Background: an optimization exercise with open tools, aiming at small area and a short achievable clock period. Do not read the settings as production practice. RTL that was checked went through simulation tests only; none was proved equivalent to the original. Not every run is shown, and edits may drop behaviour that the tests do not exercise. Function not checked in runs 3 and 5: the RTL went through the layout flow alone. No driver is modelled on the clock port, so clocking that relies on it looks cheaper here than on a real chip.

File: flow/config.mk
export PLATFORM = sky130hd
export DESIGN_NAME = basic_pe_array_ws
export DESIGN_NICKNAME = basic_pe_array_ws
export VERILOG_FILES = /design/flow/design.v
export SDC_FILE = /design/flow/constraint.sdc
export NUM_CORES = 4
export LEC_CHECK = 0
export CAP_MARGIN = 20
export CORE_MARGIN = 2
export CORE_UTILIZATION = 40
export SLEW_MARGIN = 20
File: flow/constraint.sdc
create_clock -name core_clock -period 9.0 [get_ports {clk}]
set_input_delay 1.8000 -clock core_clock [delete_from_list [all_inputs] [get_ports {clk}]]
set_output_delay 1.8000 -clock core_clock [all_outputs]
set_load 0.01 [all_outputs]
File: flow/design.v
`timescale 1ns / 1ps
module basic_pe_array_ws (clk, reset, a_vec, b_vec, c_vec);
parameter size=8, row=8, col=8;
input wire clk,reset;                                                
input wire [row*size-1:0] a_vec;                             
input wire [row*col*size-1:0] b_vec;                 
output wire [col*(row)*(2*size+1)-1:0] c_vec;                      
wire [size-1:0] wa [1:row*col];        
wire [2*size:0] wc [1:col*row];
wire [size-1:0] b [1:row*col];
genvar j;
generate
    for (j =1; j <= row; j=j+1) begin                 
        assign wa[col*(j-1)+1] = a_vec[size*(row-j+1)-1:size*(row-j)];
    end
endgenerate
genvar k;
generate
    for (k =1; k <= (row)*col; k=k+1) begin      
        if(k%col != 0) begin                        
            assign c_vec[(2*size+1)*(col*(row)-k+1)-1:(2*size+1)*(col*(row)-k)] = wc[k];
        end
        else if (k%col == 0) begin
            assign c_vec[(2*size+1)*(col*(row)-k+1)-1:(2*size+1)*(col*(row)-k)] = wc[k];
        end
    end
endgenerate
genvar n;
generate
    for (n =1; n <= row*col; n=n+1) begin
        assign b[n] = b_vec[size*(row*col-n+1)-1:size*(row*col-n)];
    end
endgenerate
genvar i;
generate 
    for (i=1; i<=row*col; i=i+1) begin: sa
        if (i < col) begin
            pe_ws pe (.clk(clk), .reset(reset), .in_a(wa[i]), .in_b(b[i]), .in_c(0), .out_a(wa[i+1]), .out_c(wc[i]));
        end    
        else if (i == col) begin
            pe_ws pe (.clk(clk), .reset(reset), .in_a(wa[i]), .in_b(b[i]), .in_c(0), .out_a(), .out_c(wc[i]));
        end        
        else if (i > col && (i)%col != 0) begin
            pe_ws pe (.clk(clk), .reset(reset), .in_a(wa[i]), .in_b(b[i]), .in_c(wc[i-row]), .out_a(wa[i+1]), .out_c(wc[i]));
        end
        else if(i%col ==0)begin
            pe_ws pe (.clk(clk), .reset(reset), .in_a(wa[i]), .in_b(b[i]), .in_c(wc[i-row]), .out_a(), .out_c(wc[i]));
        end
    end
endgenerate
endmodule
module pe_ws(clk,reset,in_a,in_b,in_c,out_a,out_c);  
parameter size=8;                  
input wire reset,clk;                    
input wire [size-1:0] in_a,in_b;    
input wire [2*size:0] in_c;  
output wire [2*size:0] out_c;        
output wire [size-1:0] out_a;  
reg [2*size:0] reg_c;
reg [size-1:0] reg_a, reg_b;
 always @(posedge clk)begin           
    if(reset) begin                      
      reg_a <= 0;
      reg_b <= 0;
      reg_c <= 0;
    end
    else begin                           
      reg_a <= in_a;
      reg_b <= in_b;
      reg_c <= in_c;
    end
 end
    assign out_a = reg_a;
    assign out_c = reg_a*reg_b + reg_c;
endmodule
File: flow/run.sh
#!/bin/bash
# synth_recipe.tcl (not shown) runs the flow's synth.tcl, then flattens the netlist and writes it again
# the make line also repeats each setting of config.mk as NAME=value (left out here)
make -C /OpenROAD-flow-scripts/flow DESIGN_CONFIG=/design/flow/config.mk WORK_HOME=/design/flow/orfs CLKGATE_MAP_FILE= SYNTH_SCRIPT=/design/flow/synth_recipe.tcl finish
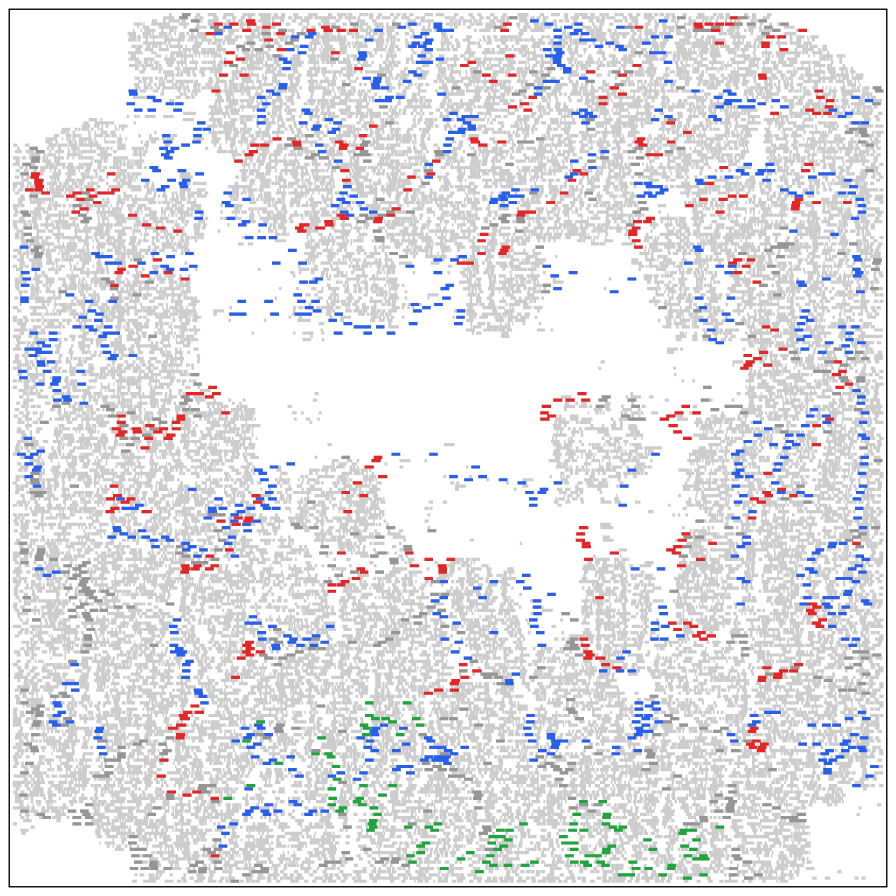
(run_1/registers.png)
Other sequential cells in the stronger grey, the rest of the logic in the fainter grey.
[sa.genblk1.genblk1.genblk1.pe.reg_a] red | flops: 392 | where: spread over the die
[sa.genblk1.genblk1.genblk1.pe.reg_c] blue | flops: 826 | where: spread over the die
[sa.genblk1.genblk1.genblk1.genblk1.pe.reg_c] green | flops: 118
final core occ: 0.470
FF/Latch Area: 0.0398 sq mm
sequential cell area share: 0.153

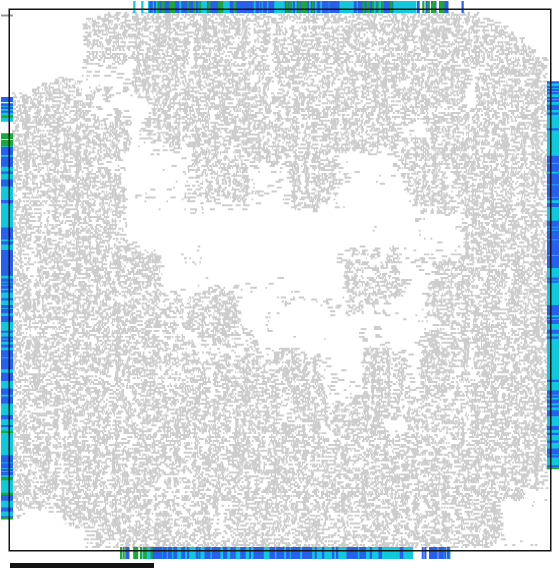
(run_1/pins.png)
Scale bar: 200 microns. Pins as bars across the die edge, other pins in grey.
[a_vec] green | pins: 64 | direction: input | edge: 40 top, 13 left, 10 bottom, 1 right
[c_vec] cyan | pins: 1088 | direction: output | edge: 298 bottom, 278 right, 261 left, 251 top
[b_vec] blue | pins: 512 | direction: input | edge: 136 left, 134 top, 127 bottom, 115 right
all pins by edge: 435 bottom, 425 top, 412 left, 394 right
PortBufs: 1657
die span in x: 748 microns
die height: 748 microns

==> impl_results.md, run 1 <==
* Seq Cell Count at 1968
* Initial DRC count at 9700
* Min Hold Slack at 0.519 ns
* Fillers at 53086
* Top cells by count, synth: and2_1 (4077), inv_1 (3589), ha_1 (3246)
* Clock network area share at 0.0366
* Distinct cells, synth at 83
* Final Non-Filler Cells at 33941
* Worst Setup EP: c_vec[692]
* Clock Path Buffers at 4
* Critical path buffers and inverters at 5
* Largest family of logic cells by synthesized area: adder cells
* Cell Area, Synth at 0.221 sq mm
* Invs w/o clock at 3589
* Rows at 273
* Multi-input gate area at 0.169 sq mm
* Hold EP: sa[55].genblk1.genblk1.genblk1.pe.reg_c[16]
* Flop and latch count out of synthesis at 1968
* CP max stage cell: clkdlybuf4s50_1
* Vias in the first global route at 171660
* # IOs at 1666
* Cell with the most instances after synthesis: and2_1
* CP top delay family: adder cells
* Worst-Skew Late Latency at 0.97 ns
* Hold Path Class: flip-flop to flip-flop
* Worst slew pin tran at 1.35 ns
* Fin crit share at 0.974
* Total grt overflow at 0
* Non-clock buffers, area share at 0.0686
* Final setup viols at 0
* DRC at 0
* Top cell type's share of synthesized area at 0.213
* Hold Path Stages at 2
* Largest area contributor in the netlist: fa_1
* Seq/Total Area, Yosys at 0.178
* Total GRT Usage at 0.261
* Total CTS buffers at 273
* Top FF cell, synth: dfxtp_1
* R2R Path Start: sa[10].genblk1.genblk1.genblk1.pe.reg_a[5]
* Initial core utilization at 0.401
* Drt first pass iters at 6
* Dpl hpwl at 632000 microns
* Resize count post-CTS at 145
* Post-Synth Adder-Cell Area at 0.397
* Status: timing/DRC/antenna clean
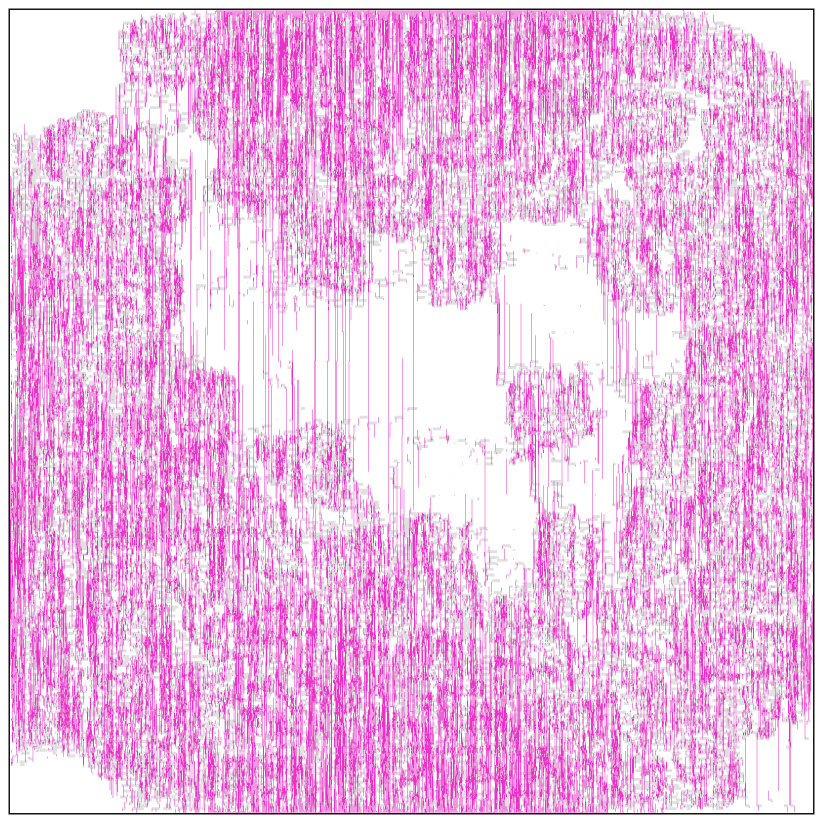
(run_1/met2.png)
Cells faint in the background.
main direction: vertical
nets with wire on the layer: 27333
longest straight run: 372 microns
share of all routed wire: 44%
routed wire length: 744000 microns
via count: 170888
met2 Track Usage GR: 0.403

--- run 2 (changed files replaced; the others as in run 1) ---
==> flow/design.v <==
module basic_pe_array_ws (clk, reset, a_vec, b_vec, c_vec);
parameter size=8, row=8, col=8;
input wire clk, reset;
input wire [row*size-1:0] a_vec;
input wire [row*col*size-1:0] b_vec;
output wire [col*row*(2*size+1)-1:0] c_vec;
wire [2*size:0] cw [0:row*col-1];
wire [size-1:0] aw [0:row*col-1];    
genvar r, c;
generate
  for (r = 0; r < row; r = r + 1) begin : gr
    reg [size-1:0] ah [0:col-2];
    always @(posedge clk) begin : sh
      integer i;
      for (i = 0; i < col-1; i = i + 1)
        if (reset) ah[i] <= 0;
        else ah[i] <= aw[row*r+i];
    end
    for (c = 0; c < col; c = c + 1) begin : gc
      wire [size-1:0] bw = b_vec[size*(row*col-1-(row*r+c)) +: size];
      if (c == 0) begin : ga
        assign aw[row*r+c] = a_vec[size*(row-1-r) +: size];
      end else begin : ga
        assign aw[row*r+c] = ah[c-1];
      end
      if (c == 0 && r == 0) begin : pe
        pe_ws_az u (.clk(clk), .reset(reset), .a(aw[row*r+c]), .b(bw), .s({(2*size+1){1'b0}}), .c(cw[row*r+c]));
      end else if (c == 0) begin : pe
        pe_ws_as u (.clk(clk), .reset(reset), .a(aw[row*r+c]), .b(bw), .s(cw[row*(r-1)+c]), .c(cw[row*r+c]));
      end else if (r == 0) begin : pe
        pe_ws_rz u (.clk(clk), .reset(reset), .a(aw[row*r+c]), .b(bw), .s({(2*size+1){1'b0}}), .c(cw[row*r+c]));
      end else begin : pe
        pe_ws_rs u (.clk(clk), .reset(reset), .a(aw[row*r+c]), .b(bw), .s(cw[row*(r-1)+c]), .c(cw[row*r+c]));
      end
      assign c_vec[(2*size+1)*(row*col-1-(row*r+c)) +: 2*size+1] = cw[row*r+c];
    end
  end
endgenerate
endmodule
module pe_ws_rz (clk, reset, a, b, s, c);
input wire clk, reset;
input wire [7:0] a, b;
input wire [16:0] s;
output wire [16:0] c;
  wire pp0_0 = a[0] & b[0];
  wire pp0_1 = a[0] & b[1];
  wire pp0_2 = a[0] & b[2];
  wire pp0_3 = a[0] & b[3];
  wire pp0_4 = a[0] & b[4];
  wire pp0_5 = a[0] & b[5];
  wire pp0_6 = a[0] & b[6];
  wire pp0_7 = a[0] & b[7];
  wire pp1_0 = a[1] & b[0];
  wire pp1_1 = a[1] & b[1];
  wire pp1_2 = a[1] & b[2];
  wire pp1_3 = a[1] & b[3];
  wire pp1_4 = a[1] & b[4];
  wire pp1_5 = a[1] & b[5];
  wire pp1_6 = a[1] & b[6];
  wire pp1_7 = a[1] & b[7];
  wire pp2_0 = a[2] & b[0];
  wire pp2_1 = a[2] & b[1];
  wire pp2_2 = a[2] & b[2];
  wire pp2_3 = a[2] & b[3];
  wire pp2_4 = a[2] & b[4];
  wire pp2_5 = a[2] & b[5];
  wire pp2_6 = a[2] & b[6];
  wire pp2_7 = a[2] & b[7];
  wire pp3_0 = a[3] & b[0];
  wire pp3_1 = a[3] & b[1];
  wire pp3_2 = a[3] & b[2];
  wire pp3_3 = a[3] & b[3];
  wire pp3_4 = a[3] & b[4];
  wire pp3_5 = a[3] & b[5];
  wire pp3_6 = a[3] & b[6];
  wire pp3_7 = a[3] & b[7];
  wire pp4_0 = a[4] & b[0];
  wire pp4_1 = a[4] & b[1];
  wire pp4_2 = a[4] & b[2];
  wire pp4_3 = a[4] & b[3];
  wire pp4_4 = a[4] & b[4];
  wire pp4_5 = a[4] & b[5];
  wire pp4_6 = a[4] & b[6];
  wire pp4_7 = a[4] & b[7];
  wire pp5_0 = a[5] & b[0];
  wire pp5_1 = a[5] & b[1];
  wire pp5_2 = a[5] & b[2];
  wire pp5_3 = a[5] & b[3];
  wire pp5_4 = a[5] & b[4];
  wire pp5_5 = a[5] & b[5];
  wire pp5_6 = a[5] & b[6];
  wire pp5_7 = a[5] & b[7];
  wire pp6_0 = a[6] & b[0];
  wire pp6_1 = a[6] & b[1];
  wire pp6_2 = a[6] & b[2];
  wire pp6_3 = a[6] & b[3];
  wire pp6_4 = a[6] & b[4];
  wire pp6_5 = a[6] & b[5];
  wire pp6_6 = a[6] & b[6];
  wire pp6_7 = a[6] & b[7];
  wire pp7_0 = a[7] & b[0];
  wire pp7_1 = a[7] & b[1];
  wire pp7_2 = a[7] & b[2];
  wire pp7_3 = a[7] & b[3];
  wire pp7_4 = a[7] & b[4];
  wire pp7_5 = a[7] & b[5];
  wire pp7_6 = a[7] & b[6];
  wire pp7_7 = a[7] & b[7];
  wire w1, w2;
  ha_ws h3 (.a(pp0_6), .b(pp1_5), .s(w1), .co(w2));
  wire w4, w5;
  fa_ws f6 (.a(pp0_7), .b(pp1_6), .ci(pp2_5), .s(w4), .co(w5));
  wire w7, w8;
  ha_ws h9 (.a(pp3_4), .b(pp4_3), .s(w7), .co(w8));
  wire w10, w11;
  fa_ws f12 (.a(pp1_7), .b(pp2_6), .ci(pp3_5), .s(w10), .co(w11));
  wire w13, w14;
  ha_ws h15 (.a(pp4_4), .b(pp5_3), .s(w13), .co(w14));
  wire w16, w17;
  fa_ws f18 (.a(pp2_7), .b(pp3_6), .ci(pp4_5), .s(w16), .co(w17));
  wire w19, w20;
  ha_ws h21 (.a(pp0_4), .b(pp1_3), .s(w19), .co(w20));
  wire w22, w23;
  fa_ws f24 (.a(pp0_5), .b(pp1_4), .ci(pp2_3), .s(w22), .co(w23));
  wire w25, w26;
  ha_ws h27 (.a(pp3_2), .b(pp4_1), .s(w25), .co(w26));
  wire w28, w29;
  fa_ws f30 (.a(pp2_4), .b(pp3_3), .ci(pp4_2), .s(w28), .co(w29));
  wire w31, w32;
  fa_ws f33 (.a(pp5_1), .b(pp6_0), .ci(w1), .s(w31), .co(w32));
  wire w34, w35;
  fa_ws f36 (.a(pp5_2), .b(pp6_1), .ci(pp7_0), .s(w34), .co(w35));
  wire w37, w38;
  fa_ws f39 (.a(w2), .b(w7), .ci(w34), .s(w37), .co(w38));
  wire w40, w41;
  fa_ws f42 (.a(pp6_2), .b(pp7_1), .ci(w8), .s(w40), .co(w41));
  wire w43, w44;
  fa_ws f45 (.a(w13), .b(w5), .ci(w10), .s(w43), .co(w44));
  wire w46, w47;
  fa_ws f48 (.a(pp5_4), .b(pp6_3), .ci(pp7_2), .s(w46), .co(w47));
  wire w49, w50;
  fa_ws f51 (.a(w14), .b(w11), .ci(w16), .s(w49), .co(w50));
  wire w52, w53;
  fa_ws f54 (.a(pp3_7), .b(pp4_6), .ci(pp5_5), .s(w52), .co(w53));
  wire w55, w56;
  fa_ws f57 (.a(pp6_4), .b(pp7_3), .ci(w17), .s(w55), .co(w56));
  wire w58, w59;
  fa_ws f60 (.a(pp4_7), .b(pp5_6), .ci(pp6_5), .s(w58), .co(w59));
  wire w61, w62;
  ha_ws h63 (.a(pp0_3), .b(pp1_2), .s(w61), .co(w62));
  wire w64, w65;
  fa_ws f66 (.a(pp2_2), .b(pp3_1), .ci(pp4_0), .s(w64), .co(w65));
  wire w67, w68;
  fa_ws f69 (.a(pp5_0), .b(w20), .ci(w25), .s(w67), .co(w68));
  wire w70, w71;
  fa_ws f72 (.a(w26), .b(w23), .ci(w28), .s(w70), .co(w71));
  wire w73, w74;
  fa_ws f75 (.a(w29), .b(w4), .ci(w32), .s(w73), .co(w74));
  wire w76, w77;
  fa_ws f78 (.a(w35), .b(w40), .ci(w38), .s(w76), .co(w77));
  wire w79, w80;
  fa_ws f81 (.a(w46), .b(w41), .ci(w44), .s(w79), .co(w80));
  wire w82, w83;
  fa_ws f84 (.a(w47), .b(w52), .ci(w50), .s(w82), .co(w83));
  wire w85, w86;
  fa_ws f87 (.a(pp7_4), .b(w53), .ci(w58), .s(w85), .co(w86));
  wire w88, w89;
  fa_ws f90 (.a(pp5_7), .b(pp6_6), .ci(pp7_5), .s(w88), .co(w89));
  wire w91, w92;
  ha_ws h93 (.a(pp0_2), .b(pp1_1), .s(w91), .co(w92));
  wire w94, w95;
  fa_ws f96 (.a(pp2_1), .b(pp3_0), .ci(w61), .s(w94), .co(w95));
  wire w97, w98;
  fa_ws f99 (.a(w62), .b(w19), .ci(w64), .s(w97), .co(w98));
  wire w100, w101;
  fa_ws f102 (.a(w65), .b(w22), .ci(w67), .s(w100), .co(w101));
  wire w103, w104;
  fa_ws f105 (.a(w68), .b(w31), .ci(w70), .s(w103), .co(w104));
  wire w106, w107;
  fa_ws f108 (.a(w71), .b(w37), .ci(w73), .s(w106), .co(w107));
  wire w109, w110;
  fa_ws f111 (.a(w43), .b(w74), .ci(w76), .s(w109), .co(w110));
  wire w112, w113;
  fa_ws f114 (.a(w49), .b(w77), .ci(w79), .s(w112), .co(w113));
  wire w115, w116;
  fa_ws f117 (.a(w55), .b(w80), .ci(w82), .s(w115), .co(w116));
  wire w118, w119;
  fa_ws f120 (.a(w56), .b(w85), .ci(w83), .s(w118), .co(w119));
  wire w121, w122;
  fa_ws f123 (.a(w59), .b(w88), .ci(w86), .s(w121), .co(w122));
  wire w124, w125;
  fa_ws f126 (.a(pp6_7), .b(pp7_6), .ci(w89), .s(w124), .co(w125));
  wire w127, w128;
  ha_ws h129 (.a(pp0_1), .b(pp1_0), .s(w127), .co(w128));
  wire w130, w131;
  fa_ws f132 (.a(pp2_0), .b(w128), .ci(w91), .s(w130), .co(w131));
  wire w133, w134;
  fa_ws f135 (.a(w92), .b(w131), .ci(w94), .s(w133), .co(w134));
  wire w136, w137;
  fa_ws f138 (.a(w95), .b(w97), .ci(w134), .s(w136), .co(w137));
  wire w139, w140;
  ha_ws h141 (.a(w101), .b(w103), .s(w139), .co(w140));
  wire w142, w143;
  ha_ws h144 (.a(w124), .b(w122), .s(w142), .co(w143));
  reg [14:0] r0;
  wire [14:0] d0 = {pp7_7, w142, w121, w116, w113, w110, w107, w104, w139, w98, w136, w133, w130, w127, pp0_0};
  always @(posedge clk) begin
    if (reset) r0 <= 0;
    else r0 <= d0;
  end
  wire [16:0] q0 = {2'b0, r0};
  reg [14:5] r1;
  wire [14:5] d1 = {w125, 1'b0, w119, w118, w115, w112, w109, w106, 1'b0, w100};
  always @(posedge clk) begin
    if (reset) r1 <= 0;
    else r1 <= d1;
  end
  wire [16:0] q1 = {2'b0, r1, 5'b0};
  reg [14:5] r2;
  wire [14:5] d2 = {w143, 1'b0, 1'b0, 1'b0, 1'b0, 1'b0, 1'b0, w140, 1'b0, w137};
  always @(posedge clk) begin
    if (reset) r2 <= 0;
    else r2 <= d2;
  end
  wire [16:0] q2 = {2'b0, r2, 5'b0};
  assign c = q0 + q1 + q2;
endmodule
module pe_ws_rs (clk, reset, a, b, s, c);
input wire clk, reset;
input wire [7:0] a, b;
input wire [16:0] s;
output wire [16:0] c;
  wire pp0_0 = a[0] & b[0];
  wire pp0_1 = a[0] & b[1];
  wire pp0_2 = a[0] & b[2];
  wire pp0_3 = a[0] & b[3];
  wire pp0_4 = a[0] & b[4];
  wire pp0_5 = a[0] & b[5];
  wire pp0_6 = a[0] & b[6];
  wire pp0_7 = a[0] & b[7];
  wire pp1_0 = a[1] & b[0];
  wire pp1_1 = a[1] & b[1];
  wire pp1_2 = a[1] & b[2];
  wire pp1_3 = a[1] & b[3];
  wire pp1_4 = a[1] & b[4];
  wire pp1_5 = a[1] & b[5];
  wire pp1_6 = a[1] & b[6];
  wire pp1_7 = a[1] & b[7];
  wire pp2_0 = a[2] & b[0];
  wire pp2_1 = a[2] & b[1];
  wire pp2_2 = a[2] & b[2];
  wire pp2_3 = a[2] & b[3];
  wire pp2_4 = a[2] & b[4];
  wire pp2_5 = a[2] & b[5];
  wire pp2_6 = a[2] & b[6];
  wire pp2_7 = a[2] & b[7];
  wire pp3_0 = a[3] & b[0];
  wire pp3_1 = a[3] & b[1];
  wire pp3_2 = a[3] & b[2];
  wire pp3_3 = a[3] & b[3];
  wire pp3_4 = a[3] & b[4];
  wire pp3_5 = a[3] & b[5];
  wire pp3_6 = a[3] & b[6];
  wire pp3_7 = a[3] & b[7];
  wire pp4_0 = a[4] & b[0];
  wire pp4_1 = a[4] & b[1];
  wire pp4_2 = a[4] & b[2];
  wire pp4_3 = a[4] & b[3];
  wire pp4_4 = a[4] & b[4];
  wire pp4_5 = a[4] & b[5];
  wire pp4_6 = a[4] & b[6];
  wire pp4_7 = a[4] & b[7];
  wire pp5_0 = a[5] & b[0];
  wire pp5_1 = a[5] & b[1];
  wire pp5_2 = a[5] & b[2];
  wire pp5_3 = a[5] & b[3];
  wire pp5_4 = a[5] & b[4];
  wire pp5_5 = a[5] & b[5];
  wire pp5_6 = a[5] & b[6];
  wire pp5_7 = a[5] & b[7];
  wire pp6_0 = a[6] & b[0];
  wire pp6_1 = a[6] & b[1];
  wire pp6_2 = a[6] & b[2];
  wire pp6_3 = a[6] & b[3];
  wire pp6_4 = a[6] & b[4];
  wire pp6_5 = a[6] & b[5];
  wire pp6_6 = a[6] & b[6];
  wire pp6_7 = a[6] & b[7];
  wire pp7_0 = a[7] & b[0];
  wire pp7_1 = a[7] & b[1];
  wire pp7_2 = a[7] & b[2];
  wire pp7_3 = a[7] & b[3];
  wire pp7_4 = a[7] & b[4];
  wire pp7_5 = a[7] & b[5];
  wire pp7_6 = a[7] & b[6];
  wire pp7_7 = a[7] & b[7];
  wire w1, w2;
  ha_ws h3 (.a(s[5]), .b(pp0_5), .s(w1), .co(w2));
  wire w4, w5;
  fa_ws f6 (.a(s[6]), .b(pp0_6), .ci(pp1_5), .s(w4), .co(w5));
  wire w7, w8;
  ha_ws h9 (.a(pp2_4), .b(pp3_3), .s(w7), .co(w8));
  wire w10, w11;
  fa_ws f12 (.a(s[7]), .b(pp0_7), .ci(pp1_6), .s(w10), .co(w11));
  wire w13, w14;
  fa_ws f15 (.a(pp2_5), .b(pp3_4), .ci(pp4_3), .s(w13), .co(w14));
  wire w16, w17;
  ha_ws h18 (.a(pp5_2), .b(pp6_1), .s(w16), .co(w17));
  wire w19, w20;
  fa_ws f21 (.a(s[8]), .b(pp1_7), .ci(pp2_6), .s(w19), .co(w20));
  wire w22, w23;
  fa_ws f24 (.a(pp3_5), .b(pp4_4), .ci(pp5_3), .s(w22), .co(w23));
  wire w25, w26;
  ha_ws h27 (.a(pp6_2), .b(pp7_1), .s(w25), .co(w26));
  wire w28, w29;
  fa_ws f30 (.a(s[9]), .b(pp2_7), .ci(pp3_6), .s(w28), .co(w29));
  wire w31, w32;
  fa_ws f33 (.a(pp4_5), .b(pp5_4), .ci(pp6_3), .s(w31), .co(w32));
  wire w34, w35;
  fa_ws f36 (.a(s[10]), .b(pp3_7), .ci(pp4_6), .s(w34), .co(w35));
  wire w37, w38;
  ha_ws h39 (.a(s[3]), .b(pp0_3), .s(w37), .co(w38));
  wire w40, w41;
  fa_ws f42 (.a(s[4]), .b(pp0_4), .ci(pp1_3), .s(w40), .co(w41));
  wire w43, w44;
  ha_ws h45 (.a(pp2_2), .b(pp3_1), .s(w43), .co(w44));
  wire w46, w47;
  fa_ws f48 (.a(pp1_4), .b(pp2_3), .ci(pp3_2), .s(w46), .co(w47));
  wire w49, w50;
  fa_ws f51 (.a(pp4_1), .b(pp5_0), .ci(w1), .s(w49), .co(w50));
  wire w52, w53;
  fa_ws f54 (.a(pp4_2), .b(pp5_1), .ci(pp6_0), .s(w52), .co(w53));
  wire w55, w56;
  fa_ws f57 (.a(w2), .b(w7), .ci(w4), .s(w55), .co(w56));
  wire w58, w59;
  fa_ws f60 (.a(pp7_0), .b(w8), .ci(w16), .s(w58), .co(w59));
  wire w61, w62;
  fa_ws f63 (.a(w5), .b(w10), .ci(w13), .s(w61), .co(w62));
  wire w64, w65;
  fa_ws f66 (.a(w17), .b(w25), .ci(w11), .s(w64), .co(w65));
  wire w67, w68;
  fa_ws f69 (.a(w14), .b(w19), .ci(w22), .s(w67), .co(w68));
  wire w70, w71;
  fa_ws f72 (.a(pp7_2), .b(w26), .ci(w20), .s(w70), .co(w71));
  wire w73, w74;
  fa_ws f75 (.a(w23), .b(w28), .ci(w31), .s(w73), .co(w74));
  wire w76, w77;
  fa_ws f78 (.a(pp5_5), .b(pp6_4), .ci(pp7_3), .s(w76), .co(w77));
  wire w79, w80;
  fa_ws f81 (.a(w29), .b(w32), .ci(w34), .s(w79), .co(w80));
  wire w82, w83;
  fa_ws f84 (.a(s[11]), .b(pp4_7), .ci(pp5_6), .s(w82), .co(w83));
  wire w85, w86;
  fa_ws f87 (.a(pp6_5), .b(pp7_4), .ci(w35), .s(w85), .co(w86));
  wire w88, w89;
  fa_ws f90 (.a(s[12]), .b(pp5_7), .ci(pp6_6), .s(w88), .co(w89));
  wire w91, w92;
  ha_ws h93 (.a(s[2]), .b(pp0_2), .s(w91), .co(w92));
  wire w94, w95;
  fa_ws f96 (.a(pp1_2), .b(pp2_1), .ci(pp3_0), .s(w94), .co(w95));
  wire w97, w98;
  fa_ws f99 (.a(pp4_0), .b(w38), .ci(w43), .s(w97), .co(w98));
  wire w100, w101;
  fa_ws f102 (.a(w44), .b(w41), .ci(w46), .s(w100), .co(w101));
  wire w103, w104;
  fa_ws f105 (.a(w47), .b(w52), .ci(w50), .s(w103), .co(w104));
  wire w106, w107;
  fa_ws f108 (.a(w53), .b(w58), .ci(w56), .s(w106), .co(w107));
  wire w109, w110;
  fa_ws f111 (.a(w59), .b(w62), .ci(w64), .s(w109), .co(w110));
  wire w112, w113;
  fa_ws f114 (.a(w65), .b(w68), .ci(w70), .s(w112), .co(w113));
  wire w115, w116;
  fa_ws f117 (.a(w76), .b(w71), .ci(w74), .s(w115), .co(w116));
  wire w118, w119;
  fa_ws f120 (.a(w77), .b(w82), .ci(w80), .s(w118), .co(w119));
  wire w121, w122;
  fa_ws f123 (.a(pp7_5), .b(w83), .ci(w88), .s(w121), .co(w122));
  wire w124, w125;
  fa_ws f126 (.a(s[13]), .b(pp6_7), .ci(pp7_6), .s(w124), .co(w125));
  wire w127, w128;
  ha_ws h129 (.a(s[1]), .b(pp0_1), .s(w127), .co(w128));
  wire w130, w131;
  fa_ws f132 (.a(pp1_1), .b(pp2_0), .ci(w91), .s(w130), .co(w131));
  wire w133, w134;
  fa_ws f135 (.a(w92), .b(w37), .ci(w94), .s(w133), .co(w134));
  wire w136, w137;
  fa_ws f138 (.a(w95), .b(w40), .ci(w97), .s(w136), .co(w137));
  wire w139, w140;
  fa_ws f141 (.a(w98), .b(w49), .ci(w100), .s(w139), .co(w140));
  wire w142, w143;
  fa_ws f144 (.a(w101), .b(w55), .ci(w103), .s(w142), .co(w143));
  wire w145, w146;
  fa_ws f147 (.a(w61), .b(w104), .ci(w106), .s(w145), .co(w146));
  wire w148, w149;
  fa_ws f150 (.a(w67), .b(w107), .ci(w109), .s(w148), .co(w149));
  wire w151, w152;
  fa_ws f153 (.a(w73), .b(w110), .ci(w112), .s(w151), .co(w152));
  wire w154, w155;
  fa_ws f156 (.a(w79), .b(w113), .ci(w115), .s(w154), .co(w155));
  wire w157, w158;
  fa_ws f159 (.a(w85), .b(w116), .ci(w118), .s(w157), .co(w158));
  wire w160, w161;
  fa_ws f162 (.a(w86), .b(w121), .ci(w119), .s(w160), .co(w161));
  wire w163, w164;
  fa_ws f165 (.a(w89), .b(w124), .ci(w122), .s(w163), .co(w164));
  wire w166, w167;
  fa_ws f168 (.a(s[14]), .b(pp7_7), .ci(w125), .s(w166), .co(w167));
  wire w169, w170;
  ha_ws h171 (.a(s[0]), .b(pp0_0), .s(w169), .co(w170));
  wire w172, w173;
  fa_ws f174 (.a(pp1_0), .b(w170), .ci(w127), .s(w172), .co(w173));
  wire w175, w176;
  fa_ws f177 (.a(w128), .b(w173), .ci(w130), .s(w175), .co(w176));
  wire w178, w179;
  fa_ws f180 (.a(w131), .b(w133), .ci(w176), .s(w178), .co(w179));
  wire w181, w182;
  ha_ws h183 (.a(w137), .b(w139), .s(w181), .co(w182));
  wire w184, w185;
  ha_ws h186 (.a(w166), .b(w164), .s(w184), .co(w185));
  reg [16:0] r0;
  wire [16:0] d0 = {s[16], s[15], w184, w163, w158, w155, w152, w149, w146, w143, w140, w181, w134, w178, w175, w172, w169};
  always @(posedge clk) begin
    if (reset) r0 <= 0;
    else r0 <= d0;
  end
  wire [16:0] q0 = {r0};
  reg [15:4] r1;
  wire [15:4] d1 = {w167, 1'b0, w161, w160, w157, w154, w151, w148, w145, w142, 1'b0, w136};
  always @(posedge clk) begin
    if (reset) r1 <= 0;
    else r1 <= d1;
  end
  wire [16:0] q1 = {1'b0, r1, 4'b0};
  reg [15:4] r2;
  wire [15:4] d2 = {w185, 1'b0, 1'b0, 1'b0, 1'b0, 1'b0, 1'b0, 1'b0, 1'b0, w182, 1'b0, w179};
  always @(posedge clk) begin
    if (reset) r2 <= 0;
    else r2 <= d2;
  end
  wire [16:0] q2 = {1'b0, r2, 4'b0};
  assign c = q0 + q1 + q2;
endmodule
module pe_ws_az (clk, reset, a, b, s, c);
input wire clk, reset;
input wire [7:0] a, b;
input wire [16:0] s;
output wire [16:0] c;
  wire pp0_0 = a[0] & b[0];
  wire pp0_1 = a[0] & b[1];
  wire pp0_2 = a[0] & b[2];
  wire pp0_3 = a[0] & b[3];
  wire pp0_4 = a[0] & b[4];
  wire pp0_5 = a[0] & b[5];
  wire pp0_6 = a[0] & b[6];
  wire pp0_7 = a[0] & b[7];
  wire pp1_0 = a[1] & b[0];
  wire pp1_1 = a[1] & b[1];
  wire pp1_2 = a[1] & b[2];
  wire pp1_3 = a[1] & b[3];
  wire pp1_4 = a[1] & b[4];
  wire pp1_5 = a[1] & b[5];
  wire pp1_6 = a[1] & b[6];
  wire pp1_7 = a[1] & b[7];
  wire pp2_0 = a[2] & b[0];
  wire pp2_1 = a[2] & b[1];
  wire pp2_2 = a[2] & b[2];
  wire pp2_3 = a[2] & b[3];
  wire pp2_4 = a[2] & b[4];
  wire pp2_5 = a[2] & b[5];
  wire pp2_6 = a[2] & b[6];
  wire pp2_7 = a[2] & b[7];
  wire pp3_0 = a[3] & b[0];
  wire pp3_1 = a[3] & b[1];
  wire pp3_2 = a[3] & b[2];
  wire pp3_3 = a[3] & b[3];
  wire pp3_4 = a[3] & b[4];
  wire pp3_5 = a[3] & b[5];
  wire pp3_6 = a[3] & b[6];
  wire pp3_7 = a[3] & b[7];
  wire pp4_0 = a[4] & b[0];
  wire pp4_1 = a[4] & b[1];
  wire pp4_2 = a[4] & b[2];
  wire pp4_3 = a[4] & b[3];
  wire pp4_4 = a[4] & b[4];
  wire pp4_5 = a[4] & b[5];
  wire pp4_6 = a[4] & b[6];
  wire pp4_7 = a[4] & b[7];
  wire pp5_0 = a[5] & b[0];
  wire pp5_1 = a[5] & b[1];
  wire pp5_2 = a[5] & b[2];
  wire pp5_3 = a[5] & b[3];
  wire pp5_4 = a[5] & b[4];
  wire pp5_5 = a[5] & b[5];
  wire pp5_6 = a[5] & b[6];
  wire pp5_7 = a[5] & b[7];
  wire pp6_0 = a[6] & b[0];
  wire pp6_1 = a[6] & b[1];
  wire pp6_2 = a[6] & b[2];
  wire pp6_3 = a[6] & b[3];
  wire pp6_4 = a[6] & b[4];
  wire pp6_5 = a[6] & b[5];
  wire pp6_6 = a[6] & b[6];
  wire pp6_7 = a[6] & b[7];
  wire pp7_0 = a[7] & b[0];
  wire pp7_1 = a[7] & b[1];
  wire pp7_2 = a[7] & b[2];
  wire pp7_3 = a[7] & b[3];
  wire pp7_4 = a[7] & b[4];
  wire pp7_5 = a[7] & b[5];
  wire pp7_6 = a[7] & b[6];
  wire pp7_7 = a[7] & b[7];
  wire w1, w2;
  ha_ws h3 (.a(pp0_6), .b(pp1_5), .s(w1), .co(w2));
  wire w4, w5;
  fa_ws f6 (.a(pp0_7), .b(pp1_6), .ci(pp2_5), .s(w4), .co(w5));
  wire w7, w8;
  ha_ws h9 (.a(pp3_4), .b(pp4_3), .s(w7), .co(w8));
  wire w10, w11;
  fa_ws f12 (.a(pp1_7), .b(pp2_6), .ci(pp3_5), .s(w10), .co(w11));
  wire w13, w14;
  ha_ws h15 (.a(pp4_4), .b(pp5_3), .s(w13), .co(w14));
  wire w16, w17;
  fa_ws f18 (.a(pp2_7), .b(pp3_6), .ci(pp4_5), .s(w16), .co(w17));
  wire w19, w20;
  ha_ws h21 (.a(pp0_4), .b(pp1_3), .s(w19), .co(w20));
  wire w22, w23;
  fa_ws f24 (.a(pp0_5), .b(pp1_4), .ci(pp2_3), .s(w22), .co(w23));
  wire w25, w26;
  ha_ws h27 (.a(pp3_2), .b(pp4_1), .s(w25), .co(w26));
  wire w28, w29;
  fa_ws f30 (.a(pp2_4), .b(pp3_3), .ci(pp4_2), .s(w28), .co(w29));
  wire w31, w32;
  fa_ws f33 (.a(pp5_1), .b(pp6_0), .ci(w1), .s(w31), .co(w32));
  wire w34, w35;
  fa_ws f36 (.a(pp5_2), .b(pp6_1), .ci(pp7_0), .s(w34), .co(w35));
  wire w37, w38;
  fa_ws f39 (.a(w2), .b(w7), .ci(w34), .s(w37), .co(w38));
  wire w40, w41;
  fa_ws f42 (.a(pp6_2), .b(pp7_1), .ci(w8), .s(w40), .co(w41));
  wire w43, w44;
  fa_ws f45 (.a(w13), .b(w5), .ci(w10), .s(w43), .co(w44));
  wire w46, w47;
  fa_ws f48 (.a(pp5_4), .b(pp6_3), .ci(pp7_2), .s(w46), .co(w47));
  wire w49, w50;
  fa_ws f51 (.a(w14), .b(w11), .ci(w16), .s(w49), .co(w50));
  wire w52, w53;
  fa_ws f54 (.a(pp3_7), .b(pp4_6), .ci(pp5_5), .s(w52), .co(w53));
  wire w55, w56;
  fa_ws f57 (.a(pp6_4), .b(pp7_3), .ci(w17), .s(w55), .co(w56));
  wire w58, w59;
  fa_ws f60 (.a(pp4_7), .b(pp5_6), .ci(pp6_5), .s(w58), .co(w59));
  wire w61, w62;
  ha_ws h63 (.a(pp0_3), .b(pp1_2), .s(w61), .co(w62));
  wire w64, w65;
  fa_ws f66 (.a(pp2_2), .b(pp3_1), .ci(pp4_0), .s(w64), .co(w65));
  wire w67, w68;
  fa_ws f69 (.a(pp5_0), .b(w20), .ci(w25), .s(w67), .co(w68));
  wire w70, w71;
  fa_ws f72 (.a(w26), .b(w23), .ci(w28), .s(w70), .co(w71));
  wire w73, w74;
  fa_ws f75 (.a(w29), .b(w4), .ci(w32), .s(w73), .co(w74));
  wire w76, w77;
  fa_ws f78 (.a(w35), .b(w40), .ci(w38), .s(w76), .co(w77));
  wire w79, w80;
  fa_ws f81 (.a(w46), .b(w41), .ci(w44), .s(w79), .co(w80));
  wire w82, w83;
  fa_ws f84 (.a(w47), .b(w52), .ci(w50), .s(w82), .co(w83));
  wire w85, w86;
  fa_ws f87 (.a(pp7_4), .b(w53), .ci(w58), .s(w85), .co(w86));
  wire w88, w89;
  fa_ws f90 (.a(pp5_7), .b(pp6_6), .ci(pp7_5), .s(w88), .co(w89));
  wire w91, w92;
  ha_ws h93 (.a(pp0_2), .b(pp1_1), .s(w91), .co(w92));
  wire w94, w95;
  fa_ws f96 (.a(pp2_1), .b(pp3_0), .ci(w61), .s(w94), .co(w95));
  wire w97, w98;
  fa_ws f99 (.a(w62), .b(w19), .ci(w64), .s(w97), .co(w98));
  wire w100, w101;
  fa_ws f102 (.a(w65), .b(w22), .ci(w67), .s(w100), .co(w101));
  wire w103, w104;
  fa_ws f105 (.a(w68), .b(w31), .ci(w70), .s(w103), .co(w104));
  wire w106, w107;
  fa_ws f108 (.a(w71), .b(w37), .ci(w73), .s(w106), .co(w107));
  wire w109, w110;
  fa_ws f111 (.a(w43), .b(w74), .ci(w76), .s(w109), .co(w110));
  wire w112, w113;
  fa_ws f114 (.a(w49), .b(w77), .ci(w79), .s(w112), .co(w113));
  wire w115, w116;
  fa_ws f117 (.a(w55), .b(w80), .ci(w82), .s(w115), .co(w116));
  wire w118, w119;
  fa_ws f120 (.a(w56), .b(w85), .ci(w83), .s(w118), .co(w119));
  wire w121, w122;
  fa_ws f123 (.a(w59), .b(w88), .ci(w86), .s(w121), .co(w122));
  wire w124, w125;
  fa_ws f126 (.a(pp6_7), .b(pp7_6), .ci(w89), .s(w124), .co(w125));
  wire w127, w128;
  ha_ws h129 (.a(pp0_1), .b(pp1_0), .s(w127), .co(w128));
  wire w130, w131;
  fa_ws f132 (.a(pp2_0), .b(w128), .ci(w91), .s(w130), .co(w131));
  wire w133, w134;
  fa_ws f135 (.a(w92), .b(w131), .ci(w94), .s(w133), .co(w134));
  wire w136, w137;
  fa_ws f138 (.a(w95), .b(w97), .ci(w134), .s(w136), .co(w137));
  wire w139, w140;
  ha_ws h141 (.a(w101), .b(w103), .s(w139), .co(w140));
  wire w142, w143;
  ha_ws h144 (.a(w124), .b(w122), .s(w142), .co(w143));
  reg [14:0] r0;
  wire [14:0] d0 = {pp7_7, w142, w121, w116, w113, w110, w107, w104, w139, w98, w136, w133, w130, w127, pp0_0};
  always @(posedge clk) begin
    if (reset) r0 <= 0;
    else r0 <= d0;
  end
  wire [16:0] q0 = {2'b0, r0};
  reg [14:5] r1;
  wire [14:5] d1 = {w125, 1'b0, w119, w118, w115, w112, w109, w106, 1'b0, w100};
  always @(posedge clk) begin
    if (reset) r1 <= 0;
    else r1 <= d1;
  end
  wire [16:0] q1 = {2'b0, r1, 5'b0};
  reg [14:5] r2;
  wire [14:5] d2 = {w143, 1'b0, 1'b0, 1'b0, 1'b0, 1'b0, 1'b0, w140, 1'b0, w137};
  always @(posedge clk) begin
    if (reset) r2 <= 0;
    else r2 <= d2;
  end
  wire [16:0] q2 = {2'b0, r2, 5'b0};
  assign c = q0 + q1 + q2;
endmodule
module pe_ws_as (clk, reset, a, b, s, c);
input wire clk, reset;
input wire [7:0] a, b;
input wire [16:0] s;
output wire [16:0] c;
  wire pp0_0 = a[0] & b[0];
  wire pp0_1 = a[0] & b[1];
  wire pp0_2 = a[0] & b[2];
  wire pp0_3 = a[0] & b[3];
  wire pp0_4 = a[0] & b[4];
  wire pp0_5 = a[0] & b[5];
  wire pp0_6 = a[0] & b[6];
  wire pp0_7 = a[0] & b[7];
  wire pp1_0 = a[1] & b[0];
  wire pp1_1 = a[1] & b[1];
  wire pp1_2 = a[1] & b[2];
  wire pp1_3 = a[1] & b[3];
  wire pp1_4 = a[1] & b[4];
  wire pp1_5 = a[1] & b[5];
  wire pp1_6 = a[1] & b[6];
  wire pp1_7 = a[1] & b[7];
  wire pp2_0 = a[2] & b[0];
  wire pp2_1 = a[2] & b[1];
  wire pp2_2 = a[2] & b[2];
  wire pp2_3 = a[2] & b[3];
  wire pp2_4 = a[2] & b[4];
  wire pp2_5 = a[2] & b[5];
  wire pp2_6 = a[2] & b[6];
  wire pp2_7 = a[2] & b[7];
  wire pp3_0 = a[3] & b[0];
  wire pp3_1 = a[3] & b[1];
  wire pp3_2 = a[3] & b[2];
  wire pp3_3 = a[3] & b[3];
  wire pp3_4 = a[3] & b[4];
  wire pp3_5 = a[3] & b[5];
  wire pp3_6 = a[3] & b[6];
  wire pp3_7 = a[3] & b[7];
  wire pp4_0 = a[4] & b[0];
  wire pp4_1 = a[4] & b[1];
  wire pp4_2 = a[4] & b[2];
  wire pp4_3 = a[4] & b[3];
  wire pp4_4 = a[4] & b[4];
  wire pp4_5 = a[4] & b[5];
  wire pp4_6 = a[4] & b[6];
  wire pp4_7 = a[4] & b[7];
  wire pp5_0 = a[5] & b[0];
  wire pp5_1 = a[5] & b[1];
  wire pp5_2 = a[5] & b[2];
  wire pp5_3 = a[5] & b[3];
  wire pp5_4 = a[5] & b[4];
  wire pp5_5 = a[5] & b[5];
  wire pp5_6 = a[5] & b[6];
  wire pp5_7 = a[5] & b[7];
  wire pp6_0 = a[6] & b[0];
  wire pp6_1 = a[6] & b[1];
  wire pp6_2 = a[6] & b[2];
  wire pp6_3 = a[6] & b[3];
  wire pp6_4 = a[6] & b[4];
  wire pp6_5 = a[6] & b[5];
  wire pp6_6 = a[6] & b[6];
  wire pp6_7 = a[6] & b[7];
  wire pp7_0 = a[7] & b[0];
  wire pp7_1 = a[7] & b[1];
  wire pp7_2 = a[7] & b[2];
  wire pp7_3 = a[7] & b[3];
  wire pp7_4 = a[7] & b[4];
  wire pp7_5 = a[7] & b[5];
  wire pp7_6 = a[7] & b[6];
  wire pp7_7 = a[7] & b[7];
  wire w1, w2;
  ha_ws h3 (.a(s[5]), .b(pp0_5), .s(w1), .co(w2));
  wire w4, w5;
  fa_ws f6 (.a(s[6]), .b(pp0_6), .ci(pp1_5), .s(w4), .co(w5));
  wire w7, w8;
  ha_ws h9 (.a(pp2_4), .b(pp3_3), .s(w7), .co(w8));
  wire w10, w11;
  fa_ws f12 (.a(s[7]), .b(pp0_7), .ci(pp1_6), .s(w10), .co(w11));
  wire w13, w14;
  fa_ws f15 (.a(pp2_5), .b(pp3_4), .ci(pp4_3), .s(w13), .co(w14));
  wire w16, w17;
  ha_ws h18 (.a(pp5_2), .b(pp6_1), .s(w16), .co(w17));
  wire w19, w20;
  fa_ws f21 (.a(s[8]), .b(pp1_7), .ci(pp2_6), .s(w19), .co(w20));
  wire w22, w23;
  fa_ws f24 (.a(pp3_5), .b(pp4_4), .ci(pp5_3), .s(w22), .co(w23));
  wire w25, w26;
  ha_ws h27 (.a(pp6_2), .b(pp7_1), .s(w25), .co(w26));
  wire w28, w29;
  fa_ws f30 (.a(s[9]), .b(pp2_7), .ci(pp3_6), .s(w28), .co(w29));
  wire w31, w32;
  fa_ws f33 (.a(pp4_5), .b(pp5_4), .ci(pp6_3), .s(w31), .co(w32));
  wire w34, w35;
  fa_ws f36 (.a(s[10]), .b(pp3_7), .ci(pp4_6), .s(w34), .co(w35));
  wire w37, w38;
  ha_ws h39 (.a(s[3]), .b(pp0_3), .s(w37), .co(w38));
  wire w40, w41;
  fa_ws f42 (.a(s[4]), .b(pp0_4), .ci(pp1_3), .s(w40), .co(w41));
  wire w43, w44;
  ha_ws h45 (.a(pp2_2), .b(pp3_1), .s(w43), .co(w44));
  wire w46, w47;
  fa_ws f48 (.a(pp1_4), .b(pp2_3), .ci(pp3_2), .s(w46), .co(w47));
  wire w49, w50;
  fa_ws f51 (.a(pp4_1), .b(pp5_0), .ci(w1), .s(w49), .co(w50));
  wire w52, w53;
  fa_ws f54 (.a(pp4_2), .b(pp5_1), .ci(pp6_0), .s(w52), .co(w53));
  wire w55, w56;
  fa_ws f57 (.a(w2), .b(w7), .ci(w4), .s(w55), .co(w56));
  wire w58, w59;
  fa_ws f60 (.a(pp7_0), .b(w8), .ci(w16), .s(w58), .co(w59));
  wire w61, w62;
  fa_ws f63 (.a(w5), .b(w10), .ci(w13), .s(w61), .co(w62));
  wire w64, w65;
  fa_ws f66 (.a(w17), .b(w25), .ci(w11), .s(w64), .co(w65));
  wire w67, w68;
  fa_ws f69 (.a(w14), .b(w19), .ci(w22), .s(w67), .co(w68));
  wire w70, w71;
  fa_ws f72 (.a(pp7_2), .b(w26), .ci(w20), .s(w70), .co(w71));
  wire w73, w74;
  fa_ws f75 (.a(w23), .b(w28), .ci(w31), .s(w73), .co(w74));
  wire w76, w77;
  fa_ws f78 (.a(pp5_5), .b(pp6_4), .ci(pp7_3), .s(w76), .co(w77));
  wire w79, w80;
  fa_ws f81 (.a(w29), .b(w32), .ci(w34), .s(w79), .co(w80));
  wire w82, w83;
  fa_ws f84 (.a(s[11]), .b(pp4_7), .ci(pp5_6), .s(w82), .co(w83));
  wire w85, w86;
  fa_ws f87 (.a(pp6_5), .b(pp7_4), .ci(w35), .s(w85), .co(w86));
  wire w88, w89;
  fa_ws f90 (.a(s[12]), .b(pp5_7), .ci(pp6_6), .s(w88), .co(w89));
  wire w91, w92;
  ha_ws h93 (.a(s[2]), .b(pp0_2), .s(w91), .co(w92));
  wire w94, w95;
  fa_ws f96 (.a(pp1_2), .b(pp2_1), .ci(pp3_0), .s(w94), .co(w95));
  wire w97, w98;
  fa_ws f99 (.a(pp4_0), .b(w38), .ci(w43), .s(w97), .co(w98));
  wire w100, w101;
  fa_ws f102 (.a(w44), .b(w41), .ci(w46), .s(w100), .co(w101));
  wire w103, w104;
  fa_ws f105 (.a(w47), .b(w52), .ci(w50), .s(w103), .co(w104));
  wire w106, w107;
  fa_ws f108 (.a(w53), .b(w58), .ci(w56), .s(w106), .co(w107));
  wire w109, w110;
  fa_ws f111 (.a(w59), .b(w62), .ci(w64), .s(w109), .co(w110));
  wire w112, w113;
  fa_ws f114 (.a(w65), .b(w68), .ci(w70), .s(w112), .co(w113));
  wire w115, w116;
  fa_ws f117 (.a(w76), .b(w71), .ci(w74), .s(w115), .co(w116));
  wire w118, w119;
  fa_ws f120 (.a(w77), .b(w82), .ci(w80), .s(w118), .co(w119));
  wire w121, w122;
  fa_ws f123 (.a(pp7_5), .b(w83), .ci(w88), .s(w121), .co(w122));
  wire w124, w125;
  fa_ws f126 (.a(s[13]), .b(pp6_7), .ci(pp7_6), .s(w124), .co(w125));
  wire w127, w128;
  ha_ws h129 (.a(s[1]), .b(pp0_1), .s(w127), .co(w128));
  wire w130, w131;
  fa_ws f132 (.a(pp1_1), .b(pp2_0), .ci(w91), .s(w130), .co(w131));
  wire w133, w134;
  fa_ws f135 (.a(w92), .b(w37), .ci(w94), .s(w133), .co(w134));
  wire w136, w137;
  fa_ws f138 (.a(w95), .b(w40), .ci(w97), .s(w136), .co(w137));
  wire w139, w140;
  fa_ws f141 (.a(w98), .b(w49), .ci(w100), .s(w139), .co(w140));
  wire w142, w143;
  fa_ws f144 (.a(w101), .b(w55), .ci(w103), .s(w142), .co(w143));
  wire w145, w146;
  fa_ws f147 (.a(w61), .b(w104), .ci(w106), .s(w145), .co(w146));
  wire w148, w149;
  fa_ws f150 (.a(w67), .b(w107), .ci(w109), .s(w148), .co(w149));
  wire w151, w152;
  fa_ws f153 (.a(w73), .b(w110), .ci(w112), .s(w151), .co(w152));
  wire w154, w155;
  fa_ws f156 (.a(w79), .b(w113), .ci(w115), .s(w154), .co(w155));
  wire w157, w158;
  fa_ws f159 (.a(w85), .b(w116), .ci(w118), .s(w157), .co(w158));
  wire w160, w161;
  fa_ws f162 (.a(w86), .b(w121), .ci(w119), .s(w160), .co(w161));
  wire w163, w164;
  fa_ws f165 (.a(w89), .b(w124), .ci(w122), .s(w163), .co(w164));
  wire w166, w167;
  fa_ws f168 (.a(s[14]), .b(pp7_7), .ci(w125), .s(w166), .co(w167));
  wire w169, w170;
  ha_ws h171 (.a(s[0]), .b(pp0_0), .s(w169), .co(w170));
  wire w172, w173;
  fa_ws f174 (.a(pp1_0), .b(w170), .ci(w127), .s(w172), .co(w173));
  wire w175, w176;
  fa_ws f177 (.a(w128), .b(w173), .ci(w130), .s(w175), .co(w176));
  wire w178, w179;
  fa_ws f180 (.a(w131), .b(w133), .ci(w176), .s(w178), .co(w179));
  wire w181, w182;
  ha_ws h183 (.a(w137), .b(w139), .s(w181), .co(w182));
  wire w184, w185;
  ha_ws h186 (.a(w166), .b(w164), .s(w184), .co(w185));
  reg [16:0] r0;
  wire [16:0] d0 = {s[16], s[15], w184, w163, w158, w155, w152, w149, w146, w143, w140, w181, w134, w178, w175, w172, w169};
  always @(posedge clk) begin
    if (reset) r0 <= 0;
    else r0 <= d0;
  end
  wire [16:0] q0 = {r0};
  reg [15:4] r1;
  wire [15:4] d1 = {w167, 1'b0, w161, w160, w157, w154, w151, w148, w145, w142, 1'b0, w136};
  always @(posedge clk) begin
    if (reset) r1 <= 0;
    else r1 <= d1;
  end
  wire [16:0] q1 = {1'b0, r1, 4'b0};
  reg [15:4] r2;
  wire [15:4] d2 = {w185, 1'b0, 1'b0, 1'b0, 1'b0, 1'b0, 1'b0, 1'b0, 1'b0, w182, 1'b0, w179};
  always @(posedge clk) begin
    if (reset) r2 <= 0;
    else r2 <= d2;
  end
  wire [16:0] q2 = {1'b0, r2, 4'b0};
  assign c = q0 + q1 + q2;
endmodule
module fa_ws (a, b, ci, s, co);
input wire a, b, ci;
output wire s, co;
assign s = a ^ b ^ ci;
assign co = (a & b) | (ci & (a ^ b));
endmodule
module ha_ws (a, b, s, co);
input wire a, b;
output wire s, co;
assign s = a ^ b;
assign co = a & b;
endmodule
==> flow/config.mk <==
export PLATFORM = sky130hd
export DESIGN_NAME = basic_pe_array_ws
export DESIGN_NICKNAME = basic_pe_array_ws
export VERILOG_FILES = /design/flow/design.v
export SDC_FILE = /design/flow/constraint.sdc
export NUM_CORES = 4
export LEC_CHECK = 0
export CAP_MARGIN = 20
export CORE_MARGIN = 2
export CORE_UTILIZATION = 40
export SLEW_MARGIN = 20
export SYNTH_HIERARCHICAL = 1
export SYNTH_MINIMUM_KEEP_SIZE = 0
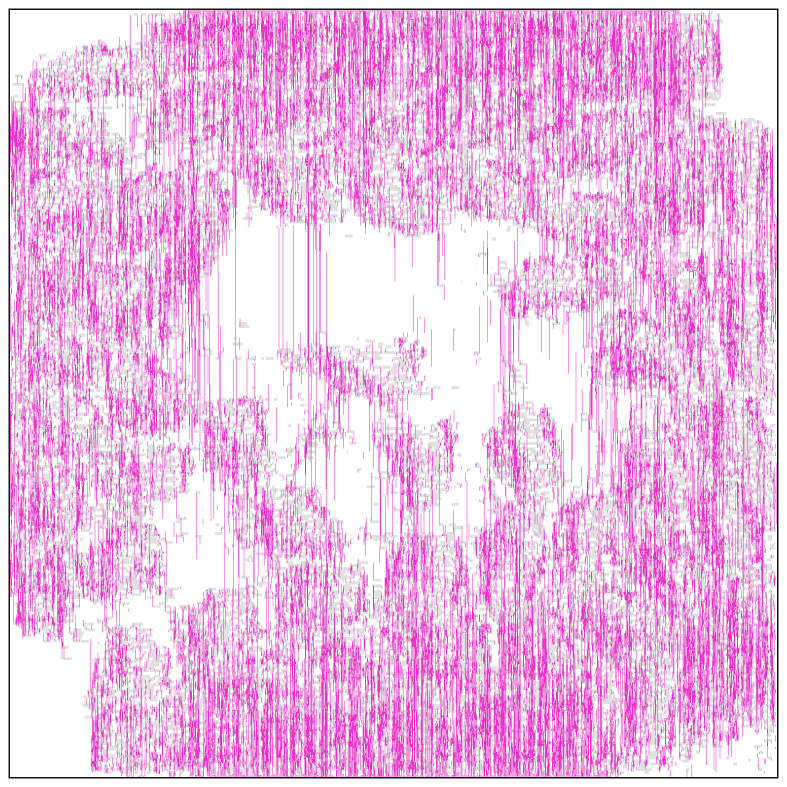
(run_2/met2.png)
Cells faint in the background.
nets with wire on the layer: 21371
longest straight run: 221 microns
main direction: vertical
routed wire length: 633000 microns
met2 Track Usage GR: 0.394

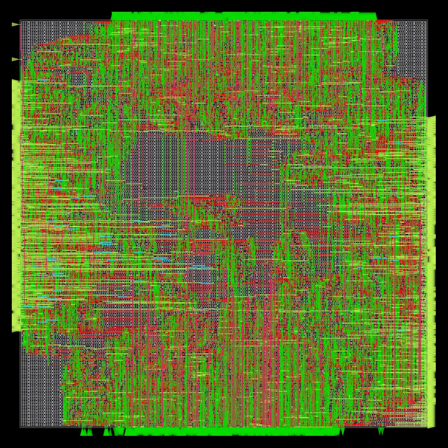
(run_2/final_routing.png)
via count: 131872
drt wl/cell: 23.9 microns
Total GRT Usage: 0.247
met3 routed WL: 38900 microns

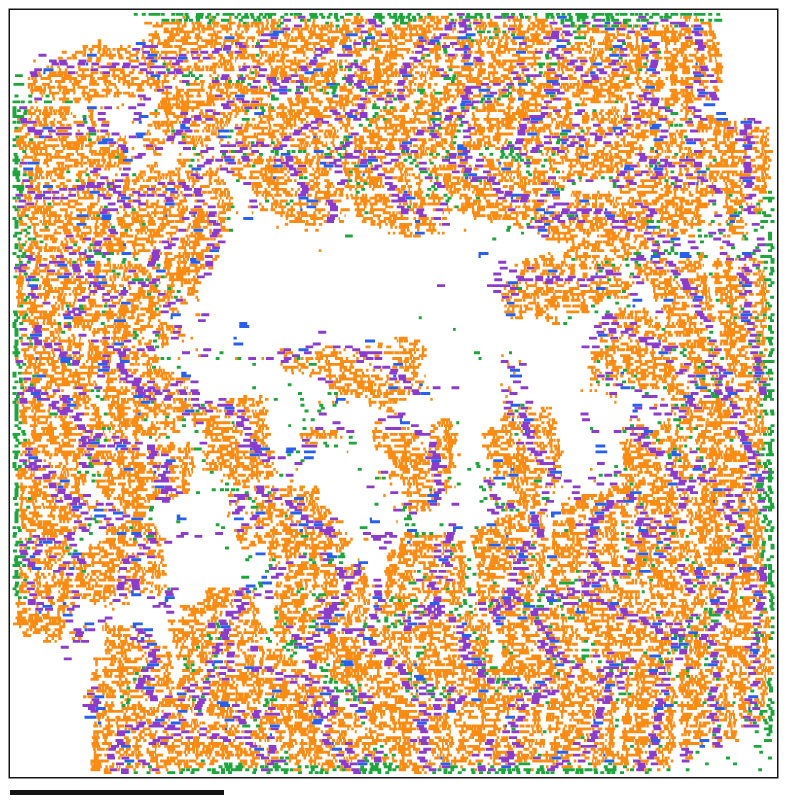
(run_2/cell_classes.png)
Scale bar: 200 microns.
[flip-flops] purple | cells: 2336
[other buffers and delay cells] green | cells: 1707
[all other logic] orange | cells: 15104
[clock drivers and dummy loads] blue | cells: 534
Rows: 261
CORE AREA: 0.505 sq mm
sequential cell area share: 0.199
Design Area, Final: 0.235 sq mm

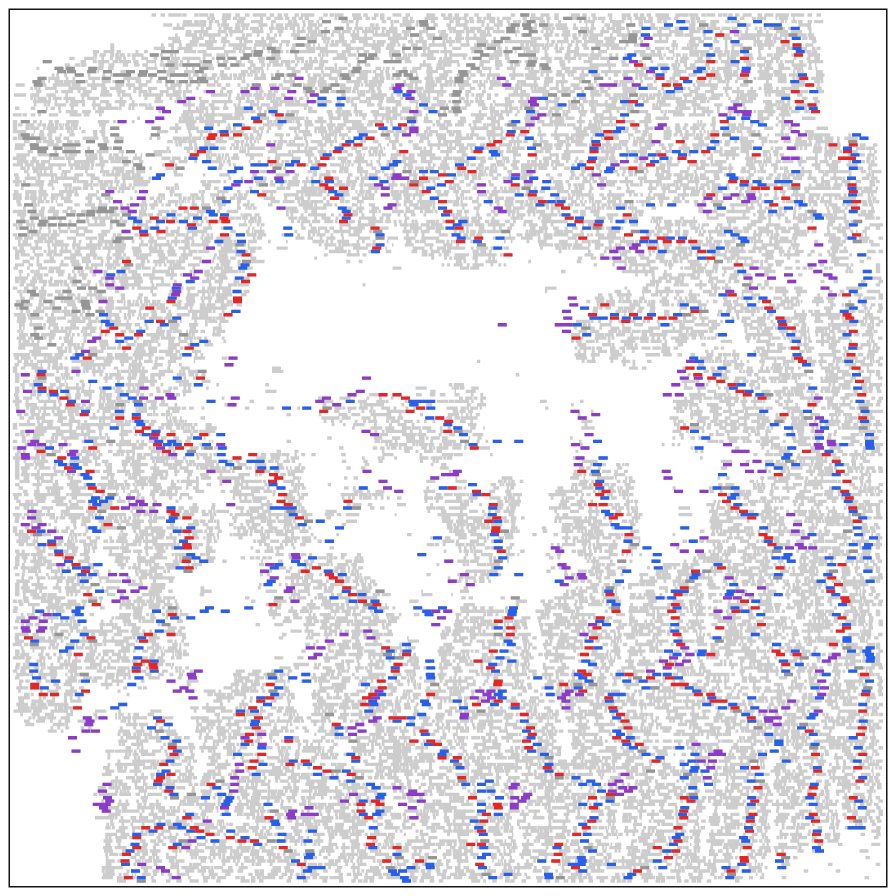
(run_2/registers.png)
Other sequential cells in the stronger grey, the rest of the logic in the fainter grey.
[gr.gc.genblk2.genblk1.pe.u.r0] blue | flops: 938 | where: spread over the die
[gr.gc.genblk2.genblk1.pe.u.r1] red | flops: 546 | where: spread over the die
[gr.ah] purple | flops: 448 | where: spread over the die
final core occ: 0.466
FF/Latch Area: 0.0468 sq mm

==> run 2 against run 1 <==
Against the previous run:
- still clean
- register-to-register slack improved by 2.0 ns
- cell area fell by 9.4%
- global-route usage fell by 1.4 points
- clock skew rose by 0.015 ns
- worst setup slack improved by 2.7 ns
- via count fell by 23%
- critical path type unchanged
- critical endpoint is now c_vec[607]
- largest cell class unchanged
==> impl_results.md, run 2 <==
* Final Non-Filler Cells at 26456 (-22%)
* Seq Cell Count at 2336 (+19%)
* Dpl hpwl at 533000 microns (-16%)
* DRC at 0 (unchanged)
* Total CTS buffers at 302 (+11%)
* Worst-Skew Late Latency at 0.98 ns (about the same)
* Non-clock buffers, area share at 0.0730 (+0.00443)
* Initial core utilization at 0.401 (about the same)
* Worst slew pin tran at 1.22 ns (-0.121 ns)
* Clock network area share at 0.0447 (+0.00809)
* FF-to-FF path depth at 11
* Multi-input gate area at 0.151 sq mm (-11%)
* Total grt overflow at 0 (unchanged)
* Startpoint class of the critical path: flip-flop
* # IOs at 1666 (unchanged)
* Hold EP: gr[0].gc[7].genblk2.genblk1.pe.u.r0[14]
* Fin crit share at 0.674 (-0.300)
* Hold Fails Final Rpt at 0
* CP max stage cell: o311ai_2
* Crit-path cells: fa_1 > ha_1 > nand4_1 > a21boi_0 > o21a_1 > o311ai_2 > clkdlybuf4s50_1
* R2R Path Start: gr[3].gc[4].genblk2.genblk1.pe.u.r0[6]
* Status: timing/DRC/antenna clean
* Hold Path Stages at 2 (unchanged)
* Min Hold Slack at 0.555 ns (+0.0353 ns)
* CP top delay family: compound AO/OA/AOI/OAI gates
* Clock Path Buffers at 4 (unchanged)
* Die span in x at 715 microns (-4.3%)
* Initial DRC count at 6496 (-33%)
* PortBufs at 1665 (+0.48%)
* Drt first pass iters at 5 (-1)
* Fillers at 46760 (-12%)
* Critical path buffers and inverters at 1 (-4)
* Die height at 715 microns (-4.3%)
## Run 3: large edit since run 2, in outline
flow/design.v: 859 -> 818 lines; modules unchanged: 2
  basic_pe_array_ws: edited, 39 -> 40 lines
  pe_ws_rz: edited, 188 -> 176 lines
  pe_ws_rs: edited, 216 -> 204 lines
  pe_ws_az: edited, 188 -> 176 lines
  pe_ws_as: edited, 216 -> 204 lines
  han_ws: new, 6 lines
==> module basic_pe_array_ws as of run 3 <==
module basic_pe_array_ws (clk, reset, a_vec, b_vec, c_vec);
parameter size=8, row=8, col=8;
input wire clk, reset;
input wire [row*size-1:0] a_vec;
input wire [row*col*size-1:0] b_vec;
output wire [col*row*(2*size+1)-1:0] c_vec;
wire [2*size:0] cw [0:row*col-1];
wire [2*size:0] cnw [0:row*col-1];
wire [size-1:0] aw [0:row*col-1];    
genvar r, c;
generate
  for (r = 0; r < row; r = r + 1) begin : gr
    reg [size-1:0] ah [0:col-2];
    always @(posedge clk) begin : sh
      integer i;
      for (i = 0; i < col-1; i = i + 1)
        if (reset) ah[i] <= 0;
        else ah[i] <= aw[row*r+i];
    end
    for (c = 0; c < col; c = c + 1) begin : gc
      wire [size-1:0] bw = b_vec[size*(row*col-1-(row*r+c)) +: size];
      if (c == 0) begin : ga
        assign aw[row*r+c] = a_vec[size*(row-1-r) +: size];
      end else begin : ga
        assign aw[row*r+c] = ah[c-1];
      end
      if (c == 0 && r == 0) begin : pe
        pe_ws_az u (.clk(clk), .reset(reset), .a(aw[row*r+c]), .b(bw), .s({(2*size+1){1'b0}}), .sn({(2*size+1){1'b1}}), .c(cw[row*r+c]), .cn(cnw[row*r+c]));
      end else if (c == 0) begin : pe
        pe_ws_as u (.clk(clk), .reset(reset), .a(aw[row*r+c]), .b(bw), .s(cw[row*(r-1)+c]), .sn(cnw[row*(r-1)+c]), .c(cw[row*r+c]), .cn(cnw[row*r+c]));
      end else if (r == 0) begin : pe
        pe_ws_rz u (.clk(clk), .reset(reset), .a(aw[row*r+c]), .b(bw), .s({(2*size+1){1'b0}}), .sn({(2*size+1){1'b1}}), .c(cw[row*r+c]), .cn(cnw[row*r+c]));
      end else begin : pe
        pe_ws_rs u (.clk(clk), .reset(reset), .a(aw[row*r+c]), .b(bw), .s(cw[row*(r-1)+c]), .sn(cnw[row*(r-1)+c]), .c(cw[row*r+c]), .cn(cnw[row*r+c]));
      end
      assign c_vec[(2*size+1)*(row*col-1-(row*r+c)) +: 2*size+1] = cw[row*r+c];
    end
  end
endgenerate
endmodule
==> module pe_ws_as as of run 3 <==
module pe_ws_as (clk, reset, a, b, s, sn, c, cn);
input wire clk, reset;
input wire [7:0] a, b;
input wire [16:0] s, sn;    
output wire [16:0] c, cn;
  wire pp0_0 = ~(a[0] & b[0]);
  wire pp0_1 = ~(a[0] & b[1]);
  wire pp0_2 = ~(a[0] & b[2]);
  wire pp0_3 = ~(a[0] & b[3]);
  wire pp0_4 = ~(a[0] & b[4]);
  wire pp0_5 = ~(a[0] & b[5]);
  wire pp0_6 = ~(a[0] & b[6]);
  wire pp0_7 = ~(a[0] & b[7]);
  wire pp1_0 = ~(a[1] & b[0]);
  wire pp1_1 = ~(a[1] & b[1]);
  wire pp1_2 = ~(a[1] & b[2]);
  wire pp1_3 = ~(a[1] & b[3]);
  wire pp1_4 = ~(a[1] & b[4]);
  wire pp1_5 = ~(a[1] & b[5]);
  wire pp1_6 = ~(a[1] & b[6]);
  wire pp1_7 = ~(a[1] & b[7]);
  wire pp2_0 = ~(a[2] & b[0]);
  wire pp2_1 = ~(a[2] & b[1]);
  wire pp2_2 = ~(a[2] & b[2]);
  wire pp2_3 = ~(a[2] & b[3]);
  wire pp2_4 = ~(a[2] & b[4]);
  wire pp2_5 = ~(a[2] & b[5]);
  wire pp2_6 = ~(a[2] & b[6]);
  wire pp2_7 = ~(a[2] & b[7]);
  wire pp3_0 = ~(a[3] & b[0]);
  wire pp3_1 = ~(a[3] & b[1]);
  wire pp3_2 = ~(a[3] & b[2]);
  wire pp3_3 = ~(a[3] & b[3]);
  wire pp3_4 = ~(a[3] & b[4]);
  wire pp3_5 = ~(a[3] & b[5]);
  wire pp3_6 = ~(a[3] & b[6]);
  wire pp3_7 = ~(a[3] & b[7]);
  wire pp4_0 = ~(a[4] & b[0]);
  wire pp4_1 = ~(a[4] & b[1]);
  wire pp4_2 = ~(a[4] & b[2]);
  wire pp4_3 = ~(a[4] & b[3]);
  wire pp4_4 = ~(a[4] & b[4]);
  wire pp4_5 = ~(a[4] & b[5]);
  wire pp4_6 = ~(a[4] & b[6]);
  wire pp4_7 = ~(a[4] & b[7]);
  wire pp5_0 = ~(a[5] & b[0]);
  wire pp5_1 = ~(a[5] & b[1]);
  wire pp5_2 = ~(a[5] & b[2]);
  wire pp5_3 = ~(a[5] & b[3]);
  wire pp5_4 = ~(a[5] & b[4]);
  wire pp5_5 = ~(a[5] & b[5]);
  wire pp5_6 = ~(a[5] & b[6]);
  wire pp5_7 = ~(a[5] & b[7]);
  wire pp6_0 = ~(a[6] & b[0]);
  wire pp6_1 = ~(a[6] & b[1]);
  wire pp6_2 = ~(a[6] & b[2]);
  wire pp6_3 = ~(a[6] & b[3]);
  wire pp6_4 = ~(a[6] & b[4]);
  wire pp6_5 = ~(a[6] & b[5]);
  wire pp6_6 = ~(a[6] & b[6]);
  wire pp6_7 = ~(a[6] & b[7]);
  wire pp7_0 = ~(a[7] & b[0]);
  wire pp7_1 = ~(a[7] & b[1]);
  wire pp7_2 = ~(a[7] & b[2]);
  wire pp7_3 = ~(a[7] & b[3]);
  wire pp7_4 = ~(a[7] & b[4]);
  wire pp7_5 = ~(a[7] & b[5]);
  wire pp7_6 = ~(a[7] & b[6]);
  wire pp7_7 = ~(a[7] & b[7]);
  wire w1, w2;
  fa_ws h3 (.a(sn[5]), .b(pp0_5), .ci(1'b1), .s(w1), .co(w2));
  wire w4, w5;
  fa_ws f6 (.a(sn[6]), .b(pp0_6), .ci(pp1_5), .s(w4), .co(w5));
  wire w7, w8;
  fa_ws h9 (.a(pp2_4), .b(pp3_3), .ci(1'b1), .s(w7), .co(w8));
  wire w10, w11;
  fa_ws f12 (.a(sn[7]), .b(pp0_7), .ci(pp1_6), .s(w10), .co(w11));
  wire w13, w14;
  fa_ws f15 (.a(pp2_5), .b(pp3_4), .ci(pp4_3), .s(w13), .co(w14));
  wire w16, w17;
  fa_ws h18 (.a(pp5_2), .b(pp6_1), .ci(1'b1), .s(w16), .co(w17));
  wire w19, w20;
  fa_ws f21 (.a(sn[8]), .b(pp1_7), .ci(pp2_6), .s(w19), .co(w20));
  wire w22, w23;
  fa_ws f24 (.a(pp3_5), .b(pp4_4), .ci(pp5_3), .s(w22), .co(w23));
  wire w25, w26;
  fa_ws h27 (.a(pp6_2), .b(pp7_1), .ci(1'b1), .s(w25), .co(w26));
  wire w28, w29;
  fa_ws f30 (.a(sn[9]), .b(pp2_7), .ci(pp3_6), .s(w28), .co(w29));
  wire w31, w32;
  fa_ws f33 (.a(pp4_5), .b(pp5_4), .ci(pp6_3), .s(w31), .co(w32));
  wire w34, w35;
  fa_ws f36 (.a(sn[10]), .b(pp3_7), .ci(pp4_6), .s(w34), .co(w35));
  wire w37, w38;
  fa_ws h39 (.a(sn[3]), .b(pp0_3), .ci(1'b1), .s(w37), .co(w38));
  wire w40, w41;
  fa_ws f42 (.a(sn[4]), .b(pp0_4), .ci(pp1_3), .s(w40), .co(w41));
  wire w43, w44;
  fa_ws h45 (.a(pp2_2), .b(pp3_1), .ci(1'b1), .s(w43), .co(w44));
  wire w46, w47;
  fa_ws f48 (.a(pp1_4), .b(pp2_3), .ci(pp3_2), .s(w46), .co(w47));
  wire w49, w50;
  fa_ws f51 (.a(pp4_1), .b(pp5_0), .ci(w1), .s(w49), .co(w50));
  wire w52, w53;
  fa_ws f54 (.a(pp4_2), .b(pp5_1), .ci(pp6_0), .s(w52), .co(w53));
  wire w55, w56;
  fa_ws f57 (.a(w2), .b(w7), .ci(w4), .s(w55), .co(w56));
  wire w58, w59;
  fa_ws f60 (.a(pp7_0), .b(w8), .ci(w16), .s(w58), .co(w59));
  wire w61, w62;
  fa_ws f63 (.a(w5), .b(w10), .ci(w13), .s(w61), .co(w62));
  wire w64, w65;
  fa_ws f66 (.a(w17), .b(w25), .ci(w11), .s(w64), .co(w65));
  wire w67, w68;
  fa_ws f69 (.a(w14), .b(w19), .ci(w22), .s(w67), .co(w68));
  wire w70, w71;
  fa_ws f72 (.a(pp7_2), .b(w26), .ci(w20), .s(w70), .co(w71));
  wire w73, w74;
  fa_ws f75 (.a(w23), .b(w28), .ci(w31), .s(w73), .co(w74));
  wire w76, w77;
  fa_ws f78 (.a(pp5_5), .b(pp6_4), .ci(pp7_3), .s(w76), .co(w77));
  wire w79, w80;
  fa_ws f81 (.a(w29), .b(w32), .ci(w34), .s(w79), .co(w80));
  wire w82, w83;
  fa_ws f84 (.a(sn[11]), .b(pp4_7), .ci(pp5_6), .s(w82), .co(w83));
  wire w85, w86;
  fa_ws f87 (.a(pp6_5), .b(pp7_4), .ci(w35), .s(w85), .co(w86));
  wire w88, w89;
  fa_ws f90 (.a(sn[12]), .b(pp5_7), .ci(pp6_6), .s(w88), .co(w89));
  wire w91, w92;
  fa_ws h93 (.a(sn[2]), .b(pp0_2), .ci(1'b1), .s(w91), .co(w92));
  wire w94, w95;
  fa_ws f96 (.a(pp1_2), .b(pp2_1), .ci(pp3_0), .s(w94), .co(w95));
  wire w97, w98;
  fa_ws f99 (.a(pp4_0), .b(w38), .ci(w43), .s(w97), .co(w98));
  wire w100, w101;
  fa_ws f102 (.a(w44), .b(w41), .ci(w46), .s(w100), .co(w101));
  wire w103, w104;
  fa_ws f105 (.a(w47), .b(w52), .ci(w50), .s(w103), .co(w104));
  wire w106, w107;
  fa_ws f108 (.a(w53), .b(w58), .ci(w56), .s(w106), .co(w107));
  wire w109, w110;
  fa_ws f111 (.a(w59), .b(w62), .ci(w64), .s(w109), .co(w110));
  wire w112, w113;
  fa_ws f114 (.a(w65), .b(w68), .ci(w70), .s(w112), .co(w113));
  wire w115, w116;
  fa_ws f117 (.a(w76), .b(w71), .ci(w74), .s(w115), .co(w116));
  wire w118, w119;
  fa_ws f120 (.a(w77), .b(w82), .ci(w80), .s(w118), .co(w119));
  wire w121, w122;
  fa_ws f123 (.a(pp7_5), .b(w83), .ci(w88), .s(w121), .co(w122));
  wire w124, w125;
  fa_ws f126 (.a(sn[13]), .b(pp6_7), .ci(pp7_6), .s(w124), .co(w125));
  wire w127, w128;
  fa_ws h129 (.a(sn[1]), .b(pp0_1), .ci(1'b1), .s(w127), .co(w128));
  wire w130, w131;
  fa_ws f132 (.a(pp1_1), .b(pp2_0), .ci(w91), .s(w130), .co(w131));
  wire w133, w134;
  fa_ws f135 (.a(w92), .b(w37), .ci(w94), .s(w133), .co(w134));
  wire w136, w137;
  fa_ws f138 (.a(w95), .b(w40), .ci(w97), .s(w136), .co(w137));
  wire w139, w140;
  fa_ws f141 (.a(w98), .b(w49), .ci(w100), .s(w139), .co(w140));
  wire w142, w143;
  fa_ws f144 (.a(w101), .b(w55), .ci(w103), .s(w142), .co(w143));
  wire w145, w146;
  fa_ws f147 (.a(w61), .b(w104), .ci(w106), .s(w145), .co(w146));
  wire w148, w149;
  fa_ws f150 (.a(w67), .b(w107), .ci(w109), .s(w148), .co(w149));
  wire w151, w152;
  fa_ws f153 (.a(w73), .b(w110), .ci(w112), .s(w151), .co(w152));
  wire w154, w155;
  fa_ws f156 (.a(w79), .b(w113), .ci(w115), .s(w154), .co(w155));
  wire w157, w158;
  fa_ws f159 (.a(w85), .b(w116), .ci(w118), .s(w157), .co(w158));
  wire w160, w161;
  fa_ws f162 (.a(w86), .b(w121), .ci(w119), .s(w160), .co(w161));
  wire w163, w164;
  fa_ws f165 (.a(w89), .b(w124), .ci(w122), .s(w163), .co(w164));
  wire w166, w167;
  fa_ws f168 (.a(sn[14]), .b(pp7_7), .ci(w125), .s(w166), .co(w167));
  wire [16:0] x0 = {~sn[16], ~sn[15], ~w166, ~w163, ~w158, ~w155, ~w152, ~w149, ~w146, ~w143, ~w140, ~w137, ~w134, ~w131, ~w128, ~pp1_0, ~sn[0]};
  wire [16:0] x1 = {1'b0, ~w167, ~w164, ~w161, ~w160, ~w157, ~w154, ~w151, ~w148, ~w145, ~w142, ~w139, ~w136, ~w133, ~w130, ~w127, ~pp0_0};
  wire [9:0] lo = x0[8:0] + x1[8:0];
  reg [9:0] lr;
  always @(posedge clk) begin
    if (reset) lr <= 0;
    else lr <= lo;
  end
  reg [16:9] hr0;
  always @(posedge clk) begin
    if (reset) hr0 <= 0;
    else hr0 <= x0[16:9];
  end
  wire [16:9] h0 = {hr0};
  reg [15:9] hr1;
  always @(posedge clk) begin
    if (reset) hr1 <= 0;
    else hr1 <= x1[15:9];
  end
  wire [16:9] h1 = {1'b0, hr1};
  assign c = {h0 + h1 + lr[9], lr[8:0]};
  assign cn = ~c;
endmodule
==> module han_ws as of run 3 <==
module han_ws (a, b, s, co);
input wire a, b;
output wire s, co;
assign s = ~(a ^ b);
assign co = a | b;
endmodule
--- a/flow/config.mk
+++ b/flow/config.mk
@@ -8,5 +8,6 @@
 export CAP_MARGIN = 20
 export CORE_MARGIN = 2
-export CORE_UTILIZATION = 40
+export CORE_UTILIZATION = 60
+export SETUP_SLACK_MARGIN = 4.5
 export SLEW_MARGIN = 20
 export SYNTH_HIERARCHICAL = 1
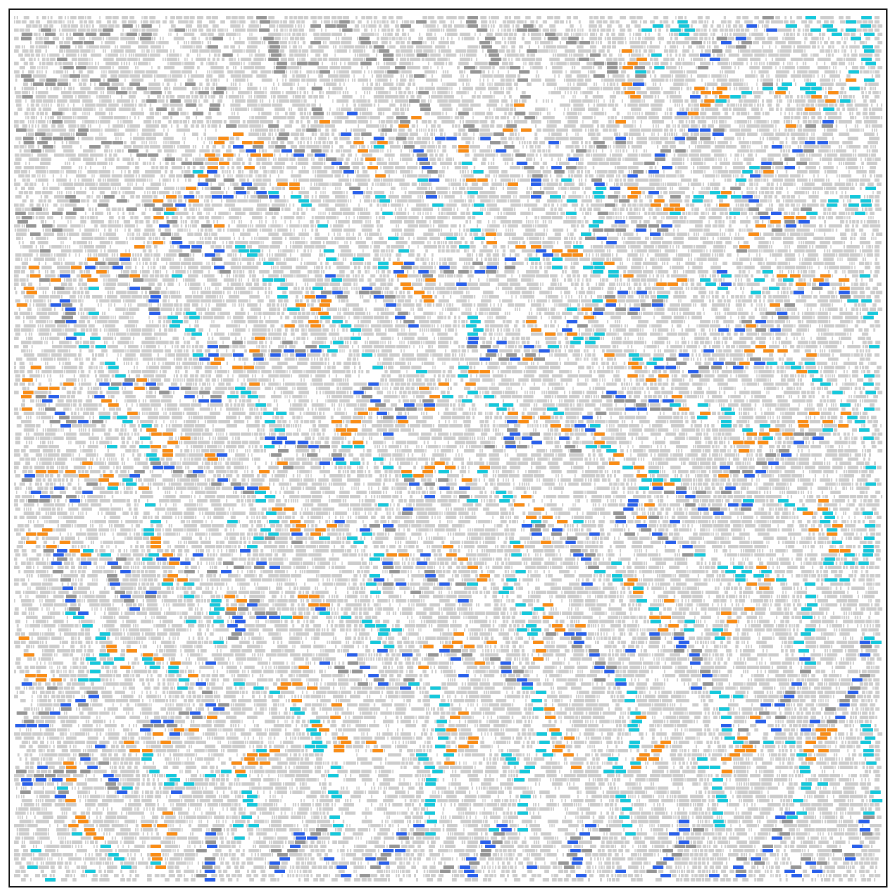
(run_3/registers.png)
Other sequential cells in the stronger grey, the rest of the logic in the fainter grey.
[gr.gc.genblk2.genblk1.pe.u.lr] cyan | flops: 560 | where: spread over the die
[gr.gc.genblk2.genblk1.pe.u.hr0] blue | flops: 434 | where: spread over the die
[gr.ah] orange | flops: 448 | where: spread over the die
not coloured: 582
final core occ: 0.715
FF/Latch Area: 0.0407 sq mm
sequential cell area share: 0.177

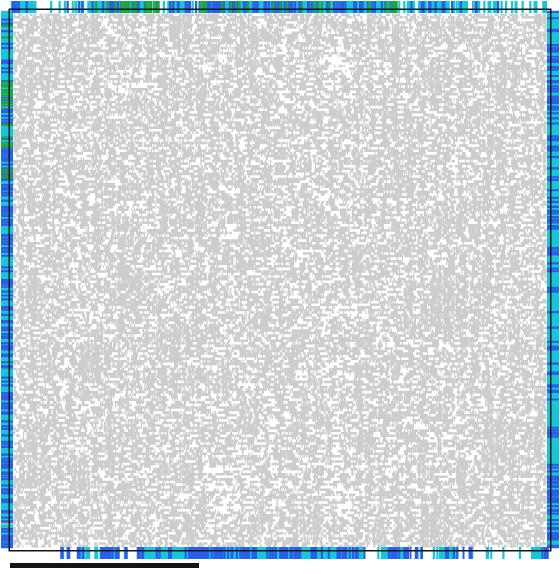
(run_3/pins.png)
Scale bar: 200 microns. Pins as bars across the die edge, other pins in grey.
[a_vec] green | pins: 64 | direction: input | edge: 44 top, 20 left
[c_vec] cyan | pins: 1088 | direction: output | edge: 300 right, 290 top, 249 left, 249 bottom
[b_vec] blue | pins: 512 | direction: input | edge: 147 left, 138 bottom, 117 right, 110 top
all pins by edge: 444 top, 418 right, 417 left, 387 bottom
die span in x: 572 microns
die height: 572 microns

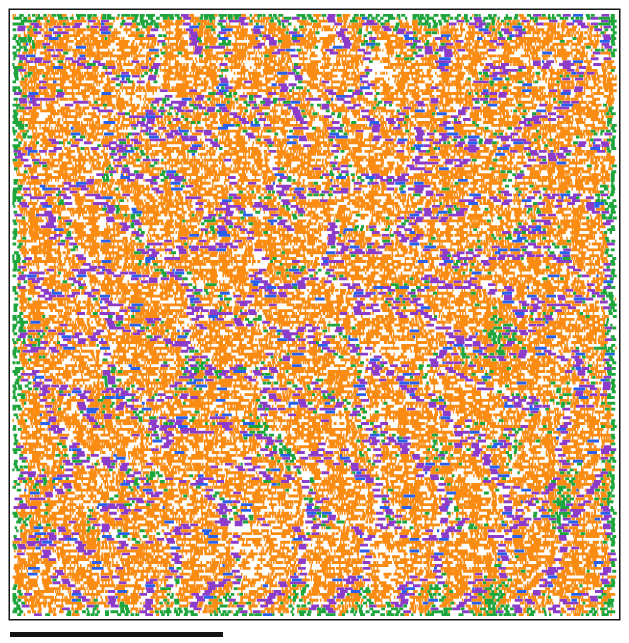
(run_3/cell_classes.png)
Scale bar: 200 microns.
[clock drivers and dummy loads] blue | cells: 440
[all other logic] orange | cells: 17459
[other buffers and delay cells] green | cells: 2088
[flip-flops] purple | cells: 2024
Design Area, Final: 0.230 sq mm
Rows: 208

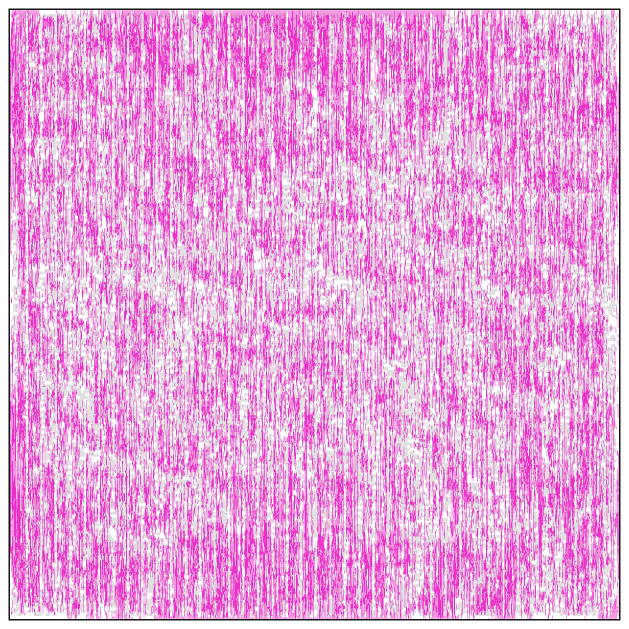
(run_3/met2.png)
Cells faint in the background.
share of all routed wire: 44%
main direction: vertical
longest straight run: 191 microns
wire length on this layer: 264 mm
nets with wire on the layer: 23663
met2 Track Usage GR: 0.551
via count: 142565
routed wire length: 597000 microns

==> run 3 against run 2 <==
Against the previous run:
- register-to-register slack got worse by 0.37 ns
- area after synthesis decreased by 4.3%
- highest routed layer unchanged
- critical endpoint is now gr[6].gc[7].genblk2.genblk1.pe.u.hr0[15]
- still clean
==> impl_results.md, run 3 <==
* Status: timing/DRC/antenna clean
* Total GRT Usage at 0.364 (+0.117)
* Dpl hpwl at 488000 microns (-8.4%)
* Worst-Skew Late Latency at 0.96 ns (-0.02 ns)
* Hold Path Stages at 2 (unchanged)
* Initial DRC count at 9632 (+48%)
* Hold EP: gr[0].gc[7].genblk2.genblk1.pe.u.lr[0]
* Drt first pass iters at 6 (+1)
* Startpoint class of the critical path: flip-flop
* Share of cells above drive strength 1 at 0.143
* Final Non-Filler Cells at 26495 (+0.15%)
* Clock network area share at 0.0371 (-0.00756)
* CORE AREA at 0.321 sq mm (-36%)
* Fin crit share at 0.540 (-0.134)
* Critical path buffers and inverters at 27 (+26)
* DRC at 0 (unchanged)
* Seq Cell Count at 2024 (-13%)
* PortBufs at 1657 (-0.48%)
* CP max stage cell: fa_2
* CP required at 9.82 ns
* Drt wl/cell at 22.5 microns (-5.7%)
* Multi-input gate area at 0.145 sq mm (-3.9%)
* Commonest non-fill, non-tap cells in the layout: nand2_1 (4103), fa_1 (3336), inv_1 (2234)
* Skew final at 0.0433 ns
* Non-clock buffers, area share at 0.0898 (+0.0168)
* Clock Path Buffers at 4 (unchanged)
* Fillers at 24779 (-47%)
* Min Hold Slack at 0.550 ns (-0.00441 ns)
* Worst slew pin tran at 1.07 ns (-0.152 ns)
==> run 4, diff against run 3 <==
--- a/flow/design.v
+++ b/flow/design.v
@@ -194,24 +194,13 @@
   wire [16:0] x0 = {1'b0, 1'b0, ~pp7_7, ~w124, ~w121, ~w116, ~w113, ~w110, ~w107, ~w104, ~w101, ~w98, ~w95, ~w92, ~pp2_0, ~pp0_1, ~pp0_0};
   wire [16:0] x1 = {1'b0, 1'b0, ~w125, ~w122, ~w119, ~w118, ~w115, ~w112, ~w109, ~w106, ~w103, ~w100, ~w97, ~w94, ~w91, ~pp1_0, 1'b0};
-  wire [9:0] lo = x0[8:0] + x1[8:0];
-  reg [9:0] lr;
+  wire [16:0] x2 = {1'b0, 1'b0, 1'b0, 1'b0, 1'b0, 1'b0, 1'b0, 1'b0, 1'b0, 1'b0, 1'b0, 1'b0, 1'b0, 1'b0, 1'b0, 1'b0, 1'b0};
+  wire [16:0] sum = x0 + x1 + x2;
+  reg [16:0] cr;
   always @(posedge clk) begin
-    if (reset) lr <= 0;
-    else lr <= lo;
+    if (reset) cr <= 0;
+    else cr <= sum;
   end
-  reg [14:9] hr0;
-  always @(posedge clk) begin
-    if (reset) hr0 <= 0;
-    else hr0 <= x0[14:9];
-  end
-  wire [16:9] h0 = {2'b0, hr0};
-  reg [14:9] hr1;
-  always @(posedge clk) begin
-    if (reset) hr1 <= 0;
-    else hr1 <= x1[14:9];
-  end
-  wire [16:9] h1 = {2'b0, hr1};
-  assign c = {h0 + h1 + lr[9], lr[8:0]};
-  assign cn = ~c;
+  assign c = cr;
+  assign cn = ~cr;
 endmodule
 module pe_ws_rs (clk, reset, a, b, s, sn, c, cn);
@@ -398,24 +387,13 @@
   wire [16:0] x0 = {~sn[16], ~sn[15], ~w166, ~w163, ~w158, ~w155, ~w152, ~w149, ~w146, ~w143, ~w140, ~w137, ~w134, ~w131, ~w128, ~pp1_0, ~sn[0]};
   wire [16:0] x1 = {1'b0, ~w167, ~w164, ~w161, ~w160, ~w157, ~w154, ~w151, ~w148, ~w145, ~w142, ~w139, ~w136, ~w133, ~w130, ~w127, ~pp0_0};
-  wire [9:0] lo = x0[8:0] + x1[8:0];
-  reg [9:0] lr;
-  always @(posedge clk) begin
-    if (reset) lr <= 0;
-    else lr <= lo;
-  end
-  reg [16:9] hr0;
-  always @(posedge clk) begin
-    if (reset) hr0 <= 0;
-    else hr0 <= x0[16:9];
-  end
-  wire [16:9] h0 = {hr0};
-  reg [15:9] hr1;
+  wire [16:0] x2 = {1'b0, 1'b0, 1'b0, 1'b0, 1'b0, 1'b0, 1'b0, 1'b0, 1'b0, 1'b0, 1'b0, 1'b0, 1'b0, 1'b0, 1'b0, 1'b0, 1'b0};
+  wire [16:0] sum = x0 + x1 + x2;
+  reg [16:0] cr;
   always @(posedge clk) begin
-    if (reset) hr1 <= 0;
-    else hr1 <= x1[15:9];
+    if (reset) cr <= 0;
+    else cr <= sum;
   end
-  wire [16:9] h1 = {1'b0, hr1};
-  assign c = {h0 + h1 + lr[9], lr[8:0]};
-  assign cn = ~c;
+  assign c = cr;
+  assign cn = ~cr;
 endmodule
 module pe_ws_az (clk, reset, a, b, s, sn, c, cn);
@@ -574,24 +552,13 @@
   wire [16:0] x0 = {1'b0, 1'b0, ~pp7_7, ~w124, ~w121, ~w116, ~w113, ~w110, ~w107, ~w104, ~w101, ~w98, ~w95, ~w92, ~pp2_0, ~pp0_1, ~pp0_0};
   wire [16:0] x1 = {1'b0, 1'b0, ~w125, ~w122, ~w119, ~w118, ~w115, ~w112, ~w109, ~w106, ~w103, ~w100, ~w97, ~w94, ~w91, ~pp1_0, 1'b0};
-  wire [9:0] lo = x0[8:0] + x1[8:0];
-  reg [9:0] lr;
+  wire [16:0] x2 = {1'b0, 1'b0, 1'b0, 1'b0, 1'b0, 1'b0, 1'b0, 1'b0, 1'b0, 1'b0, 1'b0, 1'b0, 1'b0, 1'b0, 1'b0, 1'b0, 1'b0};
+  wire [16:0] sum = x0 + x1 + x2;
+  reg [16:0] cr;
   always @(posedge clk) begin
-    if (reset) lr <= 0;
-    else lr <= lo;
+    if (reset) cr <= 0;
+    else cr <= sum;
   end
-  reg [14:9] hr0;
-  always @(posedge clk) begin
-    if (reset) hr0 <= 0;
-    else hr0 <= x0[14:9];
-  end
-  wire [16:9] h0 = {2'b0, hr0};
-  reg [14:9] hr1;
-  always @(posedge clk) begin
-    if (reset) hr1 <= 0;
-    else hr1 <= x1[14:9];
-  end
-  wire [16:9] h1 = {2'b0, hr1};
-  assign c = {h0 + h1 + lr[9], lr[8:0]};
-  assign cn = ~c;
+  assign c = cr;
+  assign cn = ~cr;
 endmodule
 module pe_ws_as (clk, reset, a, b, s, sn, c, cn);
@@ -778,24 +745,13 @@
   wire [16:0] x0 = {~sn[16], ~sn[15], ~w166, ~w163, ~w158, ~w155, ~w152, ~w149, ~w146, ~w143, ~w140, ~w137, ~w134, ~w131, ~w128, ~pp1_0, ~sn[0]};
   wire [16:0] x1 = {1'b0, ~w167, ~w164, ~w161, ~w160, ~w157, ~w154, ~w151, ~w148, ~w145, ~w142, ~w139, ~w136, ~w133, ~w130, ~w127, ~pp0_0};
-  wire [9:0] lo = x0[8:0] + x1[8:0];
-  reg [9:0] lr;
-  always @(posedge clk) begin
-    if (reset) lr <= 0;
-    else lr <= lo;
-  end
-  reg [16:9] hr0;
-  always @(posedge clk) begin
-    if (reset) hr0 <= 0;
-    else hr0 <= x0[16:9];
-  end
-  wire [16:9] h0 = {hr0};
-  reg [15:9] hr1;
+  wire [16:0] x2 = {1'b0, 1'b0, 1'b0, 1'b0, 1'b0, 1'b0, 1'b0, 1'b0, 1'b0, 1'b0, 1'b0, 1'b0, 1'b0, 1'b0, 1'b0, 1'b0, 1'b0};
+  wire [16:0] sum = x0 + x1 + x2;
+  reg [16:0] cr;
   always @(posedge clk) begin
-    if (reset) hr1 <= 0;
-    else hr1 <= x1[15:9];
+    if (reset) cr <= 0;
+    else cr <= sum;
   end
-  wire [16:9] h1 = {1'b0, hr1};
-  assign c = {h0 + h1 + lr[9], lr[8:0]};
-  assign cn = ~c;
+  assign c = cr;
+  assign cn = ~cr;
 endmodule
 module fa_ws (a, b, ci, s, co);
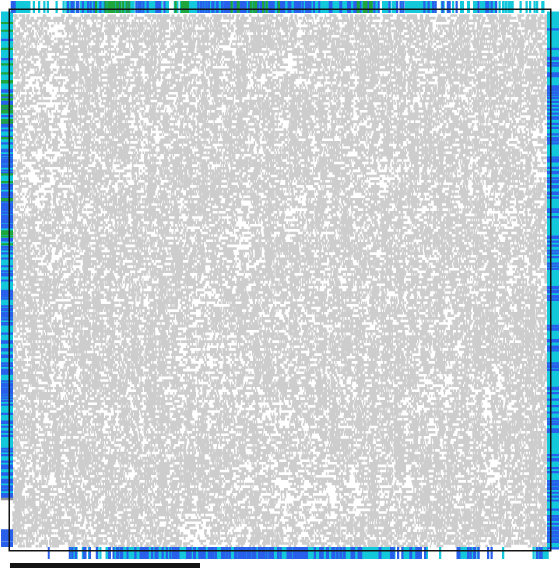
(run_4/pins.png)
Scale bar: 200 microns. Pins as bars across the die edge, other pins in grey.
[a_vec] green | pins: 64 | direction: input | edge: 39 top, 25 left
[b_vec] blue | pins: 512 | direction: input | edge: 145 bottom, 141 left, 114 right, 112 top
[c_vec] cyan | pins: 1088 | direction: output | edge: 301 right, 300 top, 266 bottom, 221 left
all pins by edge: 451 top, 415 right, 411 bottom, 389 left
die height: 568 microns
die span in x: 568 microns

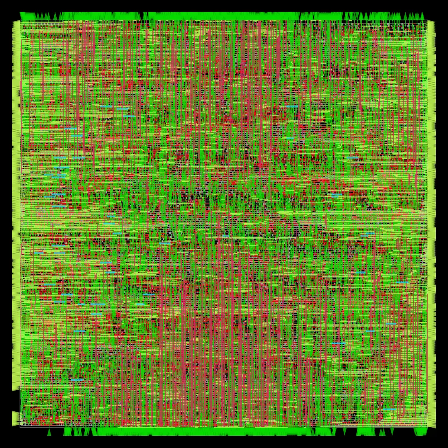
(run_4/final_routing.png)
drt wl/cell: 23.4 microns
routed wire length: 643000 microns
Post-Route M1 WL: 232000 microns
WL met2: 284000 microns
Max Used Layer: met5

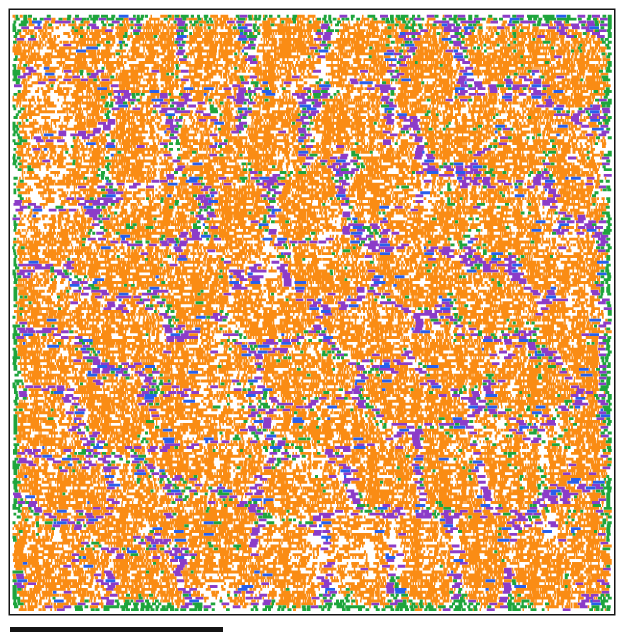
(run_4/cell_classes.png)
Scale bar: 200 microns.
[clock drivers and dummy loads] blue | cells: 356
[flip-flops] purple | cells: 1528
[other buffers and delay cells] green | cells: 1911
[all other logic] orange | cells: 19478
sequential cell area share: 0.130
final core occ: 0.744

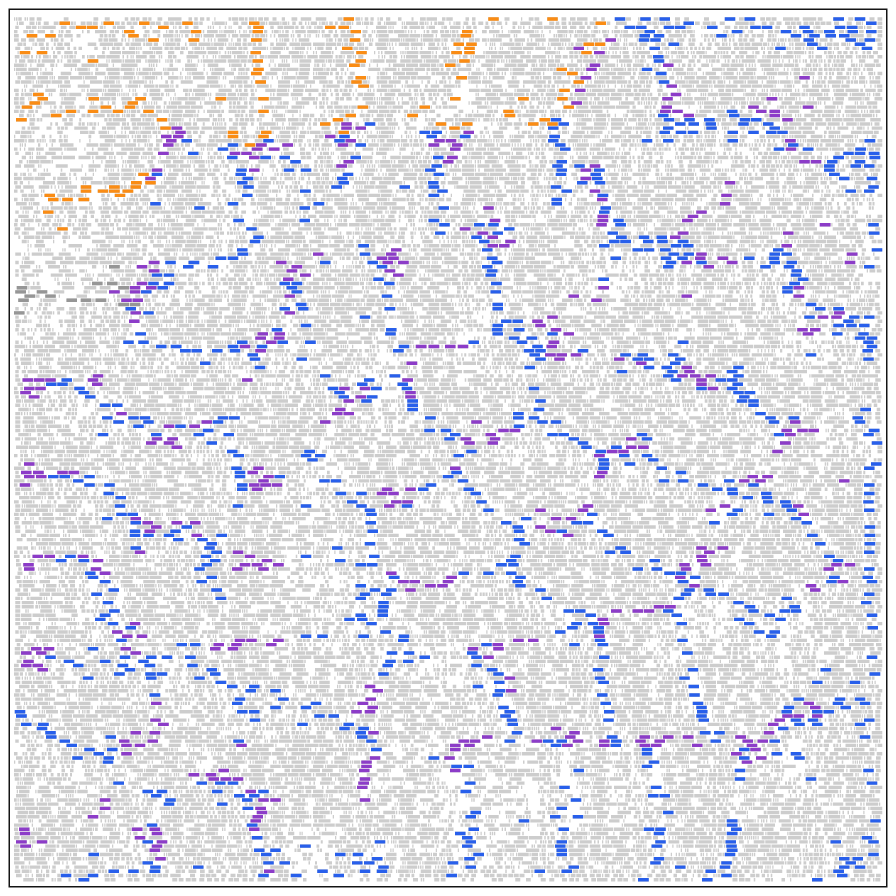
(run_4/registers.png)
Other sequential cells in the stronger grey, the rest of the logic in the fainter grey.
[gr.gc.genblk2.genblk1.pe.u.cr] blue | flops: 945 | where: spread over the die
[gr.ah] purple | flops: 448 | where: spread over the die
[gr.gc.genblk2.pe.u.cr] orange | flops: 119
FF/Latch Area: 0.0306 sq mm

==> run 4 against run 3 <==
Against the previous run:
- still clean on timing, DRC and antenna
- critical path depth is 22 lower
- via count is 9.7% higher
- worst hold slack better by 0.053 ns
- clock-buffer cell count is 82 lower
- clock skew is 0.0039 ns lower
- die area is 1.6% lower
- first-iteration DRC count is 21% higher
- flip-flop and latch count is 496 lower
- area after synthesis is 1.6% lower
- register-to-register slack better by 0.53 ns
==> impl_results.md, run 4 <==
* PortBufs at 1657 (unchanged)
* CORE AREA at 0.315 sq mm (-1.8%)
* Total GRT Usage at 0.396 (+0.0319)
* Startpoint class of the critical path: input pin
* Via count at 156438 (+9.7%)
* Multi-input gate area at 0.162 sq mm (+12%)
* Drt first pass iters at 8 (+2)
* Initial DRC count at 11644 (+21%)
* Hold Path Stages at 1 (-1)
* Worst slew pin tran at 1.16 ns (+0.0828 ns)
* CP required at 9.80 ns (-0.02 ns)
* CP max stage cell: fa_1
* Commonest non-fill, non-tap cells in the layout: nand2_1 (4437), inv_1 (2935), fa_1 (2545)
* Min Hold Slack at 0.604 ns (+0.0534 ns)
* Design Area, Final at 0.235 sq mm (+2.2%)
* Rows at 206 (-0.96%)
* Seq Cell Count at 1528 (-25%)
* Status: timing/DRC/antenna clean
* Dpl hpwl at 534000 microns (+9.4%)
* Worst-Skew Late Latency at 0.95 ns (about the same)
* Clock network area share at 0.0299 (-0.00721)
* Skew final at 0.0394 ns (-0.00390 ns)
* Fin crit share at 0.514 (-0.0252)
* Non-clock buffers, area share at 0.0785 (-0.0113)
* Clock Path Buffers at 4 (unchanged)
--- run 5: outline of the changes from run 4 ---
flow/design.v: 774 -> 808 lines; modules unchanged: 3
  pe_ws_rz: edited, 165 -> 172 lines
  pe_ws_rs: edited, 193 -> 201 lines
  pe_ws_az: edited, 165 -> 172 lines
  pe_ws_as: edited, 193 -> 201 lines
  xnor_ws: new, 5 lines
  or_ws: new, 5 lines
  removed: han_ws
==> module or_ws as of run 5 <==
module or_ws (a, b, y);
input wire a, b;
output wire y;
assign y = a | b;
endmodule
==> module xnor_ws as of run 5 <==
module xnor_ws (a, b, y);
input wire a, b;
output wire y;
assign y = ~(a ^ b);
endmodule
==> flow/flow/run.sh (new file) <==
#!/bin/bash
set -euo pipefail
export REMOVE_ABC_BUFFERS=1
bash standard.sh > flow.log 2>&1
==> flow/standard.sh (new file) <==
#!/bin/bash
# synth_recipe.tcl (not shown) runs the flow's synth.tcl, then flattens the netlist and writes it again
# the make line also repeats each setting of config.mk as NAME=value (left out here)
make -C /OpenROAD-flow-scripts/flow DESIGN_CONFIG=/design/flow/config.mk WORK_HOME=/design/flow/orfs CLKGATE_MAP_FILE= SYNTH_SCRIPT=/design/flow/synth_recipe.tcl "${@:-finish}"
removed: flow/run.sh
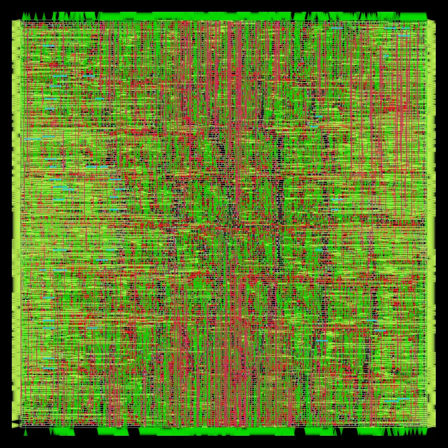
(run_5/final_routing.png)
WL met2: 259000 microns
Post-Route M1 WL: 219000 microns
routed wire length: 596000 microns

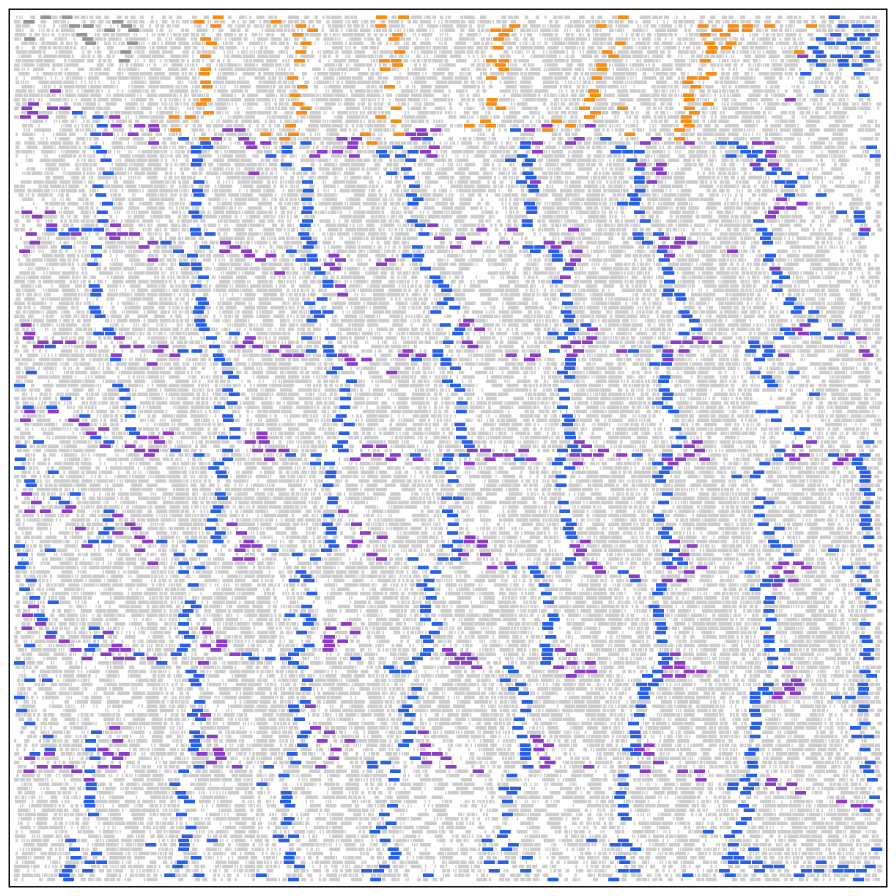
(run_5/registers.png)
Other sequential cells in the stronger grey, the rest of the logic in the fainter grey.
[gr.ah] purple | flops: 448 | where: spread over the die
[gr.gc.genblk2.pe.u.cr] orange | flops: 119
[gr.gc.genblk2.genblk1.pe.u.cr] blue | flops: 945 | where: spread over the die
not coloured: 16
final core occ: 0.720

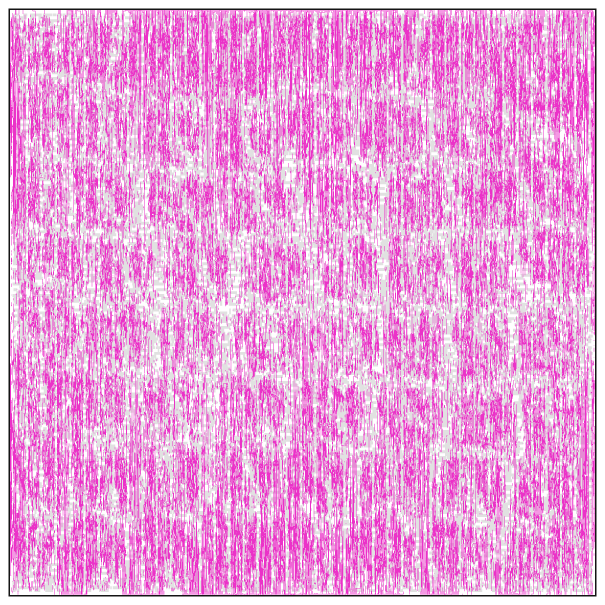
(run_5/met2.png)
Cells faint in the background.
nets with wire on the layer: 22556
share of all routed wire: 44%
met2 Track Usage GR: 0.570
via count: 144997

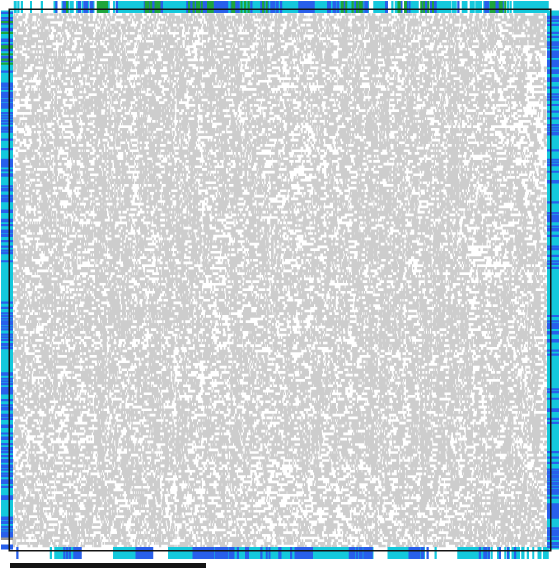
(run_5/pins.png)
Scale bar: 200 microns. Pins as bars across the die edge, other pins in grey.
[a_vec] green | pins: 64 | direction: input | edge: 57 top, 7 left
[b_vec] blue | pins: 512 | direction: input | edge: 139 left, 129 bottom, 125 top, 119 right
[c_vec] cyan | pins: 1088 | direction: output | edge: 284 right, 284 top, 269 bottom, 251 left
die height: 550 microns
die span in x: 550 microns

==> run 5 against run 4 <==
Against the previous run:
- global-route usage shrank 1.4 points
- critical endpoint is now gr[7].gc[3].genblk2.genblk1.pe.u.cr[13]
- wire length shrank 7.3%
- clock-buffer cell count grew 19
- highest routed layer unchanged
- synthesized cell count shrank 7.8%
==> impl_results.md, run 5 <==
* Non-clock buffers, area share at 0.0848 (+0.00633)
* # nets final at 25631
* Commonest non-fill, non-tap cells in the layout: nand2_1 (4614), fa_1 (2588), dfxtp_1 (1528)
* CP max stage cell: fa_1
* Skew final at 0.0439 ns (+0.00446 ns)
* First-pass GRT wire length at 879000 microns
* Relative slew slack at 0.255
* RD Place Congestion at 1.03
* Post-Syn Instances at 20019
* Total GRT Usage at 0.382 (-0.0144)
* Initial DRC count at 10754 (-7.6%)
* Dpl hpwl at 484000 microns (-9.3%)
* CP Launch Point: b_vec[39]
* Min Hold Slack at 0.573 ns (-0.0308 ns)
* PortBufs at 1657 (unchanged)
* Largest net degree at the start of global routing at 200
* Drt wl/cell at 23.6 microns (+1.2%)
* Hold Fails Final Rpt at 0
* Clock network area share at 0.0322 (+0.00227)
* Reg clk slew, reported paths at 0.06 ns
* Startpoint class of the critical path: input pin
* CORE AREA at 0.297 sq mm (-5.9%)
* FF-to-FF End: gr[3].gc[2].genblk2.genblk1.pe.u.cr[16]
* Max Used Layer: met5
* Crit-path cells: buf_4 > nand2_1 > fa_1 > fa_1 > fa_1 > fa_1 > ha_2 > nand2_1 > nor2_1 > nand3_1 > o31ai_1 > mux2_2
* Clock Path Buffers at 4 (unchanged)
* Multi-input gate area at 0.148 sq mm (-8.3%)
* Sequential cell area share at 0.143 (+0.0128)
* Seq Cell Count at 1528 (unchanged)
* Worst-Skew Late Latency at 0.90 ns (-0.05 ns)
* Design Area, Final at 0.214 sq mm (-8.9%)
* R2R Path Start: gr[2].gc[2].genblk2.genblk1.pe.u.cr[6]
* CP required at 9.76 ns (-0.04 ns)
* Rows at 200 (-2.9%)
* Fin crit share at 0.509 (-0.00538)
* Final setup margin at 4.42 ns
* Drt first pass iters at 8 (unchanged)
* Hold Crit Start: gr[0].ah[4][0]
* Hold Path Stages at 2 (+1)
* Status: timing/DRC/antenna clean
* Initial core utilization at 0.603
* Worst slew pin tran at 1.11 ns (-0.0425 ns)
* Layer with the highest usage: met2
* N_taps at 3939
* Largest class: multi-input combinational cells
* FF/Latch Area at 0.0306 sq mm (unchanged)
* Final min period at 4.58 ns

==> separate check: timing with driven ports <==
Ports are ideal in the flow. The routed layouts listed here were re-timed in OpenROAD. Step 1 (the two cells are an assumption about what drives the block):
set clk [get_ports {clk}]
set_driving_cell -lib_cell sky130_fd_sc_hd__clkbuf_16 $clk
set_driving_cell -lib_cell sky130_fd_sc_hd__buf_2 [delete_from_list [all_inputs] $clk]
Step 2 moves the port delays by t, midway between the first and last clock arrival at a register: inputs arrive t later, outputs are due t later. That takes back most of the time a late clock gives input paths. a / b / c = ideal ports / drivers / drivers and shift; a / b = the first two.
| run | t, ns | slack for setup (ns) | cell pins on the clock port's net |
|---|---|---|---|
| run 1 | 1.072 | 0.236 / 0.111 / 1.183 | 1 |
| run 2 | 1.078 | 2.934 / 2.802 / 3.880 | 1 |
| run 3 | 1.060 | 4.143 / 4.082 / 3.384 | 1 |
| run 4 | 1.046 | 4.370 / 4.225 / 3.180 | 1 |
| run 5 | 1.008 | 4.418 / 4.253 / 3.244 | 1 |
After both steps every run listed still meets setup and hold. The setup slack of run 4, which loses most, moves by -0.145 ns with the drivers and by -1.190 ns with both steps.
